Source: an optimization exercise on an open RTL-to-GDS flow (aim: small area and a short achievable clock period). Production flows keep margins and buffers that such runs may drop. At most, simulation tests tie the RTL to the original design; equivalence was not proved. Some runs may be left out. An edit can pass the tests and still lose a function that they never use. For run 2, only the layout was checked, not whether the RTL still works.

==> flow/design.v <==
`timescale 1ns / 1ps
module CORDICROT
#(	parameter   ODAT_W	= 16,
	parameter   SHIFT		= 1)
(
	input	Clk_i,
	input	Rst_i,
	input	signed  [ODAT_W-1:0]	X_i,
	input	signed  [ODAT_W-1:0]	Y_i,
	input	Val_i,
	input	Sign_i,
	output	reg	signed	[ODAT_W-1:0]	X_o,
	output	reg	signed	[ODAT_W-1:0]	Y_o,
	output	reg	Val_o
);
    wire    [ODAT_W-1:0]    shiftedInX;
    wire    [ODAT_W-1:0]    shiftedInY;
    assign  shiftedInX    =   X_i >>> SHIFT;
    assign  shiftedInY    =   Y_i >>> SHIFT;
always @(posedge Clk_i) begin
    if (Rst_i) begin
        Val_o	<= 1'b0;
    end else if	(Val_i)	begin
        Val_o	<= Val_i;
    end	else	begin
		Val_o	<=	1'b0;
	end
end
always @(posedge Clk_i) begin
    if (Rst_i) begin
        X_o   <= {ODAT_W{1'b0}};
        Y_o   <= {ODAT_W{1'b0}};
    end else if (Val_i) begin
        if (Sign_i) begin
            X_o   <= X_i + shiftedInY;
            Y_o   <= Y_i - shiftedInX; 
        end else begin
            X_o   <= X_i - shiftedInY;
            Y_o   <= Y_i + shiftedInX;
        end
    end
end
endmodule
module CORDICNCO (
    clk_i,
    rst_i,
    val_i,
    phase_inc_i,
    cos_o,
    sin_o,
    val_o
    );
    parameter                   ODAT_W              = 16;
    parameter                   P_INC_W             = 16;
    parameter                   ITER_NUM            = 16;
    parameter                   EN_SIN_N            = 0;
    localparam  [P_INC_W-1:0]   ANGLE_270_DEGREE    = 3<<(P_INC_W-2);
    localparam  [P_INC_W-1:0]   ANGLE_180_DEGREE    = 1<<(P_INC_W-1);
    localparam  [P_INC_W-1:0]   ANGLE_90_DEGREE     = 1<<(P_INC_W-2);
    localparam [15:0] INIT_VALUE = 16'h4CCC;
    input                           clk_i;
    input                           rst_i;
    input                           val_i;
    input           [P_INC_W-1:0]   phase_inc_i;
    output  reg     [ODAT_W-1:0]    cos_o;
    output  reg     [ODAT_W-1:0]    sin_o;
    output  reg                     val_o;
    wire    [P_INC_W-1:0]           precompAngle[ODAT_W-1:0];
    wire    [ODAT_W-1:0]            x_pipe[ITER_NUM:0];
    wire    [ODAT_W-1:0]            y_pipe[ITER_NUM:0];
    wire    [ITER_NUM:0]            val_pipe;
    reg     [P_INC_W-1:0]           phase_diff_pipe[ITER_NUM-1:0];
    reg     [1:0]                   sc_sign_pipe[ITER_NUM-1:0];
    reg     [P_INC_W-1:0]           phase_accumulator;
    reg     [P_INC_W-1:0]           current_phase;
    reg     [1:0]                   sc_sign_prev;
    reg     [1:0]                   sc_sign;
    reg     [2:0]                   val_sr;
    genvar  g;
    integer i;
    assign  x_pipe[0]   = INIT_VALUE;
    assign  y_pipe[0]   = INIT_VALUE;
    assign  val_pipe[0] = val_sr[2];
always @(posedge clk_i or posedge rst_i) begin
    if (rst_i) begin
        phase_accumulator   <= {P_INC_W{1'b0}};
    end else if (val_i) begin
        phase_accumulator   <= phase_accumulator + phase_inc_i;
    end
end
assign precompAngle [0] = 16'd8190;   
assign precompAngle [1] = 16'd4834;    
assign precompAngle [2] = 16'd2554;    
assign precompAngle [3] = 16'd1296;    
assign precompAngle [4] = 16'd650;     
assign precompAngle [5] = 16'd325;     
assign precompAngle [6] = 16'd162;     
assign precompAngle [7] = 16'd81;     
assign precompAngle [8] = 16'd40;      
assign precompAngle [9] = 16'd20;      
assign precompAngle [10] = 16'd10;     
assign precompAngle [11] = 16'd5;      
assign precompAngle [12] = 16'd2;      
assign precompAngle [13] = 16'd1;      
assign precompAngle [14] = 16'd0;      
assign precompAngle [15] = 16'd0;      
always @(posedge clk_i or posedge rst_i) begin
    if (rst_i) begin
        current_phase   <= {P_INC_W{1'b0}};
        sc_sign         <= 2'b0;
    end else begin
        if (phase_accumulator > ANGLE_270_DEGREE) begin
            current_phase   <= {P_INC_W{1'b0}} - phase_accumulator;
            sc_sign         <= 2'b10;
        end else if (phase_accumulator > ANGLE_180_DEGREE) begin
            current_phase   <= phase_accumulator - ANGLE_180_DEGREE;
            sc_sign         <= 2'b11;
        end else if (phase_accumulator > ANGLE_90_DEGREE) begin
            current_phase   <= ANGLE_180_DEGREE - phase_accumulator;
            sc_sign         <= 2'b01;
        end else begin
            current_phase   <= phase_accumulator;
            sc_sign         <= 2'b00;
        end
    end
end
always @(posedge clk_i or posedge rst_i) begin
    if (rst_i) begin
        val_sr <= 3'b0;
    end else begin
        val_sr <= {val_sr[1:0], val_i};
    end
end
always @(posedge clk_i) begin
    phase_diff_pipe[0]  <= current_phase - precompAngle[0];
    sc_sign_pipe[0]     <= sc_sign;
    for(i=1; i<ITER_NUM; i=i+1) begin
        sc_sign_pipe[i] <= sc_sign_pipe[i-1];
        if (phase_diff_pipe[i-1][P_INC_W-1]) begin
            phase_diff_pipe[i] <= phase_diff_pipe[i-1] + precompAngle[i];
        end else begin
            phase_diff_pipe[i] <= phase_diff_pipe[i-1] - precompAngle[i];
        end
    end
end
generate
    for (g = 0; g < ITER_NUM; g = g + 1) begin : cordic_pipe
        CORDICROT #(
            .ODAT_W     (ODAT_W),
            .SHIFT      (g+1)
        ) cordic_rotation_inst (
            .Clk_i      (clk_i),
            .Rst_i      (rst_i),
            .X_i        (x_pipe[g]),
            .Y_i        (y_pipe[g]),
            .Val_i      (val_pipe[g]),
            .Sign_i     (phase_diff_pipe[g][P_INC_W-1]),
            .X_o        (x_pipe[g+1]),
            .Y_o        (y_pipe[g+1]),
            .Val_o      (val_pipe[g+1])
            );
    end
endgenerate
generate 
    if (EN_SIN_N) begin
        always @(posedge clk_i or posedge rst_i) begin
            if (rst_i) begin
                sin_o       <= {ODAT_W{1'b0}};
            end else begin
                if (sc_sign_prev[1]) begin
                    sin_o   <=  y_pipe[ITER_NUM];
                end else begin
                    sin_o   <= ~y_pipe[ITER_NUM] + {{(ODAT_W-1){1'b0}}, 1'b1};
                end
            end
        end
    end else begin
        always @(posedge clk_i or posedge rst_i) begin
            if (rst_i) begin
                sin_o       <= {ODAT_W{1'b0}};
            end else begin
                if (sc_sign_prev[1]) begin
                    sin_o   <= ~y_pipe[ITER_NUM] + {{(ODAT_W-1){1'b0}}, 1'b1};
                end else begin
                    sin_o   <=  y_pipe[ITER_NUM];
                end
            end
        end
    end
endgenerate
always @(posedge clk_i or posedge rst_i) begin
    if (rst_i) begin
        cos_o           <= {ODAT_W{1'b0}};
        sc_sign_prev    <= 2'b0;
        val_o           <= 1'b0;
    end else begin
        if (sc_sign_prev[0]) begin
            cos_o   <= ~x_pipe[ITER_NUM] + {{(ODAT_W-1){1'b0}}, 1'b1};
        end else begin
            cos_o   <= x_pipe[ITER_NUM];
        end
        sc_sign_prev    <= sc_sign_pipe[ITER_NUM-1];
        val_o           <= val_pipe[ITER_NUM];
    end
end
endmodule
==> flow/run.sh <==
#!/bin/bash
# synth_recipe.tcl (not shown) runs the flow's synth.tcl, then flattens the netlist and writes it again
# the make line also repeats each setting of config.mk as NAME=value (left out here)
make -C /OpenROAD-flow-scripts/flow DESIGN_CONFIG=/design/flow/config.mk WORK_HOME=/design/flow/orfs CLKGATE_MAP_FILE= SYNTH_SCRIPT=/design/flow/synth_recipe.tcl finish
==> flow/config.mk <==
export PLATFORM = sky130hd
export DESIGN_NAME = CORDICNCO
export DESIGN_NICKNAME = CORDICNCO
export VERILOG_FILES = /design/flow/design.v
export SDC_FILE = /design/flow/constraint.sdc
export NUM_CORES = 4
export LEC_CHECK = 0
export CAP_MARGIN = 20
export CORE_MARGIN = 2
export CORE_UTILIZATION = 40
export SLEW_MARGIN = 20
==> flow/constraint.sdc <==
create_clock -name core_clock -period 4.0 [get_ports {clk_i}]
set_input_delay 0.8000 -clock core_clock [delete_from_list [all_inputs] [get_ports {clk_i}]]
set_output_delay 0.8000 -clock core_clock [all_outputs]
set_load 0.01 [all_outputs]
==> impl_metrics.toml, run 1 <==
[status]
status = "finished clean"

[min_path]
hold_start = "sc_sign_pipe[9][0]"

[grt]
grt_use_met2_pct = 31.8
global_route_wire_length_before_repair_mm = 230
grt_util_all_layers_pct = 18.8
gr-usage-met1_pct = 25.4

[logic_synthesis]
synth-compound-area-share_pct = 20.1
ys_warn_count = 21
synth_adder_area_share_pct = 16.6
synth.area.top_cells = "dfxtp_1, ha_1, xnor2_1"
synth.most_common_cell = "nor2_1"
postSynthAreaPerCell_sq_um = 8.59
syn_nets = 7409

[clock_tree]
cts.path.max_buffers = 3
worst_setup_hold_path_clk_slew_ns = 0.06

[sta]
tightest_slew_ns = 1.01
final_period_minus_worst_setup_slack_ns = 3.76
max_freq_mhz = 266
setup_repair_after_global_routing_missed_its_margin = "false"
final.hold.worst_slack_ns = 0.319
hold_violations = 0

[final_layout]
multi_input_comb_area_sq_um = 38500
fin_util_pct = 44.6
area_delta_synth_final_pct = 10.6
n_all_buffers = 135
area.share.sequential_pct = 26.4
final_layout_size_suffix_gt1_share_pct = 4.84
postLayoutCellArea_sq_um = 63200

[place]
place_inst = 8483
portBuffers = 51

[floorplanning]
coreArea_sq_um = 142000

[routing]
wire_per_inst_um = 16.1
detail_route.first_pass.iterations = 6
drcViolationCount = 0
route.met3.wl_mm = 3.71

[critical_path]
worst_setup_path_startpoint = "cordic_pipe[6].cordic_rotation_inst.Y_o[11]"
crit_arrival_ns = 4.31
timing.critical_path.slowest_cell_delay_ns = 0.56
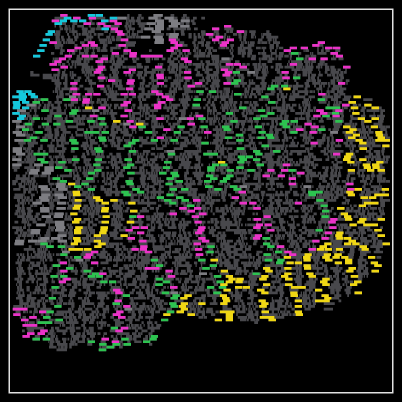
*Where the registers sit, run 1*
Drawn at 1 px/um. Other sequential cells in the stronger gray, the rest of the logic in the fainter gray.
color	name in the netlist	flops
magenta	cordic_pipe.cordic_rotation_inst.X_o	240
cyan	sc_sign_pipe	32
green	cordic_pipe.cordic_rotation_inst.Y_o	243
yellow	phase_diff_pipe	211
not colored	88

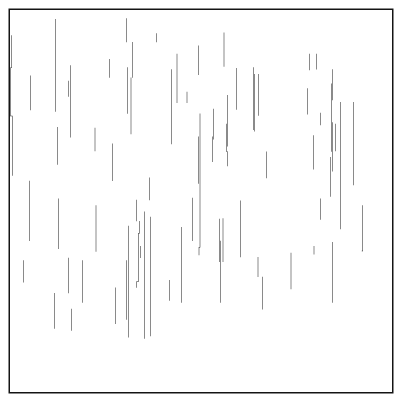
*M4 wires, run 1*
Drawn at 1 px/um.
main direction	vertical
share of all routed wire	2.4%
nets with wire on the layer	42
longest straight run	134 um
wire length on this layer	3400 um

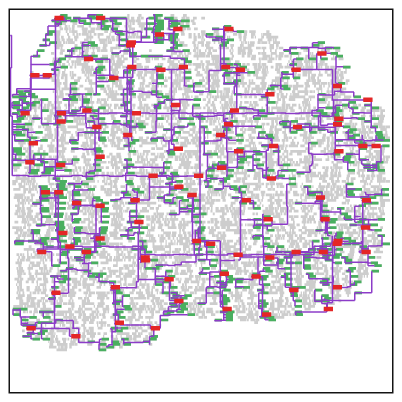
*Routed clock nets over the placement, run 1*
Drawn at 1 px/um.
[green] flip-flops | count: 814
[purple] clock wires | length: 11600 um
[red] cells driving clock nets | count: 94
routed clock nets	95
Layout Skew: 0.0366 ns
source-to-sink clock delay at the later pin of the worst-skew pair: 0.71 ns

## Run 2: files that changed since run 1, shown whole
==> flow/design.v <==
module CORDICROT (
    input  [31:0] xy_i,    
    input         d_i,     
    input         s_i,     
    input  [1:0]  q_i,     
    output [15:0] cos_o,
    output [15:0] sin_o
);
    wire signed [15:0] x = xy_i[31:16];
    wire signed [15:0] y = xy_i[15:0];
    wire signed [2:0] sx = {x[15], x[15:14]};
    wire signed [2:0] sy = {y[15], y[15:14]};
    wire signed [2:0] esx = d_i ? -sx : sx;
    wire signed [2:0] esy = d_i ? -sy : sy;
    function lt(input [15:0] v, input signed [2:0] k);
        reg z, m1, p1, m2;
        begin
            z  = (v == 16'd0);  m1 = (v == 16'hFFFF);
            p1 = (v == 16'd1);  m2 = (v == 16'hFFFE);
            case (k)
                -3'sd2: lt = v[15] & ~m1 & ~m2;
                -3'sd1: lt = v[15] & ~m1;
                3'sd0:  lt = v[15];
                3'sd1:  lt = v[15] | z;
                default: lt = v[15] | z | p1;
            endcase
        end
    endfunction
    wire yn14 = lt(y, -esx);
    wire xn14 = lt(x, esy);
    wire signed [2:0] ey14 = d_i ? -{2'b0, yn14} : {2'b0, yn14};
    wire signed [2:0] ex14 = d_i ? -{2'b0, xn14} : {2'b0, xn14};
    wire yn15 = lt(y, -esx + ex14);
    wire xn15 = lt(x, esy - ey14);
    wire signed [2:0] ey15 = d_i ? -{2'b0, yn15} : {2'b0, yn15};
    wire signed [2:0] ex15 = d_i ? -{2'b0, xn15} : {2'b0, xn15};
    wire signed [3:0] cx = -esy + ey14 + ey15;
    wire signed [3:0] cy = esx - ex14 - ex15;
    wire [15:0] bc = s_i ? y : x;
    wire [15:0] bs = s_i ? x : y;
    wire signed [3:0] kc = s_i ? cy : cx;
    wire signed [3:0] ks = s_i ? cx : cy;
    wire signed [3:0] kcn = q_i[0] ? 4'sd1 - kc : kc;
    wire signed [3:0] ksn = q_i[1] ? 4'sd1 - ks : ks;
    assign cos_o = (bc ^ {16{q_i[0]}}) + {{12{kcn[3]}}, kcn};
    assign sin_o = (bs ^ {16{q_i[1]}}) + {{12{ksn[3]}}, ksn};
endmodule
module CORDICNCO (clk_i, rst_i, val_i, phase_inc_i, cos_o, sin_o, val_o);
    input clk_i; input rst_i; input val_i; input [15:0] phase_inc_i;
    output reg [15:0] cos_o; output reg [15:0] sin_o; output val_o;
    function [31:0] lut(input [6:0] i);
        case (i)
            7'd1: lut = {16'd10229, 16'd30715};
            7'd2: lut = {16'd2594, 16'd32269};
            7'd3: lut = {16'd17474, 16'd27253};
            7'd5: lut = {16'd13972, 16'd29204};
            7'd6: lut = {16'd6590, 16'd31696};
            7'd7: lut = {16'd20732, 16'd24867};
            7'd9: lut = {16'd12125, 16'd30017};
            7'd10: lut = {16'd4603, 16'd32045};
            7'd11: lut = {16'd19141, 16'd26111};
            7'd12: lut = {16'd607, 16'd32367};
            7'd13: lut = {16'd15768, 16'd28277};
            7'd14: lut = {16'd8557, 16'd31222};
            7'd15: lut = {16'd22244, 16'd23525};
            7'd17: lut = {16'd11183, 16'd30383};
            7'd18: lut = {16'd3599, 16'd32173};
            7'd19: lut = {16'd18317, 16'd26695};
            7'd21: lut = {16'd14876, 16'd28754};
            7'd22: lut = {16'd7577, 16'd31476};
            7'd23: lut = {16'd21497, 16'd24208};
            7'd25: lut = {16'd13056, 16'd29624};
            7'd26: lut = {16'd5601, 16'd31887};
            7'd27: lut = {16'd19946, 16'd25501};
            7'd28: lut = {16'd1617, 16'd32333};
            7'd29: lut = {16'd16642, 16'd27771};
            7'd30: lut = {16'd9527, 16'd30942};
            7'd31: lut = {16'd22966, 16'd22820};
            7'd33: lut = {16'd10707, 16'd30553};
            7'd34: lut = {16'd3097, 16'd32225};
            7'd35: lut = {16'd17897, 16'd26979};
            7'd37: lut = {16'd14425, 16'd28983};
            7'd38: lut = {16'd7084, 16'd31590};
            7'd39: lut = {16'd21117, 16'd24540};
            7'd41: lut = {16'd12592, 16'd29825};
            7'd42: lut = {16'd5102, 16'd31971};
            7'd43: lut = {16'd19546, 16'd25810};
            7'd44: lut = {16'd1111, 16'd32355};
            7'd45: lut = {16'd16207, 16'd28028};
            7'd46: lut = {16'd9043, 16'd31086};
            7'd47: lut = {16'd22607, 16'd23176};
            7'd49: lut = {16'd11656, 16'd30204};
            7'd50: lut = {16'd4101, 16'd32113};
            7'd51: lut = {16'd18731, 16'd26407};
            7'd52: lut = {16'd101, 16'd32375};
            7'd53: lut = {16'd15323, 16'd28520};
            7'd54: lut = {16'd8067, 16'd31353};
            7'd55: lut = {16'd21873, 16'd23869};
            7'd57: lut = {16'd13517, 16'd29418};
            7'd58: lut = {16'd6097, 16'd31797};
            7'd59: lut = {16'd20341, 16'd25186};
            7'd60: lut = {16'd2121, 16'd32305};
            7'd61: lut = {16'd17073, 16'd27509};
            7'd62: lut = {16'd10007, 16'd30790};
            7'd65: lut = {16'd10467, 16'd30635};
            7'd66: lut = {16'd2846, 16'd32249};
            7'd67: lut = {16'd17686, 16'd27117};
            7'd69: lut = {16'd14198, 16'd29094};
            7'd70: lut = {16'd6836, 16'd31644};
            7'd71: lut = {16'd20924, 16'd24705};
            7'd73: lut = {16'd12359, 16'd29923};
            7'd74: lut = {16'd4853, 16'd32009};
            7'd75: lut = {16'd19343, 16'd25961};
            7'd76: lut = {16'd859, 16'd32363};
            7'd77: lut = {16'd15988, 16'd28153};
            7'd78: lut = {16'd8799, 16'd31156};
            7'd79: lut = {16'd22426, 16'd23351};
            7'd81: lut = {16'd11419, 16'd30295};
            7'd82: lut = {16'd3849, 16'd32145};
            7'd83: lut = {16'd18525, 16'd26553};
            7'd85: lut = {16'd15100, 16'd28638};
            7'd86: lut = {16'd7821, 16'd31416};
            7'd87: lut = {16'd21685, 16'd24040};
            7'd89: lut = {16'd13286, 16'd29522};
            7'd90: lut = {16'd5849, 16'd31843};
            7'd91: lut = {16'd20144, 16'd25345};
            7'd92: lut = {16'd1869, 16'd32321};
            7'd93: lut = {16'd16858, 16'd27641};
            7'd94: lut = {16'd9767, 16'd30868};
            7'd97: lut = {16'd10945, 16'd30469};
            7'd98: lut = {16'd3347, 16'd32201};
            7'd99: lut = {16'd18107, 16'd26839};
            7'd101: lut = {16'd14649, 16'd28871};
            7'd102: lut = {16'd7330, 16'd31534};
            7'd103: lut = {16'd21307, 16'd24376};
            7'd105: lut = {16'd12824, 16'd29727};
            7'd106: lut = {16'd5350, 16'd31931};
            7'd107: lut = {16'd19746, 16'd25658};
            7'd108: lut = {16'd1363, 16'd32347};
            7'd109: lut = {16'd16425, 16'd27902};
            7'd110: lut = {16'd9285, 16'd31016};
            7'd111: lut = {16'd22787, 16'd23000};
            7'd113: lut = {16'd11890, 16'd30114};
            7'd114: lut = {16'd4351, 16'd32081};
            7'd115: lut = {16'd18935, 16'd26261};
            7'd116: lut = {16'd353, 16'd32375};
            7'd117: lut = {16'd15545, 16'd28400};
            7'd118: lut = {16'd8311, 16'd31291};
            7'd119: lut = {16'd22057, 16'd23699};
            7'd121: lut = {16'd13745, 16'd29312};
            7'd122: lut = {16'd6345, 16'd31749};
            7'd123: lut = {16'd20537, 16'd25028};
            7'd124: lut = {16'd2373, 16'd32289};
            7'd125: lut = {16'd17287, 16'd27375};
            7'd126: lut = {16'd10247, 16'd30712};
            default: lut = 32'bx;
        endcase
    endfunction
    function [31:0] rot9(input [31:0] xy, input d);
        reg signed [15:0] x, y, xs, ys; begin x = xy[31:16]; y = xy[15:0]; xs = x >>> 9; ys = y >>> 9;
        rot9 = {x + (ys ^ {16{~d}}) + {15'd0, ~d}, y + (xs ^ {16{d}}) + {15'd0, d}}; end
    endfunction
    function [31:0] rot10(input [31:0] xy, input d);
        reg signed [15:0] x, y, xs, ys; begin x = xy[31:16]; y = xy[15:0]; xs = x >>> 10; ys = y >>> 10;
        rot10 = {x + (ys ^ {16{~d}}) + {15'd0, ~d}, y + (xs ^ {16{d}}) + {15'd0, d}}; end
    endfunction
    function [31:0] rot11(input [31:0] xy, input d);
        reg signed [15:0] x, y, xs, ys; begin x = xy[31:16]; y = xy[15:0]; xs = x >>> 11; ys = y >>> 11;
        rot11 = {x + (ys ^ {16{~d}}) + {15'd0, ~d}, y + (xs ^ {16{d}}) + {15'd0, d}}; end
    endfunction
    function [31:0] rot12(input [31:0] xy, input d);
        reg signed [15:0] x, y, xs, ys; begin x = xy[31:16]; y = xy[15:0]; xs = x >>> 12; ys = y >>> 12;
        rot12 = {x + (ys ^ {16{~d}}) + {15'd0, ~d}, y + (xs ^ {16{d}}) + {15'd0, d}}; end
    endfunction
    function [31:0] rot13(input [31:0] xy, input d);
        reg signed [15:0] x, y, xs, ys; begin x = xy[31:16]; y = xy[15:0]; xs = x >>> 13; ys = y >>> 13;
        rot13 = {x + (ys ^ {16{~d}}) + {15'd0, ~d}, y + (xs ^ {16{d}}) + {15'd0, d}}; end
    endfunction
    reg [15:0] nb_c1;
    always @(posedge clk_i or posedge rst_i)
        if (rst_i) nb_c1 <= 16'd0; else if (val_i) nb_c1 <= nb_c1 - phase_inc_i;
    reg [10:0] val_sr;
    always @(posedge clk_i or posedge rst_i)
        if (rst_i) val_sr <= 11'd0; else val_sr <= {val_sr[9:0], val_i};
    assign val_o = val_sr[10];
    wire [14:0] r0_c1 = {1'b0, {14{~nb_c1[14]}} ^ ~nb_c1[13:0]} - (15'd8189 + {14'd0, ~nb_c1[14]});
    wire [1:0] q_c1 = {~nb_c1[15] & (|nb_c1[14:0]), nb_c1[15] ^ nb_c1[14]};
    wire [13:0] r1_c1 = r0_c1[14] ? r0_c1[13:0] + 14'd4834 : r0_c1[13:0] - 14'd4834;
    wire [12:0] r2_c2 = r1_c2[13] ? r1_c2[12:0] + 13'd2554 : r1_c2[12:0] - 13'd2554;
    wire [11:0] r3_c2 = r2_c2[12] ? r2_c2[11:0] + 12'd1296 : r2_c2[11:0] - 12'd1296;
    wire [10:0] r4_c2 = r3_c2[11] ? r3_c2[10:0] + 11'd650 : r3_c2[10:0] - 11'd650;
    wire [9:0] r5_c3 = r4_c3[10] ? r4_c3[9:0] + 10'd325 : r4_c3[9:0] - 10'd325;
    wire [8:0] r6_c3 = r5_c3[9] ? r5_c3[8:0] + 9'd162 : r5_c3[8:0] - 9'd162;
    wire [7:0] r7_c3 = r6_c3[8] ? r6_c3[7:0] + 8'd81 : r6_c3[7:0] - 8'd81;
    wire [6:0] r8_c4 = r7_c4[7] ? r7_c4[6:0] + 7'd40 : r7_c4[6:0] - 7'd40;
    wire [5:0] r9_c4 = r8_c4[6] ? r8_c4[5:0] + 6'd20 : r8_c4[5:0] - 6'd20;
    wire [4:0] r10_c4 = r9_c4[5] ? r9_c4[4:0] + 5'd10 : r9_c4[4:0] - 5'd10;
    wire [3:0] r11_c5 = r10_c5[4] ? r10_c5[3:0] + 4'd5 : r10_c5[3:0] - 4'd5;
    wire [3:0] r12_c5 = r11_c5[3] ? r11_c5[3:0] + 4'd2 : r11_c5[3:0] - 4'd2;
    wire [2:0] r13_c5 = r12_c5[3] ? r12_c5[2:0] + 3'd1 : r12_c5[2:0] - 3'd1;
    wire [0:0] d0_c1 = r0_c1[14];
    wire [0:0] dp1_c1 = r1_c1[13] ^ d0_c1;
    wire [0:0] dp2_c2 = r2_c2[12] ^ d0_c2;
    wire [0:0] dp3_c2 = r3_c2[11] ^ d0_c2;
    wire [0:0] dp4_c2 = r4_c2[10] ^ d0_c2;
    wire [0:0] dp5_c3 = r5_c3[9] ^ d0_c3;
    wire [0:0] dp6_c3 = r6_c3[8] ^ d0_c3;
    wire [0:0] dp7_c3 = r7_c3[7] ^ d0_c3;
    wire [0:0] dp8_c4 = r8_c4[6] ^ d0_c4;
    wire [0:0] dp9_c4 = r9_c4[5] ^ d0_c4;
    wire [0:0] dp10_c4 = r10_c4[4] ^ d0_c4;
    wire [0:0] dp11_c5 = r11_c5[3] ^ d0_c5;
    wire [0:0] dp12_c5 = r12_c5[3] ^ d0_c5;
    wire [0:0] dp13_c5 = r13_c5[2] ^ d0_c5;
    wire [6:0] lidx_c4 = {dp7_c4, dp6_c4, dp5_c4, dp4_c4, dp3_c4, dp2_c4, dp1_c4};
    wire [31:0] xy8_c4 = lut(lidx_c4);
    wire [31:0] xy9_c5 = rot9(xy8_c5, dp8_c5);
    wire [31:0] xy10_c6 = rot10(xy9_c6, dp9_c6);
    wire [31:0] xy11_c7 = rot11(xy10_c7, dp10_c7);
    wire [31:0] xy12_c8 = rot12(xy11_c8, dp11_c8);
    wire [31:0] xy13_c9 = rot13(xy12_c9, dp12_c9);
    reg  [1:0] q_c2;
    always @(posedge clk_i) q_c2 <= q_c1;
    reg  [1:0] q_c3;
    always @(posedge clk_i) q_c3 <= q_c2;
    reg  [1:0] q_c4;
    always @(posedge clk_i) q_c4 <= q_c3;
    reg  [1:0] q_c5;
    always @(posedge clk_i) q_c5 <= q_c4;
    reg  [1:0] q_c6;
    always @(posedge clk_i) q_c6 <= q_c5;
    reg  [1:0] q_c7;
    always @(posedge clk_i) q_c7 <= q_c6;
    reg  [1:0] q_c8;
    always @(posedge clk_i) q_c8 <= q_c7;
    reg  [1:0] q_c9;
    always @(posedge clk_i) q_c9 <= q_c8;
    reg  [1:0] q_c10;
    always @(posedge clk_i) q_c10 <= q_c9;
    reg  [13:0] r1_c2;
    always @(posedge clk_i) r1_c2 <= r1_c1;
    reg  [10:0] r4_c3;
    always @(posedge clk_i) r4_c3 <= r4_c2;
    reg  [7:0] r7_c4;
    always @(posedge clk_i) r7_c4 <= r7_c3;
    reg  [4:0] r10_c5;
    always @(posedge clk_i) r10_c5 <= r10_c4;
    reg  [0:0] d0_c2;
    always @(posedge clk_i) d0_c2 <= d0_c1;
    reg  [0:0] d0_c3;
    always @(posedge clk_i) d0_c3 <= d0_c2;
    reg  [0:0] d0_c4;
    always @(posedge clk_i) d0_c4 <= d0_c3;
    reg  [0:0] d0_c5;
    always @(posedge clk_i) d0_c5 <= d0_c4;
    reg  [0:0] d0_c6;
    always @(posedge clk_i) d0_c6 <= d0_c5;
    reg  [0:0] d0_c7;
    always @(posedge clk_i) d0_c7 <= d0_c6;
    reg  [0:0] d0_c8;
    always @(posedge clk_i) d0_c8 <= d0_c7;
    reg  [0:0] d0_c9;
    always @(posedge clk_i) d0_c9 <= d0_c8;
    reg  [0:0] d0_c10;
    always @(posedge clk_i) d0_c10 <= d0_c9;
    reg  [0:0] dp1_c2;
    always @(posedge clk_i) dp1_c2 <= dp1_c1;
    reg  [0:0] dp1_c3;
    always @(posedge clk_i) dp1_c3 <= dp1_c2;
    reg  [0:0] dp1_c4;
    always @(posedge clk_i) dp1_c4 <= dp1_c3;
    reg  [0:0] dp2_c3;
    always @(posedge clk_i) dp2_c3 <= dp2_c2;
    reg  [0:0] dp2_c4;
    always @(posedge clk_i) dp2_c4 <= dp2_c3;
    reg  [0:0] dp3_c3;
    always @(posedge clk_i) dp3_c3 <= dp3_c2;
    reg  [0:0] dp3_c4;
    always @(posedge clk_i) dp3_c4 <= dp3_c3;
    reg  [0:0] dp4_c3;
    always @(posedge clk_i) dp4_c3 <= dp4_c2;
    reg  [0:0] dp4_c4;
    always @(posedge clk_i) dp4_c4 <= dp4_c3;
    reg  [0:0] dp5_c4;
    always @(posedge clk_i) dp5_c4 <= dp5_c3;
    reg  [0:0] dp6_c4;
    always @(posedge clk_i) dp6_c4 <= dp6_c3;
    reg  [0:0] dp7_c4;
    always @(posedge clk_i) dp7_c4 <= dp7_c3;
    reg  [0:0] dp8_c5;
    always @(posedge clk_i) dp8_c5 <= dp8_c4;
    reg  [0:0] dp9_c5;
    always @(posedge clk_i) dp9_c5 <= dp9_c4;
    reg  [0:0] dp9_c6;
    always @(posedge clk_i) dp9_c6 <= dp9_c5;
    reg  [0:0] dp10_c5;
    always @(posedge clk_i) dp10_c5 <= dp10_c4;
    reg  [0:0] dp10_c6;
    always @(posedge clk_i) dp10_c6 <= dp10_c5;
    reg  [0:0] dp10_c7;
    always @(posedge clk_i) dp10_c7 <= dp10_c6;
    reg  [0:0] dp11_c6;
    always @(posedge clk_i) dp11_c6 <= dp11_c5;
    reg  [0:0] dp11_c7;
    always @(posedge clk_i) dp11_c7 <= dp11_c6;
    reg  [0:0] dp11_c8;
    always @(posedge clk_i) dp11_c8 <= dp11_c7;
    reg  [0:0] dp12_c6;
    always @(posedge clk_i) dp12_c6 <= dp12_c5;
    reg  [0:0] dp12_c7;
    always @(posedge clk_i) dp12_c7 <= dp12_c6;
    reg  [0:0] dp12_c8;
    always @(posedge clk_i) dp12_c8 <= dp12_c7;
    reg  [0:0] dp12_c9;
    always @(posedge clk_i) dp12_c9 <= dp12_c8;
    reg  [0:0] dp13_c6;
    always @(posedge clk_i) dp13_c6 <= dp13_c5;
    reg  [0:0] dp13_c7;
    always @(posedge clk_i) dp13_c7 <= dp13_c6;
    reg  [0:0] dp13_c8;
    always @(posedge clk_i) dp13_c8 <= dp13_c7;
    reg  [0:0] dp13_c9;
    always @(posedge clk_i) dp13_c9 <= dp13_c8;
    reg  [0:0] dp13_c10;
    always @(posedge clk_i) dp13_c10 <= dp13_c9;
    reg  [31:0] xy8_c5;
    always @(posedge clk_i) xy8_c5 <= xy8_c4;
    reg  [31:0] xy9_c6;
    always @(posedge clk_i) xy9_c6 <= xy9_c5;
    reg  [31:0] xy10_c7;
    always @(posedge clk_i) xy10_c7 <= xy10_c6;
    reg  [31:0] xy11_c8;
    always @(posedge clk_i) xy11_c8 <= xy11_c7;
    reg  [31:0] xy12_c9;
    always @(posedge clk_i) xy12_c9 <= xy12_c8;
    reg  [31:0] xy13_c10;
    always @(posedge clk_i) xy13_c10 <= xy13_c9;
    wire [15:0] cos_w, sin_w;
    CORDICROT tail (.xy_i(xy13_c10), .d_i(dp13_c10), .s_i(d0_c10), .q_i(q_c10), .cos_o(cos_w), .sin_o(sin_w));
    always @(posedge clk_i) begin cos_o <= cos_w; sin_o <= sin_w; end
endmodule
==> run 2 against run 1 <==
The layout now fails its checks (setup timing). Flip-flop and latch count down 471. Sequential share of layout area down 5.2 points. Critical path type unchanged. Highest routed layer unchanged.
==> impl_metrics.toml, run 2 <==
[sta]
max_freq_mhz = 124
final_period_minus_worst_setup_slack_ns = 8.06
layout_skew_ns = 0.0264
final.hold.worst_slack_ns = 0.308
finalSetupViolCount = 57
setup_ws_final_ns = -4.06

[floorplanning]
coreArea_sq_um = 61600

[min_path]
hold_start = "q_c5[1]"

[logic_synthesis]
synth-compound-area-share_pct = 21.9
synth_adder_area_share_pct = 17.1

[clock_tree]
cts.path.max_buffers = 3
clk_latency_ns = 0.59
worst_setup_hold_path_clk_slew_ns = 0.07

[status]
check-failures = "setup timing"
status = "finished with violations"

[grt]
gr-usage-met1_pct = 26.8
global_route_wire_length_before_repair_mm = 123

[place]
portBuffers = 51

[critical_path]
worst_setup_path_startpoint = "xy13_c10[15]"
timing.critical_path.slowest_cell_delay_ns = 0.38

[routing]
detail_route.first_pass.iterations = 6
route.met3.wl_mm = 3.86

[final_layout]
area.share.sequential_pct = 21.2
fin_util_pct = 53.9
multi_input_comb_area_sq_um = 18100
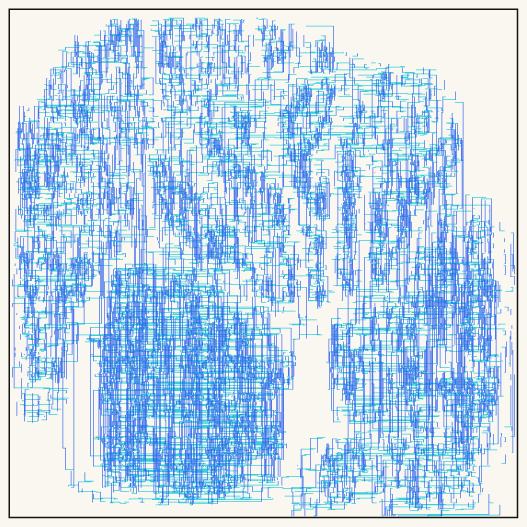
*Routed metal, one color a layer, run 2*
Drawn at 2 px/um. Two of the layers only.
color	layer	wire length
cyan	met1	30.4 mm
blue	met2	39.5 mm
detailed-route via count: 22789
global routing usage summed across all routing layers: 24.1%
average wire per cell in the routed design: 18.2 um
routed wire length: 77.8 mm

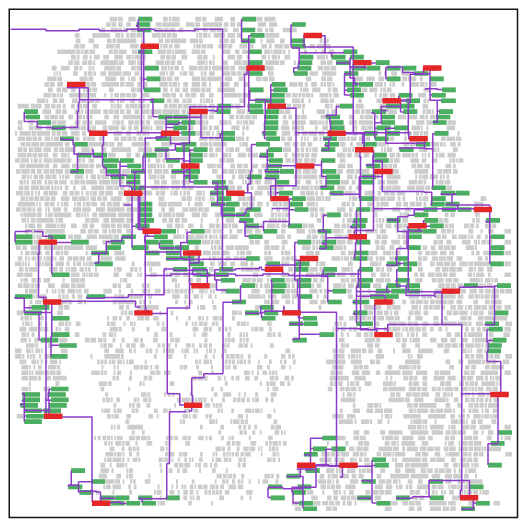
*Routed clock nets over the placement, run 2*
Drawn at 2 px/um.
[red] cells driving clock nets | count: 42
[purple] clock wires | length: 5000 um
[green] flip-flops | count: 343
routed clock nets	43
flops lie	widely spread

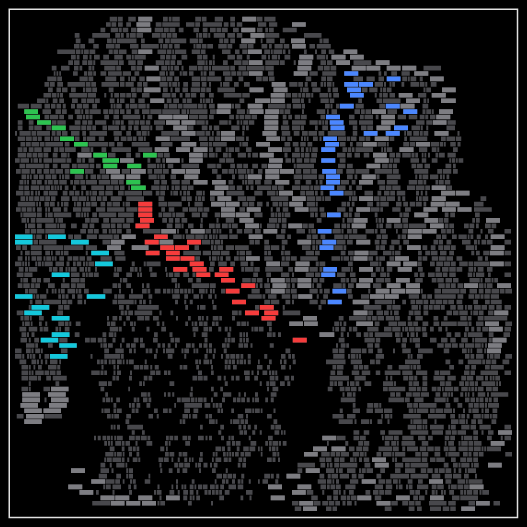
*Where the registers sit, run 2*
Drawn at 2 px/um. Other sequential cells in the stronger gray, the rest of the logic in the fainter gray.
color	name in the netlist	flops
red	xy8_c5	29
cyan	nb_c1	16
green	r1_c2	14
blue	xy11_c8	32
not colored	252

## Run 3: files that changed since run 2, shown whole
==> flow/design.v <==
module CORDICROT (
    input  [31:0] xy_i,    
    input  [6:0]  f_i,     
    input         s_i,     
    input  [1:0]  q_i,     
    output [31:0] b_o,     
    output [7:0]  k_o      
);
    reg [3:0] dx, dy, ndx, ndy;    
    always @* begin
        case (f_i)
            7'd4: begin dx = 4'hc; dy = 4'h0; ndx = 4'h5; ndy = 4'h1; end
            7'd5: begin dx = 4'he; dy = 4'h0; ndx = 4'h3; ndy = 4'h1; end
            7'd6: begin dx = 4'h2; dy = 4'h0; ndx = 4'hf; ndy = 4'h1; end
            7'd7: begin dx = 4'h4; dy = 4'h0; ndx = 4'hd; ndy = 4'h1; end
            7'd20: begin dx = 4'hc; dy = 4'h1; ndx = 4'h5; ndy = 4'h0; end
            7'd21: begin dx = 4'he; dy = 4'h1; ndx = 4'h3; ndy = 4'h0; end
            7'd22: begin dx = 4'h2; dy = 4'hf; ndx = 4'hf; ndy = 4'h2; end
            7'd23: begin dx = 4'h4; dy = 4'hf; ndx = 4'hd; ndy = 4'h2; end
            7'd32: begin dx = 4'hd; dy = 4'h3; ndx = 4'h4; ndy = 4'he; end
            7'd33: begin dx = 4'hf; dy = 4'h1; ndx = 4'h2; ndy = 4'h0; end
            7'd34: begin dx = 4'h1; dy = 4'hf; ndx = 4'h0; ndy = 4'h2; end
            7'd35: begin dx = 4'h3; dy = 4'hd; ndx = 4'he; ndy = 4'h4; end
            7'd36: begin dx = 4'hc; dy = 4'h3; ndx = 4'h5; ndy = 4'he; end
            7'd37: begin dx = 4'he; dy = 4'h1; ndx = 4'h3; ndy = 4'h0; end
            7'd38: begin dx = 4'h2; dy = 4'hf; ndx = 4'hf; ndy = 4'h2; end
            7'd39: begin dx = 4'h4; dy = 4'hd; ndx = 4'hd; ndy = 4'h4; end
            7'd116: begin dx = 4'hc; dy = 4'hc; ndx = 4'h5; ndy = 4'h5; end
            7'd117: begin dx = 4'he; dy = 4'h2; ndx = 4'h3; ndy = 4'hf; end
            7'd118: begin dx = 4'h2; dy = 4'he; ndx = 4'hf; ndy = 4'h3; end
            7'd119: begin dx = 4'h4; dy = 4'h4; ndx = 4'hd; ndy = 4'hd; end
            7'd124: begin dx = 4'hc; dy = 4'hc; ndx = 4'h5; ndy = 4'h5; end
            7'd125: begin dx = 4'he; dy = 4'h2; ndx = 4'h3; ndy = 4'hf; end
            7'd126: begin dx = 4'h2; dy = 4'h1; ndx = 4'hf; ndy = 4'h0; end
            7'd127: begin dx = 4'h4; dy = 4'h1; ndx = 4'hd; ndy = 4'h0; end
            default: begin dx = 4'hx; dy = 4'hx; ndx = 4'hx; ndy = 4'hx; end
        endcase
    end
    wire [15:0] bc = (s_i ? xy_i[15:0] : xy_i[31:16]) ^ {16{q_i[0]}};
    wire [15:0] bs = (s_i ? xy_i[31:16] : xy_i[15:0]) ^ {16{q_i[1]}};
    wire [3:0] kc = q_i[0] ? (s_i ? ndy : ndx) : (s_i ? dy : dx);
    wire [3:0] ks = q_i[1] ? (s_i ? ndx : ndy) : (s_i ? dx : dy);
    assign b_o = {bc, bs};
    assign k_o = {kc, ks};
endmodule
module ADDK (
    input  [15:0] b_i,
    input  [3:0]  k_i,
    output [15:0] s_o
);
    wire [5:0] bl = {2'b00, b_i[3:0]};
    wire [5:0] kl = {{2{k_i[3]}}, k_i};
    wire [5:0] g0 = bl & kl, p0 = bl ^ kl;
    wire [5:0] g1 = {g0[5] | p0[5] & g0[4], g0[4], g0[3] | p0[3] & g0[2], g0[2], g0[1] | p0[1] & g0[0], g0[0]};
    wire [5:0] p1 = {p0[5] & p0[4], p0[4], p0[3] & p0[2], p0[2], p0[1] & p0[0], p0[0]};
    wire [5:0] g2 = {g1[5:4], g1[3] | p1[3] & g1[1], g1[2] | p1[2] & g1[1], g1[1:0]};
    wire [5:0] p2 = {p1[5:4], p1[3] & p1[1], p1[2] & p1[1], p1[1:0]};
    wire [5:0] g3 = {g2[5] | p2[5] & g2[3], g2[4] | p2[4] & g2[3], g2[3:0]};
    wire [5:0] c = {g3[4:0], 1'b0};
    wire [5:0] sm = p0 ^ c;
    wire [3:0] lo = sm[3:0];
    wire up = ~sm[5] & sm[4], dn = sm[5];
    wire [11:0] h = b_i[15:4];
    wire [11:0] inc, dec;
    genvar i;
    generate for (i = 0; i < 12; i = i + 1) begin : g
        if (i == 0) begin : b0
            assign inc[i] = ~h[i];
            assign dec[i] = ~h[i];
        end else begin : bn
            assign inc[i] = h[i] ^ (&h[i-1:0]);
            assign dec[i] = h[i] ^ ~(|h[i-1:0]);
        end
    end endgenerate
    assign s_o = {up ? inc : dn ? dec : h, lo};
endmodule
module CORDICNCO (clk_i, rst_i, val_i, phase_inc_i, cos_o, sin_o, val_o);
    input clk_i; input rst_i; input val_i; input [15:0] phase_inc_i;
    output reg [15:0] cos_o; output reg [15:0] sin_o; output val_o;
    function [31:0] lut(input [6:0] i);
        case (i)
            7'd1: lut = {16'd10229, 16'd30715};
            7'd2: lut = {16'd2594, 16'd32269};
            7'd3: lut = {16'd17474, 16'd27253};
            7'd5: lut = {16'd13972, 16'd29204};
            7'd6: lut = {16'd6590, 16'd31696};
            7'd7: lut = {16'd20732, 16'd24867};
            7'd9: lut = {16'd12125, 16'd30017};
            7'd10: lut = {16'd4603, 16'd32045};
            7'd11: lut = {16'd19141, 16'd26111};
            7'd12: lut = {16'd607, 16'd32367};
            7'd13: lut = {16'd15768, 16'd28277};
            7'd14: lut = {16'd8557, 16'd31222};
            7'd15: lut = {16'd22244, 16'd23525};
            7'd17: lut = {16'd11183, 16'd30383};
            7'd18: lut = {16'd3599, 16'd32173};
            7'd19: lut = {16'd18317, 16'd26695};
            7'd21: lut = {16'd14876, 16'd28754};
            7'd22: lut = {16'd7577, 16'd31476};
            7'd23: lut = {16'd21497, 16'd24208};
            7'd25: lut = {16'd13056, 16'd29624};
            7'd26: lut = {16'd5601, 16'd31887};
            7'd27: lut = {16'd19946, 16'd25501};
            7'd28: lut = {16'd1617, 16'd32333};
            7'd29: lut = {16'd16642, 16'd27771};
            7'd30: lut = {16'd9527, 16'd30942};
            7'd31: lut = {16'd22966, 16'd22820};
            7'd33: lut = {16'd10707, 16'd30553};
            7'd34: lut = {16'd3097, 16'd32225};
            7'd35: lut = {16'd17897, 16'd26979};
            7'd37: lut = {16'd14425, 16'd28983};
            7'd38: lut = {16'd7084, 16'd31590};
            7'd39: lut = {16'd21117, 16'd24540};
            7'd41: lut = {16'd12592, 16'd29825};
            7'd42: lut = {16'd5102, 16'd31971};
            7'd43: lut = {16'd19546, 16'd25810};
            7'd44: lut = {16'd1111, 16'd32355};
            7'd45: lut = {16'd16207, 16'd28028};
            7'd46: lut = {16'd9043, 16'd31086};
            7'd47: lut = {16'd22607, 16'd23176};
            7'd49: lut = {16'd11656, 16'd30204};
            7'd50: lut = {16'd4101, 16'd32113};
            7'd51: lut = {16'd18731, 16'd26407};
            7'd52: lut = {16'd101, 16'd32375};
            7'd53: lut = {16'd15323, 16'd28520};
            7'd54: lut = {16'd8067, 16'd31353};
            7'd55: lut = {16'd21873, 16'd23869};
            7'd57: lut = {16'd13517, 16'd29418};
            7'd58: lut = {16'd6097, 16'd31797};
            7'd59: lut = {16'd20341, 16'd25186};
            7'd60: lut = {16'd2121, 16'd32305};
            7'd61: lut = {16'd17073, 16'd27509};
            7'd62: lut = {16'd10007, 16'd30790};
            7'd65: lut = {16'd10467, 16'd30635};
            7'd66: lut = {16'd2846, 16'd32249};
            7'd67: lut = {16'd17686, 16'd27117};
            7'd69: lut = {16'd14198, 16'd29094};
            7'd70: lut = {16'd6836, 16'd31644};
            7'd71: lut = {16'd20924, 16'd24705};
            7'd73: lut = {16'd12359, 16'd29923};
            7'd74: lut = {16'd4853, 16'd32009};
            7'd75: lut = {16'd19343, 16'd25961};
            7'd76: lut = {16'd859, 16'd32363};
            7'd77: lut = {16'd15988, 16'd28153};
            7'd78: lut = {16'd8799, 16'd31156};
            7'd79: lut = {16'd22426, 16'd23351};
            7'd81: lut = {16'd11419, 16'd30295};
            7'd82: lut = {16'd3849, 16'd32145};
            7'd83: lut = {16'd18525, 16'd26553};
            7'd85: lut = {16'd15100, 16'd28638};
            7'd86: lut = {16'd7821, 16'd31416};
            7'd87: lut = {16'd21685, 16'd24040};
            7'd89: lut = {16'd13286, 16'd29522};
            7'd90: lut = {16'd5849, 16'd31843};
            7'd91: lut = {16'd20144, 16'd25345};
            7'd92: lut = {16'd1869, 16'd32321};
            7'd93: lut = {16'd16858, 16'd27641};
            7'd94: lut = {16'd9767, 16'd30868};
            7'd97: lut = {16'd10945, 16'd30469};
            7'd98: lut = {16'd3347, 16'd32201};
            7'd99: lut = {16'd18107, 16'd26839};
            7'd101: lut = {16'd14649, 16'd28871};
            7'd102: lut = {16'd7330, 16'd31534};
            7'd103: lut = {16'd21307, 16'd24376};
            7'd105: lut = {16'd12824, 16'd29727};
            7'd106: lut = {16'd5350, 16'd31931};
            7'd107: lut = {16'd19746, 16'd25658};
            7'd108: lut = {16'd1363, 16'd32347};
            7'd109: lut = {16'd16425, 16'd27902};
            7'd110: lut = {16'd9285, 16'd31016};
            7'd111: lut = {16'd22787, 16'd23000};
            7'd113: lut = {16'd11890, 16'd30114};
            7'd114: lut = {16'd4351, 16'd32081};
            7'd115: lut = {16'd18935, 16'd26261};
            7'd116: lut = {16'd353, 16'd32375};
            7'd117: lut = {16'd15545, 16'd28400};
            7'd118: lut = {16'd8311, 16'd31291};
            7'd119: lut = {16'd22057, 16'd23699};
            7'd121: lut = {16'd13745, 16'd29312};
            7'd122: lut = {16'd6345, 16'd31749};
            7'd123: lut = {16'd20537, 16'd25028};
            7'd124: lut = {16'd2373, 16'd32289};
            7'd125: lut = {16'd17287, 16'd27375};
            7'd126: lut = {16'd10247, 16'd30712};
            default: lut = 32'bx;
        endcase
    endfunction
    function [2:0] add3(input [2:0] a, input [2:0] b, input ci);
        reg [3:0] g, p, gn, pn; integer l, i, j;
        begin
            g = {a & b, ci}; p = {a ^ b, 1'b0};
            for (l = 0; l < 2; l = l + 1) begin
                gn = g; pn = p;
                for (i = 0; i < 4; i = i + 1)
                    if ((i >> l) & 1) begin
                        j = ((i >> l) << l) - 1;
                        gn[i] = g[i] | (p[i] & g[j]); pn[i] = p[i] & p[j];
                    end
                g = gn; p = pn;
            end
            add3 = (a ^ b) ^ g[2:0];
        end
    endfunction
    function [4:0] add5(input [4:0] a, input [4:0] b, input ci);
        reg [5:0] g, p, gn, pn; integer l, i, j;
        begin
            g = {a & b, ci}; p = {a ^ b, 1'b0};
            for (l = 0; l < 3; l = l + 1) begin
                gn = g; pn = p;
                for (i = 0; i < 6; i = i + 1)
                    if ((i >> l) & 1) begin
                        j = ((i >> l) << l) - 1;
                        gn[i] = g[i] | (p[i] & g[j]); pn[i] = p[i] & p[j];
                    end
                g = gn; p = pn;
            end
            add5 = (a ^ b) ^ g[4:0];
        end
    endfunction
    function [5:0] add6(input [5:0] a, input [5:0] b, input ci);
        reg [6:0] g, p, gn, pn; integer l, i, j;
        begin
            g = {a & b, ci}; p = {a ^ b, 1'b0};
            for (l = 0; l < 3; l = l + 1) begin
                gn = g; pn = p;
                for (i = 0; i < 7; i = i + 1)
                    if ((i >> l) & 1) begin
                        j = ((i >> l) << l) - 1;
                        gn[i] = g[i] | (p[i] & g[j]); pn[i] = p[i] & p[j];
                    end
                g = gn; p = pn;
            end
            add6 = (a ^ b) ^ g[5:0];
        end
    endfunction
    function [6:0] add7(input [6:0] a, input [6:0] b, input ci);
        reg [7:0] g, p, gn, pn; integer l, i, j;
        begin
            g = {a & b, ci}; p = {a ^ b, 1'b0};
            for (l = 0; l < 3; l = l + 1) begin
                gn = g; pn = p;
                for (i = 0; i < 8; i = i + 1)
                    if ((i >> l) & 1) begin
                        j = ((i >> l) << l) - 1;
                        gn[i] = g[i] | (p[i] & g[j]); pn[i] = p[i] & p[j];
                    end
                g = gn; p = pn;
            end
            add7 = (a ^ b) ^ g[6:0];
        end
    endfunction
    function [7:0] add8(input [7:0] a, input [7:0] b, input ci);
        reg [8:0] g, p, gn, pn; integer l, i, j;
        begin
            g = {a & b, ci}; p = {a ^ b, 1'b0};
            for (l = 0; l < 4; l = l + 1) begin
                gn = g; pn = p;
                for (i = 0; i < 9; i = i + 1)
                    if ((i >> l) & 1) begin
                        j = ((i >> l) << l) - 1;
                        gn[i] = g[i] | (p[i] & g[j]); pn[i] = p[i] & p[j];
                    end
                g = gn; p = pn;
            end
            add8 = (a ^ b) ^ g[7:0];
        end
    endfunction
    function [8:0] add9(input [8:0] a, input [8:0] b, input ci);
        reg [9:0] g, p, gn, pn; integer l, i, j;
        begin
            g = {a & b, ci}; p = {a ^ b, 1'b0};
            for (l = 0; l < 4; l = l + 1) begin
                gn = g; pn = p;
                for (i = 0; i < 10; i = i + 1)
                    if ((i >> l) & 1) begin
                        j = ((i >> l) << l) - 1;
                        gn[i] = g[i] | (p[i] & g[j]); pn[i] = p[i] & p[j];
                    end
                g = gn; p = pn;
            end
            add9 = (a ^ b) ^ g[8:0];
        end
    endfunction
    function [10:0] add11(input [10:0] a, input [10:0] b, input ci);
        reg [11:0] g, p, gn, pn; integer l, i, j;
        begin
            g = {a & b, ci}; p = {a ^ b, 1'b0};
            for (l = 0; l < 4; l = l + 1) begin
                gn = g; pn = p;
                for (i = 0; i < 12; i = i + 1)
                    if ((i >> l) & 1) begin
                        j = ((i >> l) << l) - 1;
                        gn[i] = g[i] | (p[i] & g[j]); pn[i] = p[i] & p[j];
                    end
                g = gn; p = pn;
            end
            add11 = (a ^ b) ^ g[10:0];
        end
    endfunction
    function [12:0] add13(input [12:0] a, input [12:0] b, input ci);
        reg [13:0] g, p, gn, pn; integer l, i, j;
        begin
            g = {a & b, ci}; p = {a ^ b, 1'b0};
            for (l = 0; l < 4; l = l + 1) begin
                gn = g; pn = p;
                for (i = 0; i < 14; i = i + 1)
                    if ((i >> l) & 1) begin
                        j = ((i >> l) << l) - 1;
                        gn[i] = g[i] | (p[i] & g[j]); pn[i] = p[i] & p[j];
                    end
                g = gn; p = pn;
            end
            add13 = (a ^ b) ^ g[12:0];
        end
    endfunction
    function [14:0] add15(input [14:0] a, input [14:0] b, input ci);
        reg [15:0] g, p, gn, pn; integer l, i, j;
        begin
            g = {a & b, ci}; p = {a ^ b, 1'b0};
            for (l = 0; l < 4; l = l + 1) begin
                gn = g; pn = p;
                for (i = 0; i < 16; i = i + 1)
                    if ((i >> l) & 1) begin
                        j = ((i >> l) << l) - 1;
                        gn[i] = g[i] | (p[i] & g[j]); pn[i] = p[i] & p[j];
                    end
                g = gn; p = pn;
            end
            add15 = (a ^ b) ^ g[14:0];
        end
    endfunction
    function [15:0] add16(input [15:0] a, input [15:0] b, input ci);
        reg [16:0] g, p, gn, pn; integer l, i, j;
        begin
            g = {a & b, ci}; p = {a ^ b, 1'b0};
            for (l = 0; l < 5; l = l + 1) begin
                gn = g; pn = p;
                for (i = 0; i < 17; i = i + 1)
                    if ((i >> l) & 1) begin
                        j = ((i >> l) << l) - 1;
                        gn[i] = g[i] | (p[i] & g[j]); pn[i] = p[i] & p[j];
                    end
                g = gn; p = pn;
            end
            add16 = (a ^ b) ^ g[15:0];
        end
    endfunction
    function [16:0] add17(input [16:0] a, input [16:0] b, input ci);
        reg [17:0] g, p, gn, pn; integer l, i, j;
        begin
            g = {a & b, ci}; p = {a ^ b, 1'b0};
            for (l = 0; l < 5; l = l + 1) begin
                gn = g; pn = p;
                for (i = 0; i < 18; i = i + 1)
                    if ((i >> l) & 1) begin
                        j = ((i >> l) << l) - 1;
                        gn[i] = g[i] | (p[i] & g[j]); pn[i] = p[i] & p[j];
                    end
                g = gn; p = pn;
            end
            add17 = (a ^ b) ^ g[16:0];
        end
    endfunction
    function msb7(input [6:0] a, input [6:0] b);
        reg [6:0] t; begin t = add7(a, b, 1'b0); msb7 = t[6]; end
    endfunction
    function msb9(input [8:0] a, input [8:0] b);
        reg [8:0] t; begin t = add9(a, b, 1'b0); msb9 = t[8]; end
    endfunction
    function msb11(input [10:0] a, input [10:0] b);
        reg [10:0] t; begin t = add11(a, b, 1'b0); msb11 = t[10]; end
    endfunction
    function msb13(input [12:0] a, input [12:0] b);
        reg [12:0] t; begin t = add13(a, b, 1'b0); msb13 = t[12]; end
    endfunction
    function msb15(input [14:0] a, input [14:0] b);
        reg [14:0] t; begin t = add15(a, b, 1'b0); msb15 = t[14]; end
    endfunction
    function msb17(input [16:0] a, input [16:0] b);
        reg [16:0] t; begin t = add17(a, b, 1'b0); msb17 = t[16]; end
    endfunction
    function [15:0] sadd9(input [15:0] a, input [15:0] v, input m);
        reg [7:0] lo; reg [8:0] h, inc, dec; reg b; integer i;
        begin
            lo = add8({1'b0, a[6:0]}, {1'b0, v[15:9] ^ {7{m}}}, m);
            b = v[15] ^ m; h = a[15:7];
            for (i = 0; i < 9; i = i + 1) begin
                inc[i] = h[i] ^ ((h & ((9'd1 << i) - 9'd1)) == ((9'd1 << i) - 9'd1));
                dec[i] = h[i] ^ ((h & ((9'd1 << i) - 9'd1)) == 9'd0);
            end
            sadd9 = {(~b & lo[7]) ? inc : (b & ~lo[7]) ? dec : h, lo[6:0]};
        end
    endfunction
    function [31:0] rot9(input [31:0] xy, input d);
        rot9 = {sadd9(xy[31:16], xy[15:0], ~d), sadd9(xy[15:0], xy[31:16], d)};
    endfunction
    function [15:0] sadd10(input [15:0] a, input [15:0] v, input m);
        reg [6:0] lo; reg [9:0] h, inc, dec; reg b; integer i;
        begin
            lo = add7({1'b0, a[5:0]}, {1'b0, v[15:10] ^ {6{m}}}, m);
            b = v[15] ^ m; h = a[15:6];
            for (i = 0; i < 10; i = i + 1) begin
                inc[i] = h[i] ^ ((h & ((10'd1 << i) - 10'd1)) == ((10'd1 << i) - 10'd1));
                dec[i] = h[i] ^ ((h & ((10'd1 << i) - 10'd1)) == 10'd0);
            end
            sadd10 = {(~b & lo[6]) ? inc : (b & ~lo[6]) ? dec : h, lo[5:0]};
        end
    endfunction
    function [31:0] rot10(input [31:0] xy, input d);
        rot10 = {sadd10(xy[31:16], xy[15:0], ~d), sadd10(xy[15:0], xy[31:16], d)};
    endfunction
    function [15:0] sadd11(input [15:0] a, input [15:0] v, input m);
        reg [5:0] lo; reg [10:0] h, inc, dec; reg b; integer i;
        begin
            lo = add6({1'b0, a[4:0]}, {1'b0, v[15:11] ^ {5{m}}}, m);
            b = v[15] ^ m; h = a[15:5];
            for (i = 0; i < 11; i = i + 1) begin
                inc[i] = h[i] ^ ((h & ((11'd1 << i) - 11'd1)) == ((11'd1 << i) - 11'd1));
                dec[i] = h[i] ^ ((h & ((11'd1 << i) - 11'd1)) == 11'd0);
            end
            sadd11 = {(~b & lo[5]) ? inc : (b & ~lo[5]) ? dec : h, lo[4:0]};
        end
    endfunction
    function [31:0] rot11(input [31:0] xy, input d);
        rot11 = {sadd11(xy[31:16], xy[15:0], ~d), sadd11(xy[15:0], xy[31:16], d)};
    endfunction
    function [15:0] sadd12(input [15:0] a, input [15:0] v, input m);
        reg [4:0] lo; reg [11:0] h, inc, dec; reg b; integer i;
        begin
            lo = add5({1'b0, a[3:0]}, {1'b0, v[15:12] ^ {4{m}}}, m);
            b = v[15] ^ m; h = a[15:4];
            for (i = 0; i < 12; i = i + 1) begin
                inc[i] = h[i] ^ ((h & ((12'd1 << i) - 12'd1)) == ((12'd1 << i) - 12'd1));
                dec[i] = h[i] ^ ((h & ((12'd1 << i) - 12'd1)) == 12'd0);
            end
            sadd12 = {(~b & lo[4]) ? inc : (b & ~lo[4]) ? dec : h, lo[3:0]};
        end
    endfunction
    function [31:0] rot12(input [31:0] xy, input d);
        rot12 = {sadd12(xy[31:16], xy[15:0], ~d), sadd12(xy[15:0], xy[31:16], d)};
    endfunction
    reg [15:0] nb_c1;
    always @(posedge clk_i or posedge rst_i)
        if (rst_i) nb_c1 <= 16'd0; else if (val_i) nb_c1 <= add16(nb_c1, ~phase_inc_i, 1'b1);
    reg [12:0] val_sr;
    always @(posedge clk_i or posedge rst_i)
        if (rst_i) val_sr <= 13'd0; else val_sr <= {val_sr[11:0], val_i};
    assign val_o = val_sr[12];
    wire [14:0] r0_c1 = add15({1'b0, {14{nb_c1[14]}} ^ nb_c1[13:0]}, nb_c1[14] ? 15'd24578 : 15'd24577, 1'b1);
    wire [1:0] q_c1 = {~nb_c1[15] & (|nb_c1[14:0]), nb_c1[15] ^ nb_c1[14]};
    wire [0:0] d0_c1 = r0_c1[14];
    wire signed [14:0] rs0_x2 = r0_c2;
    reg dr1_x2;
    always @* case ({r0_c2[14]}) 1'd0: dr1_x2 = msb17({{2{r0_c2[14]}}, r0_c2}, 17'd126238); 1'd1: dr1_x2 = msb17({{2{r0_c2[14]}}, r0_c2}, 17'd4834); endcase
    wire [0:0] dr1_c2 = dr1_x2;
    wire [12:0] cr2_0_x2 = r0_c2[14] ? 13'd2280 : 13'd804;
    wire [12:0] rc2_0_x2 = add13(r0_c2[12:0], cr2_0_x2, 1'b0);
    wire [12:0] cr2_1_x2 = r0_c2[14] ? 13'd7388 : 13'd5912;
    wire [12:0] rc2_1_x2 = add13(r0_c2[12:0], cr2_1_x2, 1'b0);
    wire [12:0] r2_c2 = dr1_c2 ? rc2_1_x2 : rc2_0_x2;
    wire [0:0] dp1_c2 = dr1_c2 ^ d0_c2;
    wire [0:0] dp2_c2 = r2_c2[12] ^ d0_c2;
    wire signed [12:0] rs2_x3 = r2_c3;
    reg dr3_x3;
    always @* case ({r2_c3[12]}) 1'd0: dr3_x3 = msb15({{2{r2_c3[12]}}, r2_c3}, 15'd31472); 1'd1: dr3_x3 = msb15({{2{r2_c3[12]}}, r2_c3}, 15'd1296); endcase
    wire [0:0] dr3_c3 = dr3_x3;
    wire [10:0] cr4_0_x3 = r2_c3[12] ? 11'd646 : 11'd102;
    wire [10:0] rc4_0_x3 = add11(r2_c3[10:0], cr4_0_x3, 1'b0);
    wire [10:0] cr4_1_x3 = r2_c3[12] ? 11'd1946 : 11'd1402;
    wire [10:0] rc4_1_x3 = add11(r2_c3[10:0], cr4_1_x3, 1'b0);
    wire [10:0] r4_c3 = dr3_c3 ? rc4_1_x3 : rc4_0_x3;
    wire [0:0] dp3_c3 = dr3_c3 ^ d0_c3;
    wire [0:0] dp4_c3 = r4_c3[10] ^ d0_c3;
    wire signed [10:0] rs4_x4 = r4_c4;
    reg dr5_x4;
    always @* case ({r4_c4[10]}) 1'd0: dr5_x4 = msb13({{2{r4_c4[10]}}, r4_c4}, 13'd7867); 1'd1: dr5_x4 = msb13({{2{r4_c4[10]}}, r4_c4}, 13'd325); endcase
    wire [0:0] dr5_c4 = dr5_x4;
    wire [8:0] cr6_0_x4 = r4_c4[10] ? 9'd163 : 9'd25;
    wire [8:0] rc6_0_x4 = add9(r4_c4[8:0], cr6_0_x4, 1'b0);
    wire [8:0] cr6_1_x4 = r4_c4[10] ? 9'd487 : 9'd349;
    wire [8:0] rc6_1_x4 = add9(r4_c4[8:0], cr6_1_x4, 1'b0);
    wire [8:0] r6_c4 = dr5_c4 ? rc6_1_x4 : rc6_0_x4;
    wire [0:0] dp5_c4 = dr5_c4 ^ d0_c4;
    wire [0:0] dp6_c4 = r6_c4[8] ^ d0_c4;
    wire signed [8:0] rs6_x5 = r6_c5;
    reg dr7_x5;
    always @* case ({r6_c5[8]}) 1'd0: dr7_x5 = msb11({{2{r6_c5[8]}}, r6_c5}, 11'd1967); 1'd1: dr7_x5 = msb11({{2{r6_c5[8]}}, r6_c5}, 11'd81); endcase
    wire [0:0] dr7_c5 = dr7_x5;
    wire [6:0] cr8_0_x5 = r6_c5[8] ? 7'd41 : 7'd7;
    wire [6:0] rc8_0_x5 = add7(r6_c5[6:0], cr8_0_x5, 1'b0);
    wire [6:0] cr8_1_x5 = r6_c5[8] ? 7'd121 : 7'd87;
    wire [6:0] rc8_1_x5 = add7(r6_c5[6:0], cr8_1_x5, 1'b0);
    wire [6:0] r8_c5 = dr7_c5 ? rc8_1_x5 : rc8_0_x5;
    wire [0:0] dp7_c5 = dr7_c5 ^ d0_c5;
    wire [0:0] dp8_c5 = r8_c5[6] ^ d0_c5;
    wire signed [6:0] rs8_x6 = r8_c6;
    reg dr9_x6;
    always @* case ({r8_c6[6]}) 1'd0: dr9_x6 = msb9({{2{r8_c6[6]}}, r8_c6}, 9'd492); 1'd1: dr9_x6 = msb9({{2{r8_c6[6]}}, r8_c6}, 9'd20); endcase
    wire [0:0] dr9_c6 = dr9_x6;
    wire [4:0] cr10_0_x6 = r8_c6[6] ? 5'd10 : 5'd2;
    wire [4:0] rc10_0_x6 = add5(r8_c6[4:0], cr10_0_x6, 1'b0);
    wire [4:0] cr10_1_x6 = r8_c6[6] ? 5'd30 : 5'd22;
    wire [4:0] rc10_1_x6 = add5(r8_c6[4:0], cr10_1_x6, 1'b0);
    wire [4:0] r10_c6 = dr9_c6 ? rc10_1_x6 : rc10_0_x6;
    wire [0:0] dp9_c6 = dr9_c6 ^ d0_c6;
    wire [0:0] dp10_c6 = r10_c6[4] ^ d0_c6;
    wire signed [4:0] rs10_x7 = r10_c7;
    reg dr11_x7;
    always @* case ({r10_c7[4]}) 1'd0: dr11_x7 = msb7({{2{r10_c7[4]}}, r10_c7}, 7'd123); 1'd1: dr11_x7 = msb7({{2{r10_c7[4]}}, r10_c7}, 7'd5); endcase
    wire [0:0] dr11_c7 = dr11_x7;
    reg dr12_x7;
    always @* case ({dr11_c7, r10_c7[4]}) 2'd0: dr12_x7 = msb7({{2{r10_c7[4]}}, r10_c7}, 7'd121); 2'd1: dr12_x7 = msb7({{2{r10_c7[4]}}, r10_c7}, 7'd3); 2'd2: dr12_x7 = msb7({{2{r10_c7[4]}}, r10_c7}, 7'd125); 2'd3: dr12_x7 = msb7({{2{r10_c7[4]}}, r10_c7}, 7'd7); endcase
    wire [0:0] dr12_c7 = dr12_x7;
    reg [2:0] cr13_x7;
    always @* case ({dr12_c7, dr11_c7, r10_c7[4]}) 3'd0: cr13_x7 = 3'd0; 3'd1: cr13_x7 = 3'd2; 3'd2: cr13_x7 = 3'd4; 3'd3: cr13_x7 = 3'd6; 3'd4: cr13_x7 = 3'd2; 3'd5: cr13_x7 = 3'd4; 3'd6: cr13_x7 = 3'd6; 3'd7: cr13_x7 = 3'd0; endcase
    wire [2:0] r13_c7 = add3(r10_c7[2:0], cr13_x7, 1'b0);
    wire [0:0] dp11_c7 = dr11_c7 ^ d0_c7;
    wire [0:0] dp12_c7 = dr12_c7 ^ d0_c7;
    wire [0:0] dp13_c7 = r13_c7[2] ^ d0_c7;
    wire [6:0] lidx_c6 = {dp7_c6, dp6_c6, dp5_c6, dp4_c6, dp3_c6, dp2_c6, dp1_c6};
    wire [31:0] xy8_c6 = lut(lidx_c6);
    wire [31:0] xy9_c7 = rot9(xy8_c7, dp8_c7);
    wire [31:0] xy10_c8 = rot10(xy9_c8, dp9_c8);
    wire [31:0] xy11_c9 = rot11(xy10_c9, dp10_c9);
    wire [31:0] xy12_c10 = rot12(xy11_c10, dp11_c10);
    wire [6:0] tf_c11 = {xy12_c11[31:29], &xy12_c11[31:16], xy12_c11[13], dp12_c11, dp13_c11};
    wire [39:0] fo_x11;
    CORDICROT tail (.xy_i(xy12_c11), .f_i(tf_c11), .s_i(d0_c11), .q_i(q_c11), .b_o(fo_x11[39:8]), .k_o(fo_x11[7:0]));
    wire [39:0] fo_c11 = fo_x11;
    reg  [14:0] r0_c2;
    always @(posedge clk_i) r0_c2 <= r0_c1;
    reg  [1:0] q_c2;
    always @(posedge clk_i) q_c2 <= q_c1;
    reg  [1:0] q_c3;
    always @(posedge clk_i) q_c3 <= q_c2;
    reg  [1:0] q_c4;
    always @(posedge clk_i) q_c4 <= q_c3;
    reg  [1:0] q_c5;
    always @(posedge clk_i) q_c5 <= q_c4;
    reg  [1:0] q_c6;
    always @(posedge clk_i) q_c6 <= q_c5;
    reg  [1:0] q_c7;
    always @(posedge clk_i) q_c7 <= q_c6;
    reg  [1:0] q_c8;
    always @(posedge clk_i) q_c8 <= q_c7;
    reg  [1:0] q_c9;
    always @(posedge clk_i) q_c9 <= q_c8;
    reg  [1:0] q_c10;
    always @(posedge clk_i) q_c10 <= q_c9;
    reg  [1:0] q_c11;
    always @(posedge clk_i) q_c11 <= q_c10;
    reg  [0:0] d0_c2;
    always @(posedge clk_i) d0_c2 <= d0_c1;
    reg  [0:0] d0_c3;
    always @(posedge clk_i) d0_c3 <= d0_c2;
    reg  [0:0] d0_c4;
    always @(posedge clk_i) d0_c4 <= d0_c3;
    reg  [0:0] d0_c5;
    always @(posedge clk_i) d0_c5 <= d0_c4;
    reg  [0:0] d0_c6;
    always @(posedge clk_i) d0_c6 <= d0_c5;
    reg  [0:0] d0_c7;
    always @(posedge clk_i) d0_c7 <= d0_c6;
    reg  [0:0] d0_c8;
    always @(posedge clk_i) d0_c8 <= d0_c7;
    reg  [0:0] d0_c9;
    always @(posedge clk_i) d0_c9 <= d0_c8;
    reg  [0:0] d0_c10;
    always @(posedge clk_i) d0_c10 <= d0_c9;
    reg  [0:0] d0_c11;
    always @(posedge clk_i) d0_c11 <= d0_c10;
    reg  [12:0] r2_c3;
    always @(posedge clk_i) r2_c3 <= r2_c2;
    reg  [0:0] dp1_c3;
    always @(posedge clk_i) dp1_c3 <= dp1_c2;
    reg  [0:0] dp1_c4;
    always @(posedge clk_i) dp1_c4 <= dp1_c3;
    reg  [0:0] dp1_c5;
    always @(posedge clk_i) dp1_c5 <= dp1_c4;
    reg  [0:0] dp1_c6;
    always @(posedge clk_i) dp1_c6 <= dp1_c5;
    reg  [0:0] dp2_c3;
    always @(posedge clk_i) dp2_c3 <= dp2_c2;
    reg  [0:0] dp2_c4;
    always @(posedge clk_i) dp2_c4 <= dp2_c3;
    reg  [0:0] dp2_c5;
    always @(posedge clk_i) dp2_c5 <= dp2_c4;
    reg  [0:0] dp2_c6;
    always @(posedge clk_i) dp2_c6 <= dp2_c5;
    reg  [10:0] r4_c4;
    always @(posedge clk_i) r4_c4 <= r4_c3;
    reg  [0:0] dp3_c4;
    always @(posedge clk_i) dp3_c4 <= dp3_c3;
    reg  [0:0] dp3_c5;
    always @(posedge clk_i) dp3_c5 <= dp3_c4;
    reg  [0:0] dp3_c6;
    always @(posedge clk_i) dp3_c6 <= dp3_c5;
    reg  [0:0] dp4_c4;
    always @(posedge clk_i) dp4_c4 <= dp4_c3;
    reg  [0:0] dp4_c5;
    always @(posedge clk_i) dp4_c5 <= dp4_c4;
    reg  [0:0] dp4_c6;
    always @(posedge clk_i) dp4_c6 <= dp4_c5;
    reg  [8:0] r6_c5;
    always @(posedge clk_i) r6_c5 <= r6_c4;
    reg  [0:0] dp5_c5;
    always @(posedge clk_i) dp5_c5 <= dp5_c4;
    reg  [0:0] dp5_c6;
    always @(posedge clk_i) dp5_c6 <= dp5_c5;
    reg  [0:0] dp6_c5;
    always @(posedge clk_i) dp6_c5 <= dp6_c4;
    reg  [0:0] dp6_c6;
    always @(posedge clk_i) dp6_c6 <= dp6_c5;
    reg  [6:0] r8_c6;
    always @(posedge clk_i) r8_c6 <= r8_c5;
    reg  [0:0] dp7_c6;
    always @(posedge clk_i) dp7_c6 <= dp7_c5;
    reg  [0:0] dp8_c6;
    always @(posedge clk_i) dp8_c6 <= dp8_c5;
    reg  [0:0] dp8_c7;
    always @(posedge clk_i) dp8_c7 <= dp8_c6;
    reg  [4:0] r10_c7;
    always @(posedge clk_i) r10_c7 <= r10_c6;
    reg  [0:0] dp9_c7;
    always @(posedge clk_i) dp9_c7 <= dp9_c6;
    reg  [0:0] dp9_c8;
    always @(posedge clk_i) dp9_c8 <= dp9_c7;
    reg  [0:0] dp10_c7;
    always @(posedge clk_i) dp10_c7 <= dp10_c6;
    reg  [0:0] dp10_c8;
    always @(posedge clk_i) dp10_c8 <= dp10_c7;
    reg  [0:0] dp10_c9;
    always @(posedge clk_i) dp10_c9 <= dp10_c8;
    reg  [0:0] dp11_c8;
    always @(posedge clk_i) dp11_c8 <= dp11_c7;
    reg  [0:0] dp11_c9;
    always @(posedge clk_i) dp11_c9 <= dp11_c8;
    reg  [0:0] dp11_c10;
    always @(posedge clk_i) dp11_c10 <= dp11_c9;
    reg  [0:0] dp12_c8;
    always @(posedge clk_i) dp12_c8 <= dp12_c7;
    reg  [0:0] dp12_c9;
    always @(posedge clk_i) dp12_c9 <= dp12_c8;
    reg  [0:0] dp12_c10;
    always @(posedge clk_i) dp12_c10 <= dp12_c9;
    reg  [0:0] dp12_c11;
    always @(posedge clk_i) dp12_c11 <= dp12_c10;
    reg  [0:0] dp13_c8;
    always @(posedge clk_i) dp13_c8 <= dp13_c7;
    reg  [0:0] dp13_c9;
    always @(posedge clk_i) dp13_c9 <= dp13_c8;
    reg  [0:0] dp13_c10;
    always @(posedge clk_i) dp13_c10 <= dp13_c9;
    reg  [0:0] dp13_c11;
    always @(posedge clk_i) dp13_c11 <= dp13_c10;
    reg  [31:0] xy8_c7;
    always @(posedge clk_i) xy8_c7 <= xy8_c6;
    reg  [31:0] xy9_c8;
    always @(posedge clk_i) xy9_c8 <= xy9_c7;
    reg  [31:0] xy10_c9;
    always @(posedge clk_i) xy10_c9 <= xy10_c8;
    reg  [31:0] xy11_c10;
    always @(posedge clk_i) xy11_c10 <= xy11_c9;
    reg  [31:0] xy12_c11;
    always @(posedge clk_i) xy12_c11 <= xy12_c10;
    reg  [39:0] fo_c12;
    always @(posedge clk_i) fo_c12 <= fo_c11;
    wire [15:0] cos_w, sin_w;
    ADDK ac (.b_i(fo_c12[39:24]), .k_i(fo_c12[7:4]), .s_o(cos_w));
    ADDK as (.b_i(fo_c12[23:8]), .k_i(fo_c12[3:0]), .s_o(sin_w));
    always @(posedge clk_i) begin cos_o <= cos_w; sin_o <= sin_w; end
endmodule
==> flow/config.mk <==
export PLATFORM = sky130hd
export DESIGN_NAME = CORDICNCO
export DESIGN_NICKNAME = CORDICNCO
export VERILOG_FILES = /design/flow/design.v
export SDC_FILE = /design/flow/constraint.sdc
export NUM_CORES = 4
export LEC_CHECK = 0
export CAP_MARGIN = 20
export CORE_MARGIN = 2
export CORE_UTILIZATION = 40
export SETUP_SLACK_MARGIN = 1.5
export SLEW_MARGIN = 20
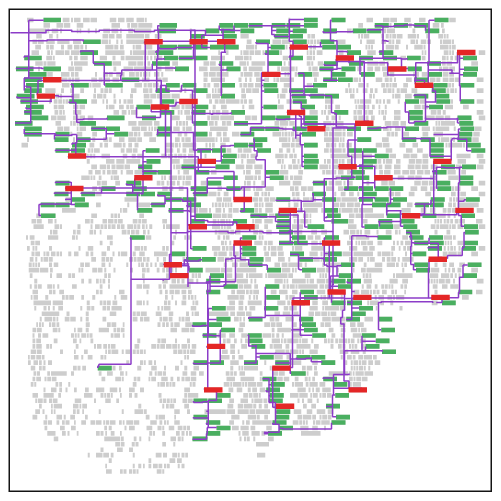
*Routed clock nets over the placement, run 3*
Drawn at 2 px/um.
[red] cells driving clock nets | count: 43
[purple] clock wires | length: 4990 um
[green] flip-flops | count: 384
routed clock nets	44
flops lie	widely spread

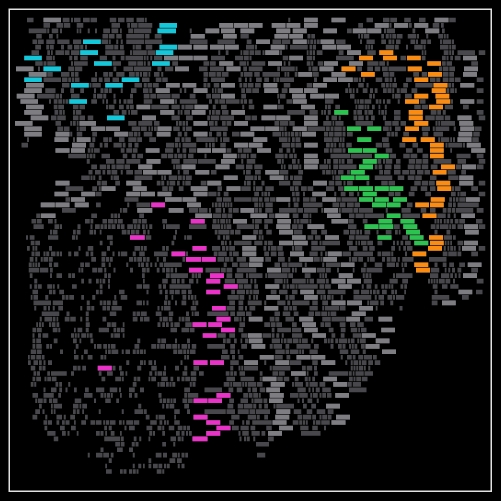
*Where the registers sit, run 3*
Drawn at 2 px/um. Other sequential cells in the stronger gray, the rest of the logic in the fainter gray.
color	name in the netlist	flops
green	xy12_c11	32
cyan	nb_c1	16
magenta	xy8_c7	29
orange	fo_c12	40
not colored	267
fraction of area in registers: 30.0%
fin util: 47.6%

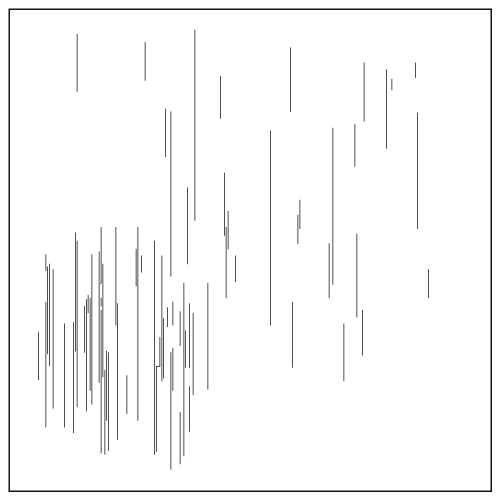
*M4 wires, run 3*
Drawn at 2 px/um.
main direction	vertical
nets with wire on the layer	58
longest straight run	107 um
detailed-route via count: 18644
routed wire length: 61.9 mm

==> run 3 against run 2 <==
The run now finishes clean. Critical path depth fell by 32. Clock-buffer cell count rose by 4. Via count fell by 18%. Synthesized cell count fell by 11%. Register-to-register slack improved by 5.5 ns. Worst setup slack improved by 5.5 ns. First-iteration DRC count fell by 3.8%. Critical path type unchanged. Non-clock buffer count fell by 431. Flip-flop and latch count rose by 41.
==> impl_metrics.toml, run 3 <==
[status]
status = "finished clean"

[place]
portBuffers = 51

[floorplanning]
coreArea_sq_um = 55100
fp.dieArea_sq_um = 57700

[sta]
setup_repair_after_global_routing_missed_its_margin = "true"
final.hold.worst_slack_ns = 0.308
layout_skew_ns = 0.0292
layout_worst_path_cycle_share_pct = 64.0
final_period_minus_worst_setup_slack_ns = 2.56
max_freq_mhz = 391
finalSetupViolCount = 0
setup_ws_final_ns = 1.44

[logic_synthesis]
ys_warn_count = 2
syn_nets = 2788
postSynthAreaPerCell_sq_um = 8.74
synth-compound-area-share_pct = 18.9
yosysSeqAreaShare_pct = 35.1
synth_adder_area_share_pct = 13.4

[critical_path]
critPathRequiredTime_ns = 4.46
timing.critical_path.buf_inv = 2
critical_path.reg2reg.endpoint = "xy12_c11[31]"
worst_setup_path_startpoint = "dp11_c10"
crit_top_cell = "inv_2"
timing.critical_path.slowest_cell_delay_ns = 0.42

[grt]
globalRoute.totalOverflow = 0
grt_util_all_layers_pct = 21.3
global_route_wire_length_before_repair_mm = 98.0
gr-usage-met1_pct = 24.9
grt_start_max_net_pins = 107
grt_util_met3_pct = 2.92

[clock_tree]
worst_setup_hold_path_clk_slew_ns = 0.06
cts.sinks = 384
cts_h_tree_depth = 2
clk_latency_ns = 0.58
cts.path.max_buffers = 3
quantity_of_gates_resized_following_cts = 63
post_cts.repair.setup_buffers = 19

[routing]
wire_per_inst_um = 18.2
viasPerCell = 5.49
detail_route.first_pass.iterations = 6
route.met3.wl_mm = 3.42
maxUsedRoutingLayer = "met4"

[final_layout]
insertedDiodeCount = 0
nFlopsAndLatches = 384
multi_input_comb_area_sq_um = 13800

[min_path]
hold_start = "q_c6[0]"
--- run 4 (diff from run 3) ---
--- a/flow/config.mk
+++ b/flow/config.mk
@@ -7,6 +7,8 @@
 export LEC_CHECK = 0
 export CAP_MARGIN = 20
 export CORE_MARGIN = 2
-export CORE_UTILIZATION = 40
+export CORE_UTILIZATION = 60
+export CTS_CLUSTER_DIAMETER = 100
+export CTS_CLUSTER_SIZE = 25
 export SETUP_SLACK_MARGIN = 1.5
 export SLEW_MARGIN = 20
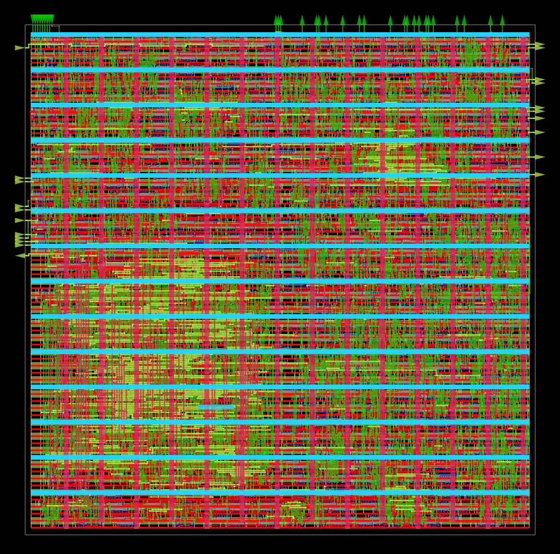
*Top view of the die, run 4*
number of top-level pins: 52
Non-Filler Instances: 3064
fin util: 67.8%

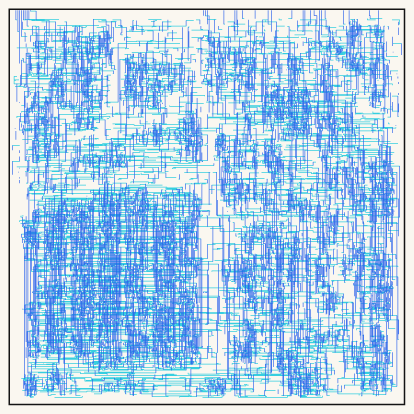
*Routed metal, one color a layer, run 4*
Drawn at 2 px/um. Two of the layers only.
color	layer	wire length
cyan	met1	25.6 mm
blue	met2	27.6 mm
detailed-route via count: 18866
global routing usage summed across all routing layers: 31.1%

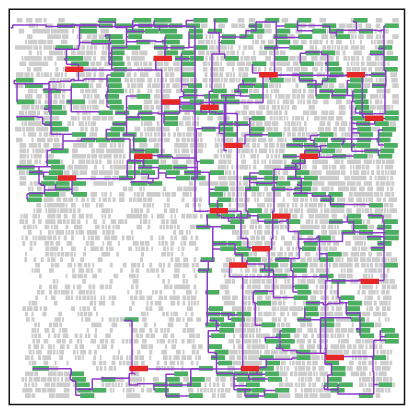
*Routed clock nets over the placement, run 4*
Drawn at 2 px/um.
[red] cells driving clock nets | count: 19
[purple] clock wires | length: 3990 um
[green] flip-flops | count: 384
routed clock nets	20
flops lie	widely spread

==> run 4 against run 3 <==
Cell count shrank 9.8%. Global-route usage grew 9.9 points. Maximum frequency grew 2.0%. Register-to-register slack better by 0.05 ns. Critical path type unchanged. Via count rose by 1.2%. Sequential share of layout area rose by 1.7 points.
==> impl_metrics.toml, run 4 <==
[status]
status = "finished clean"

[logic_synthesis]
synth-compound-area-share_pct = 18.9
postSynthAreaPerCell_sq_um = 8.74
synth_adder_area_share_pct = 13.4
syn_nets = 2788
yosysSeqAreaShare_pct = 35.1
ys_warn_count = 2

[critical_path]
worst_setup_path_startpoint = "dp1_c6"
timing.critical_path.buf_inv = 2
critPathRequiredTime_ns = 4.42
critical_path.reg2reg.endpoint = "xy8_c7[7]"

[final_layout]
insertedDiodeCount = 1
multi_input_comb_area_sq_um = 13800
nFlopsAndLatches = 384

[floorplanning]
fp.dieArea_sq_um = 38800
coreArea_sq_um = 36600

[routing]
viasPerCell = 6.16
detail_route.first_pass.iterations = 6
wire_per_inst_um = 20.0
routed_wirelength_mm = 61.3
route.met3.wl_mm = 5.14

[grt]
global_route_wire_length_before_repair_mm = 96.0
gr-usage-met1_pct = 41.2
grt_start_max_net_pins = 83
grt_util_met3_pct = 4.93
globalRoute.totalOverflow = 0

[sta]
layout_worst_path_cycle_share_pct = 62.7
final.hold.worst_slack_ns = 0.311
setup_ws_final_ns = 1.49
final_period_minus_worst_setup_slack_ns = 2.51
setup_repair_after_global_routing_missed_its_margin = "true"
layout_skew_ns = 0.0197

[clock_tree]
cts.sinks = 384
cts_h_tree_depth = 1
clk_latency_ns = 0.54

[min_path]
hold_start = "dp3_c5"

[place]
portBuffers = 51
--- run 5 (diff from run 4) ---
--- a/flow/design.v
+++ b/flow/design.v
@@ -518,11 +518,16 @@
     wire [0:0] dp12_c7 = dr12_c7 ^ d0_c7;
     wire [0:0] dp13_c7 = r13_c7[2] ^ d0_c7;
     wire [6:0] lidx_c6 = {dp7_c6, dp6_c6, dp5_c6, dp4_c6, dp3_c6, dp2_c6, dp1_c6};
-    wire [31:0] xy8_c6 = lut(lidx_c6);
-    wire [31:0] xy9_c7 = rot9(xy8_c7, dp8_c7);
-    wire [31:0] xy10_c8 = rot10(xy9_c8, dp9_c8);
-    wire [31:0] xy11_c9 = rot11(xy10_c9, dp10_c9);
-    wire [31:0] xy12_c10 = rot12(xy11_c10, dp11_c10);
+    wire [31:0] xf8_w = lut(lidx_c6);
+    wire [31:0] xy8_c6 = {1'b0, xf8_w[30:16], 2'b01, xf8_w[13:0]};
+    wire [31:0] xf9_w = rot9(xy8_c7, dp8_c7);
+    wire [31:0] xy9_c7 = {1'b0, xf9_w[30:16], 2'b01, xf9_w[13:0]};
+    wire [31:0] xf10_w = rot10(xy9_c8, dp9_c8);
+    wire [31:0] xy10_c8 = {1'b0, xf10_w[30:16], 2'b01, xf10_w[13:0]};
+    wire [31:0] xf11_w = rot11(xy10_c9, dp10_c9);
+    wire [31:0] xy11_c9 = {xf11_w[31], xf11_w[30:16], 2'b01, xf11_w[13:0]};
+    wire [31:0] xf12_w = rot12(xy11_c10, dp11_c10);
+    wire [31:0] xy12_c10 = {xf12_w[31], xf12_w[30:16], 2'b01, xf12_w[13:0]};
     wire [6:0] tf_c11 = {xy12_c11[31:29], &xy12_c11[31:16], xy12_c11[13], dp12_c11, dp13_c11};
     wire [39:0] fo_x11;
     CORDICROT tail (.xy_i(xy12_c11), .f_i(tf_c11), .s_i(d0_c11), .q_i(q_c11), .b_o(fo_x11[39:8]), .k_o(fo_x11[7:0]));
==> run 5 against run 4 <==
Largest cell class unchanged. Critical path type unchanged. Sequential share of layout area shrank 0.49 points. Flip-flop and latch count shrank 10.
==> impl_metrics.toml, run 5 <==
[status]
status = "finished clean"

[grt]
globalRoute.totalOverflow = 0
gr-usage-met1_pct = 41.6
grt_util_all_layers_pct = 31.1
global_route_wire_length_before_repair_mm = 95.5

[logic_synthesis]
synth_adder_area_share_pct = 13.2
postSynthAreaPerCell_sq_um = 8.81
ys_warn_count = 2
syn_nets = 2714

[critical_path]
critPathRequiredTime_ns = 4.43
timing.critical_path.buf_inv = 3

[floorplanning]
coreArea_sq_um = 35700
top_level_ports = 52

[final_layout]
insertedDiodeCount = 1
multi_input_comb_area_sq_um = 13600
fin_util_pct = 68.8
layout.cells.non_filler = 2993

[clock_tree]
cts_h_tree_depth = 1

[sta]
setup_repair_after_global_routing_missed_its_margin = "true"
setup_ws_final_ns = 1.44
layout_worst_path_cycle_share_pct = 64.0
final.hold.worst_slack_ns = 0.302

[place]
portBuffers = 51

[routing]
routed_wirelength_mm = 61.3
num_vias = 18494
route.met3.wl_mm = 4.81

[min_path]
hold_start = "dp8_c6"
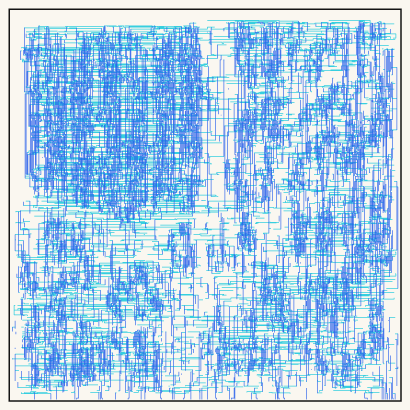
*Routed metal, one color a layer, run 5*
Drawn at 2 px/um. Two of the layers only.
color	layer	wire length
cyan	met1	25.8 mm
blue	met2	28.0 mm

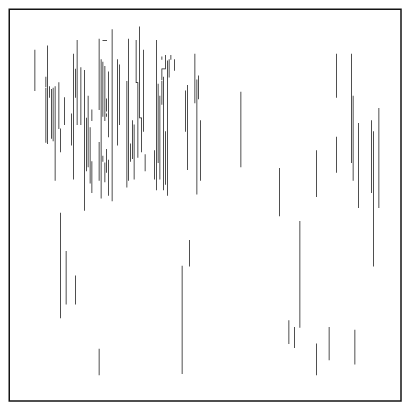
*M4 wires, run 5*
Drawn at 2 px/um.
nets with wire on the layer	66
main direction	vertical
share of all routed wire	4.3%
wire length on this layer	2630 um
longest straight run	85.7 um

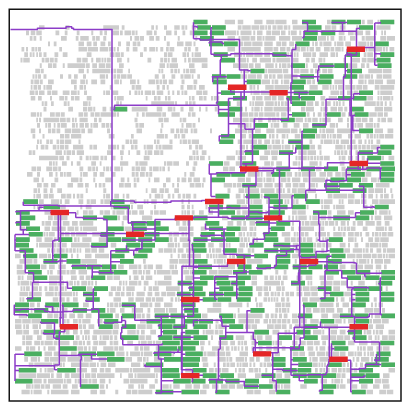
*Routed clock nets over the placement, run 5*
Drawn at 2 px/um.
[red] cells driving clock nets | count: 18
[green] flip-flops | count: 374
[purple] clock wires | length: 3770 um
flops lie	widely spread
routed clock nets	19
Layout Skew: 0.0362 ns
source-to-sink clock delay at the later pin of the worst-skew pair: 0.54 ns

==> run 6: too many edits to list; what changed since run 5 <==
flow/design.v: 677 -> 667 lines; modules unchanged: 0
  CORDICROT: edited, 45 -> 45 lines
  ADDK: edited, 31 -> 280 lines
  CORDICNCO: edited, 601 -> 342 lines
==> module CORDICROT as of run 6 <==
module CORDICROT (
    input  [31:0] xy_i,    
    input  [6:0]  f_i,     
    input         s_i,     
    input  [1:0]  q_i,     
    output [15:0] cos_o,
    output [15:0] sin_o
);
    reg [3:0] dx, dy, ndx, ndy;    
    always @* begin
        case (f_i)
            7'd4: begin dx = 4'hc; dy = 4'h0; ndx = 4'h5; ndy = 4'h1; end
            7'd5: begin dx = 4'he; dy = 4'h0; ndx = 4'h3; ndy = 4'h1; end
            7'd6: begin dx = 4'h2; dy = 4'h0; ndx = 4'hf; ndy = 4'h1; end
            7'd7: begin dx = 4'h4; dy = 4'h0; ndx = 4'hd; ndy = 4'h1; end
            7'd20: begin dx = 4'hc; dy = 4'h1; ndx = 4'h5; ndy = 4'h0; end
            7'd21: begin dx = 4'he; dy = 4'h1; ndx = 4'h3; ndy = 4'h0; end
            7'd22: begin dx = 4'h2; dy = 4'hf; ndx = 4'hf; ndy = 4'h2; end
            7'd23: begin dx = 4'h4; dy = 4'hf; ndx = 4'hd; ndy = 4'h2; end
            7'd32: begin dx = 4'hd; dy = 4'h3; ndx = 4'h4; ndy = 4'he; end
            7'd33: begin dx = 4'hf; dy = 4'h1; ndx = 4'h2; ndy = 4'h0; end
            7'd34: begin dx = 4'h1; dy = 4'hf; ndx = 4'h0; ndy = 4'h2; end
            7'd35: begin dx = 4'h3; dy = 4'hd; ndx = 4'he; ndy = 4'h4; end
            7'd36: begin dx = 4'hc; dy = 4'h3; ndx = 4'h5; ndy = 4'he; end
            7'd37: begin dx = 4'he; dy = 4'h1; ndx = 4'h3; ndy = 4'h0; end
            7'd38: begin dx = 4'h2; dy = 4'hf; ndx = 4'hf; ndy = 4'h2; end
            7'd39: begin dx = 4'h4; dy = 4'hd; ndx = 4'hd; ndy = 4'h4; end
            7'd116: begin dx = 4'hc; dy = 4'hc; ndx = 4'h5; ndy = 4'h5; end
            7'd117: begin dx = 4'he; dy = 4'h2; ndx = 4'h3; ndy = 4'hf; end
            7'd118: begin dx = 4'h2; dy = 4'he; ndx = 4'hf; ndy = 4'h3; end
            7'd119: begin dx = 4'h4; dy = 4'h4; ndx = 4'hd; ndy = 4'hd; end
            7'd124: begin dx = 4'hc; dy = 4'hc; ndx = 4'h5; ndy = 4'h5; end
            7'd125: begin dx = 4'he; dy = 4'h2; ndx = 4'h3; ndy = 4'hf; end
            7'd126: begin dx = 4'h2; dy = 4'h1; ndx = 4'hf; ndy = 4'h0; end
            7'd127: begin dx = 4'h4; dy = 4'h1; ndx = 4'hd; ndy = 4'h0; end
            default: begin dx = 4'hx; dy = 4'hx; ndx = 4'hx; ndy = 4'hx; end
        endcase
    end
    wire [15:0] bc = (s_i ? xy_i[15:0] : xy_i[31:16]) ^ {16{q_i[0]}};
    wire [15:0] bs = (s_i ? xy_i[31:16] : xy_i[15:0]) ^ {16{q_i[1]}};
    wire [3:0] kc = q_i[0] ? (s_i ? ndy : ndx) : (s_i ? dy : dx);
    wire [3:0] ks = q_i[1] ? (s_i ? ndx : ndy) : (s_i ? dx : dy);
    ADDK ac (.b_i(bc), .k_i(kc), .s_o(cos_o));
    ADDK as (.b_i(bs), .k_i(ks), .s_o(sin_o));
endmodule
--- a/flow/config.mk
+++ b/flow/config.mk
@@ -8,7 +8,5 @@
 export CAP_MARGIN = 20
 export CORE_MARGIN = 2
-export CORE_UTILIZATION = 60
-export CTS_CLUSTER_DIAMETER = 100
-export CTS_CLUSTER_SIZE = 25
-export SETUP_SLACK_MARGIN = 1.5
+export CORE_UTILIZATION = 40
+export SETUP_SLACK_MARGIN = 1.0
 export SLEW_MARGIN = 20
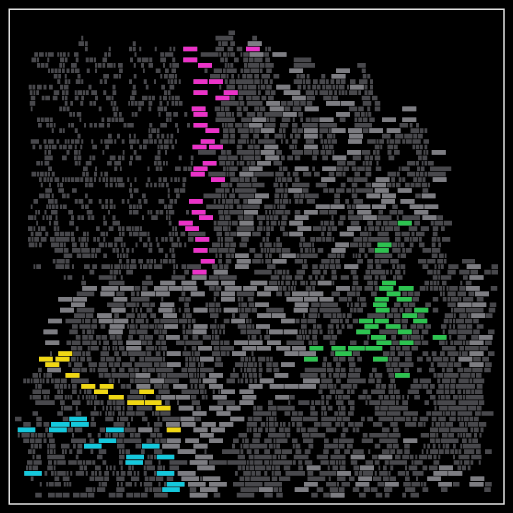
*Where the registers sit, run 6*
Drawn at 2 px/um. Other sequential cells in the stronger gray, the rest of the logic in the fainter gray.
color	name in the netlist	flops
magenta	xy8_c7	29
green	xy12_c11	32
cyan	nb_c1	16
yellow	r0_c2	14

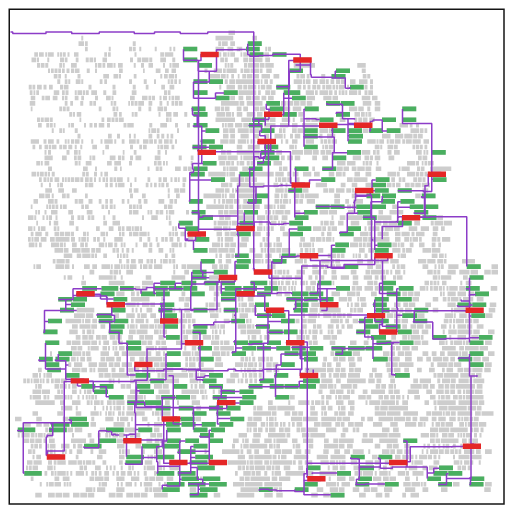
*Routed clock nets over the placement, run 6*
Drawn at 2 px/um.
[green] flip-flops | count: 343
[purple] clock wires | length: 4760 um
[red] cells driving clock nets | count: 40
routed clock nets	41
Layout Skew: 0.0288 ns
source-to-sink clock delay at the later pin of the worst-skew pair: 0.58 ns

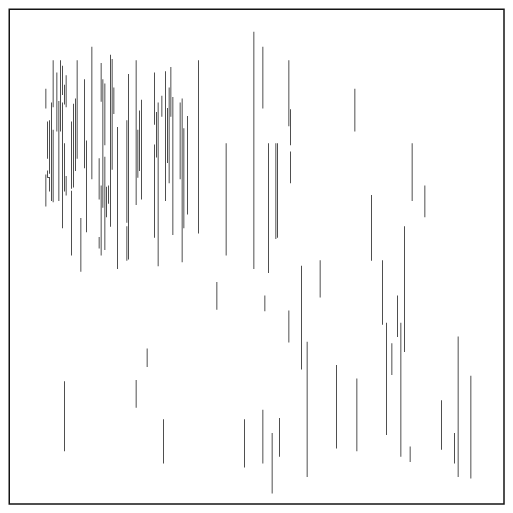
*M4 wires, run 6*
Drawn at 2 px/um.
share of all routed wire	5.1%
main direction	vertical
longest straight run	118 um
detailed-route via count: 21904
routed wire length: 73.3 mm

==> run 6 against run 5 <==
First-iteration DRC count grew 7.0%. Register-to-register slack worse by 0.96 ns. Clock-buffer cell count up 28. Die area rose by 60%. Highest routed layer is now met4.
==> impl_metrics.toml, run 6 <==
[status]
status = "finished clean"

[sta]
layout_worst_path_cycle_share_pct = 88.1
setup_repair_after_global_routing_missed_its_margin = "true"
setup_ws_final_ns = 0.477
final.hold.worst_slack_ns = 0.323

[grt]
grt_util_all_layers_pct = 23.2
grt_util_met3_pct = 3.75
gr-usage-met1_pct = 28.4
via_count_of_the_first_global_routing_pass = 21042
globalRoute.totalOverflow = 0
antenna_found_initial = 1
global_route_wire_length_before_repair_mm = 113

[final_layout]
biggestCellCategory = "multi-input combinational cells"
insertedDiodeCount = 0
fin_util_pct = 51.3
mostFrequentLayoutCell = "dfxtp_1"
n_all_buffers = 276
final_layout_size_suffix_gt1_share_pct = 21.2
multi_input_comb_area_sq_um = 17100
num-nets-final = 3255
nFlopsAndLatches = 343
layout.cells.non_filler = 3782

[logic_synthesis]
ys_warn_count = 3
syn_nets = 3056
synth-edff-count = 0
synth.most_common_cell = "dfxtp_1"
synth_adder_area_share_pct = 13.8
postSynthAreaPerCell_sq_um = 8.45

[critical_path]
worstSetupEndpointType = "register"
critPathRequiredTime_ns = 4.45
path_class = "register to register"
r2r_slack_ns = 0.48
path_cells = "nand4_1, or4_4, a31oi_4, buf_6, buf_6, mux2i_2, mux2_4, clkinv_8, ha_4, a21oi_2, a22oi_2, o2111ai_4, o41ai_4, buf_6, nor2_2, o32a_1"
timing.critical_path.buf_inv = 4
cp-endpoint = "sin_o[5]"
timing.critical_path.slowest_cell_delay_ns = 0.67

[clock_tree]
worst_setup_hold_path_clk_slew_ns = 0.06
post_cts_hold_buffers = 0
cts.sinks = 343
cts_h_tree_depth = 2
quantity_of_gates_resized_following_cts = 190
post_cts.repair.setup_buffers = 94

[place]
detailed_place.area_sq_um = 25400
portBuffers = 51

[floorplanning]
start_util_pct = 40.7
top_level_ports = 52
coreArea_sq_um = 57900

[routing]
route.met3.wl_mm = 4.53

[min_path]
hold_start = "dp12_c10"

re-timing with driven ports:
The flow's constraints put no driver on any port. The routed layouts listed below were extracted and timed again, unchanged, in two steps.
Step 1 assumes that a clkbuf_16 drives the clock port and a buf_2 every other input.
Step 2 times the ports against the registers' clock, not the clock port: input delays grow and output delays shrink by t, the midpoint of the rising clock arrivals with the driver on.
a / b / c = ideal / step 1 / step 2; a / b = the first two.
run	t (ns)	slack for setup (ns)	worst setup path at the end	slew at the worst register clock pin (ns)
run 1	0.765	0.239 / 0.239 / 0.239	register to register	0.07 / 0.07
run 2	0.644	-4.058 / -4.058 / -4.058	register to register	0.07 / 0.07
run 3	0.621	1.441 / 1.441 / 0.957	input to register	0.07 / 0.07
run 4	0.584	1.492 / 1.492 / 1.003	input to register	0.10 / 0.10
run 5	0.577	1.441 / 1.441 / 0.993	input to register	0.11 / 0.11
run 6	0.623	0.477 / 0.477 / 0.477	register to register	0.06 / 0.06
For run 4, which loses most, drivers alone change the setup slack by 0.000 ns; drivers and shift together by -0.489 ns.
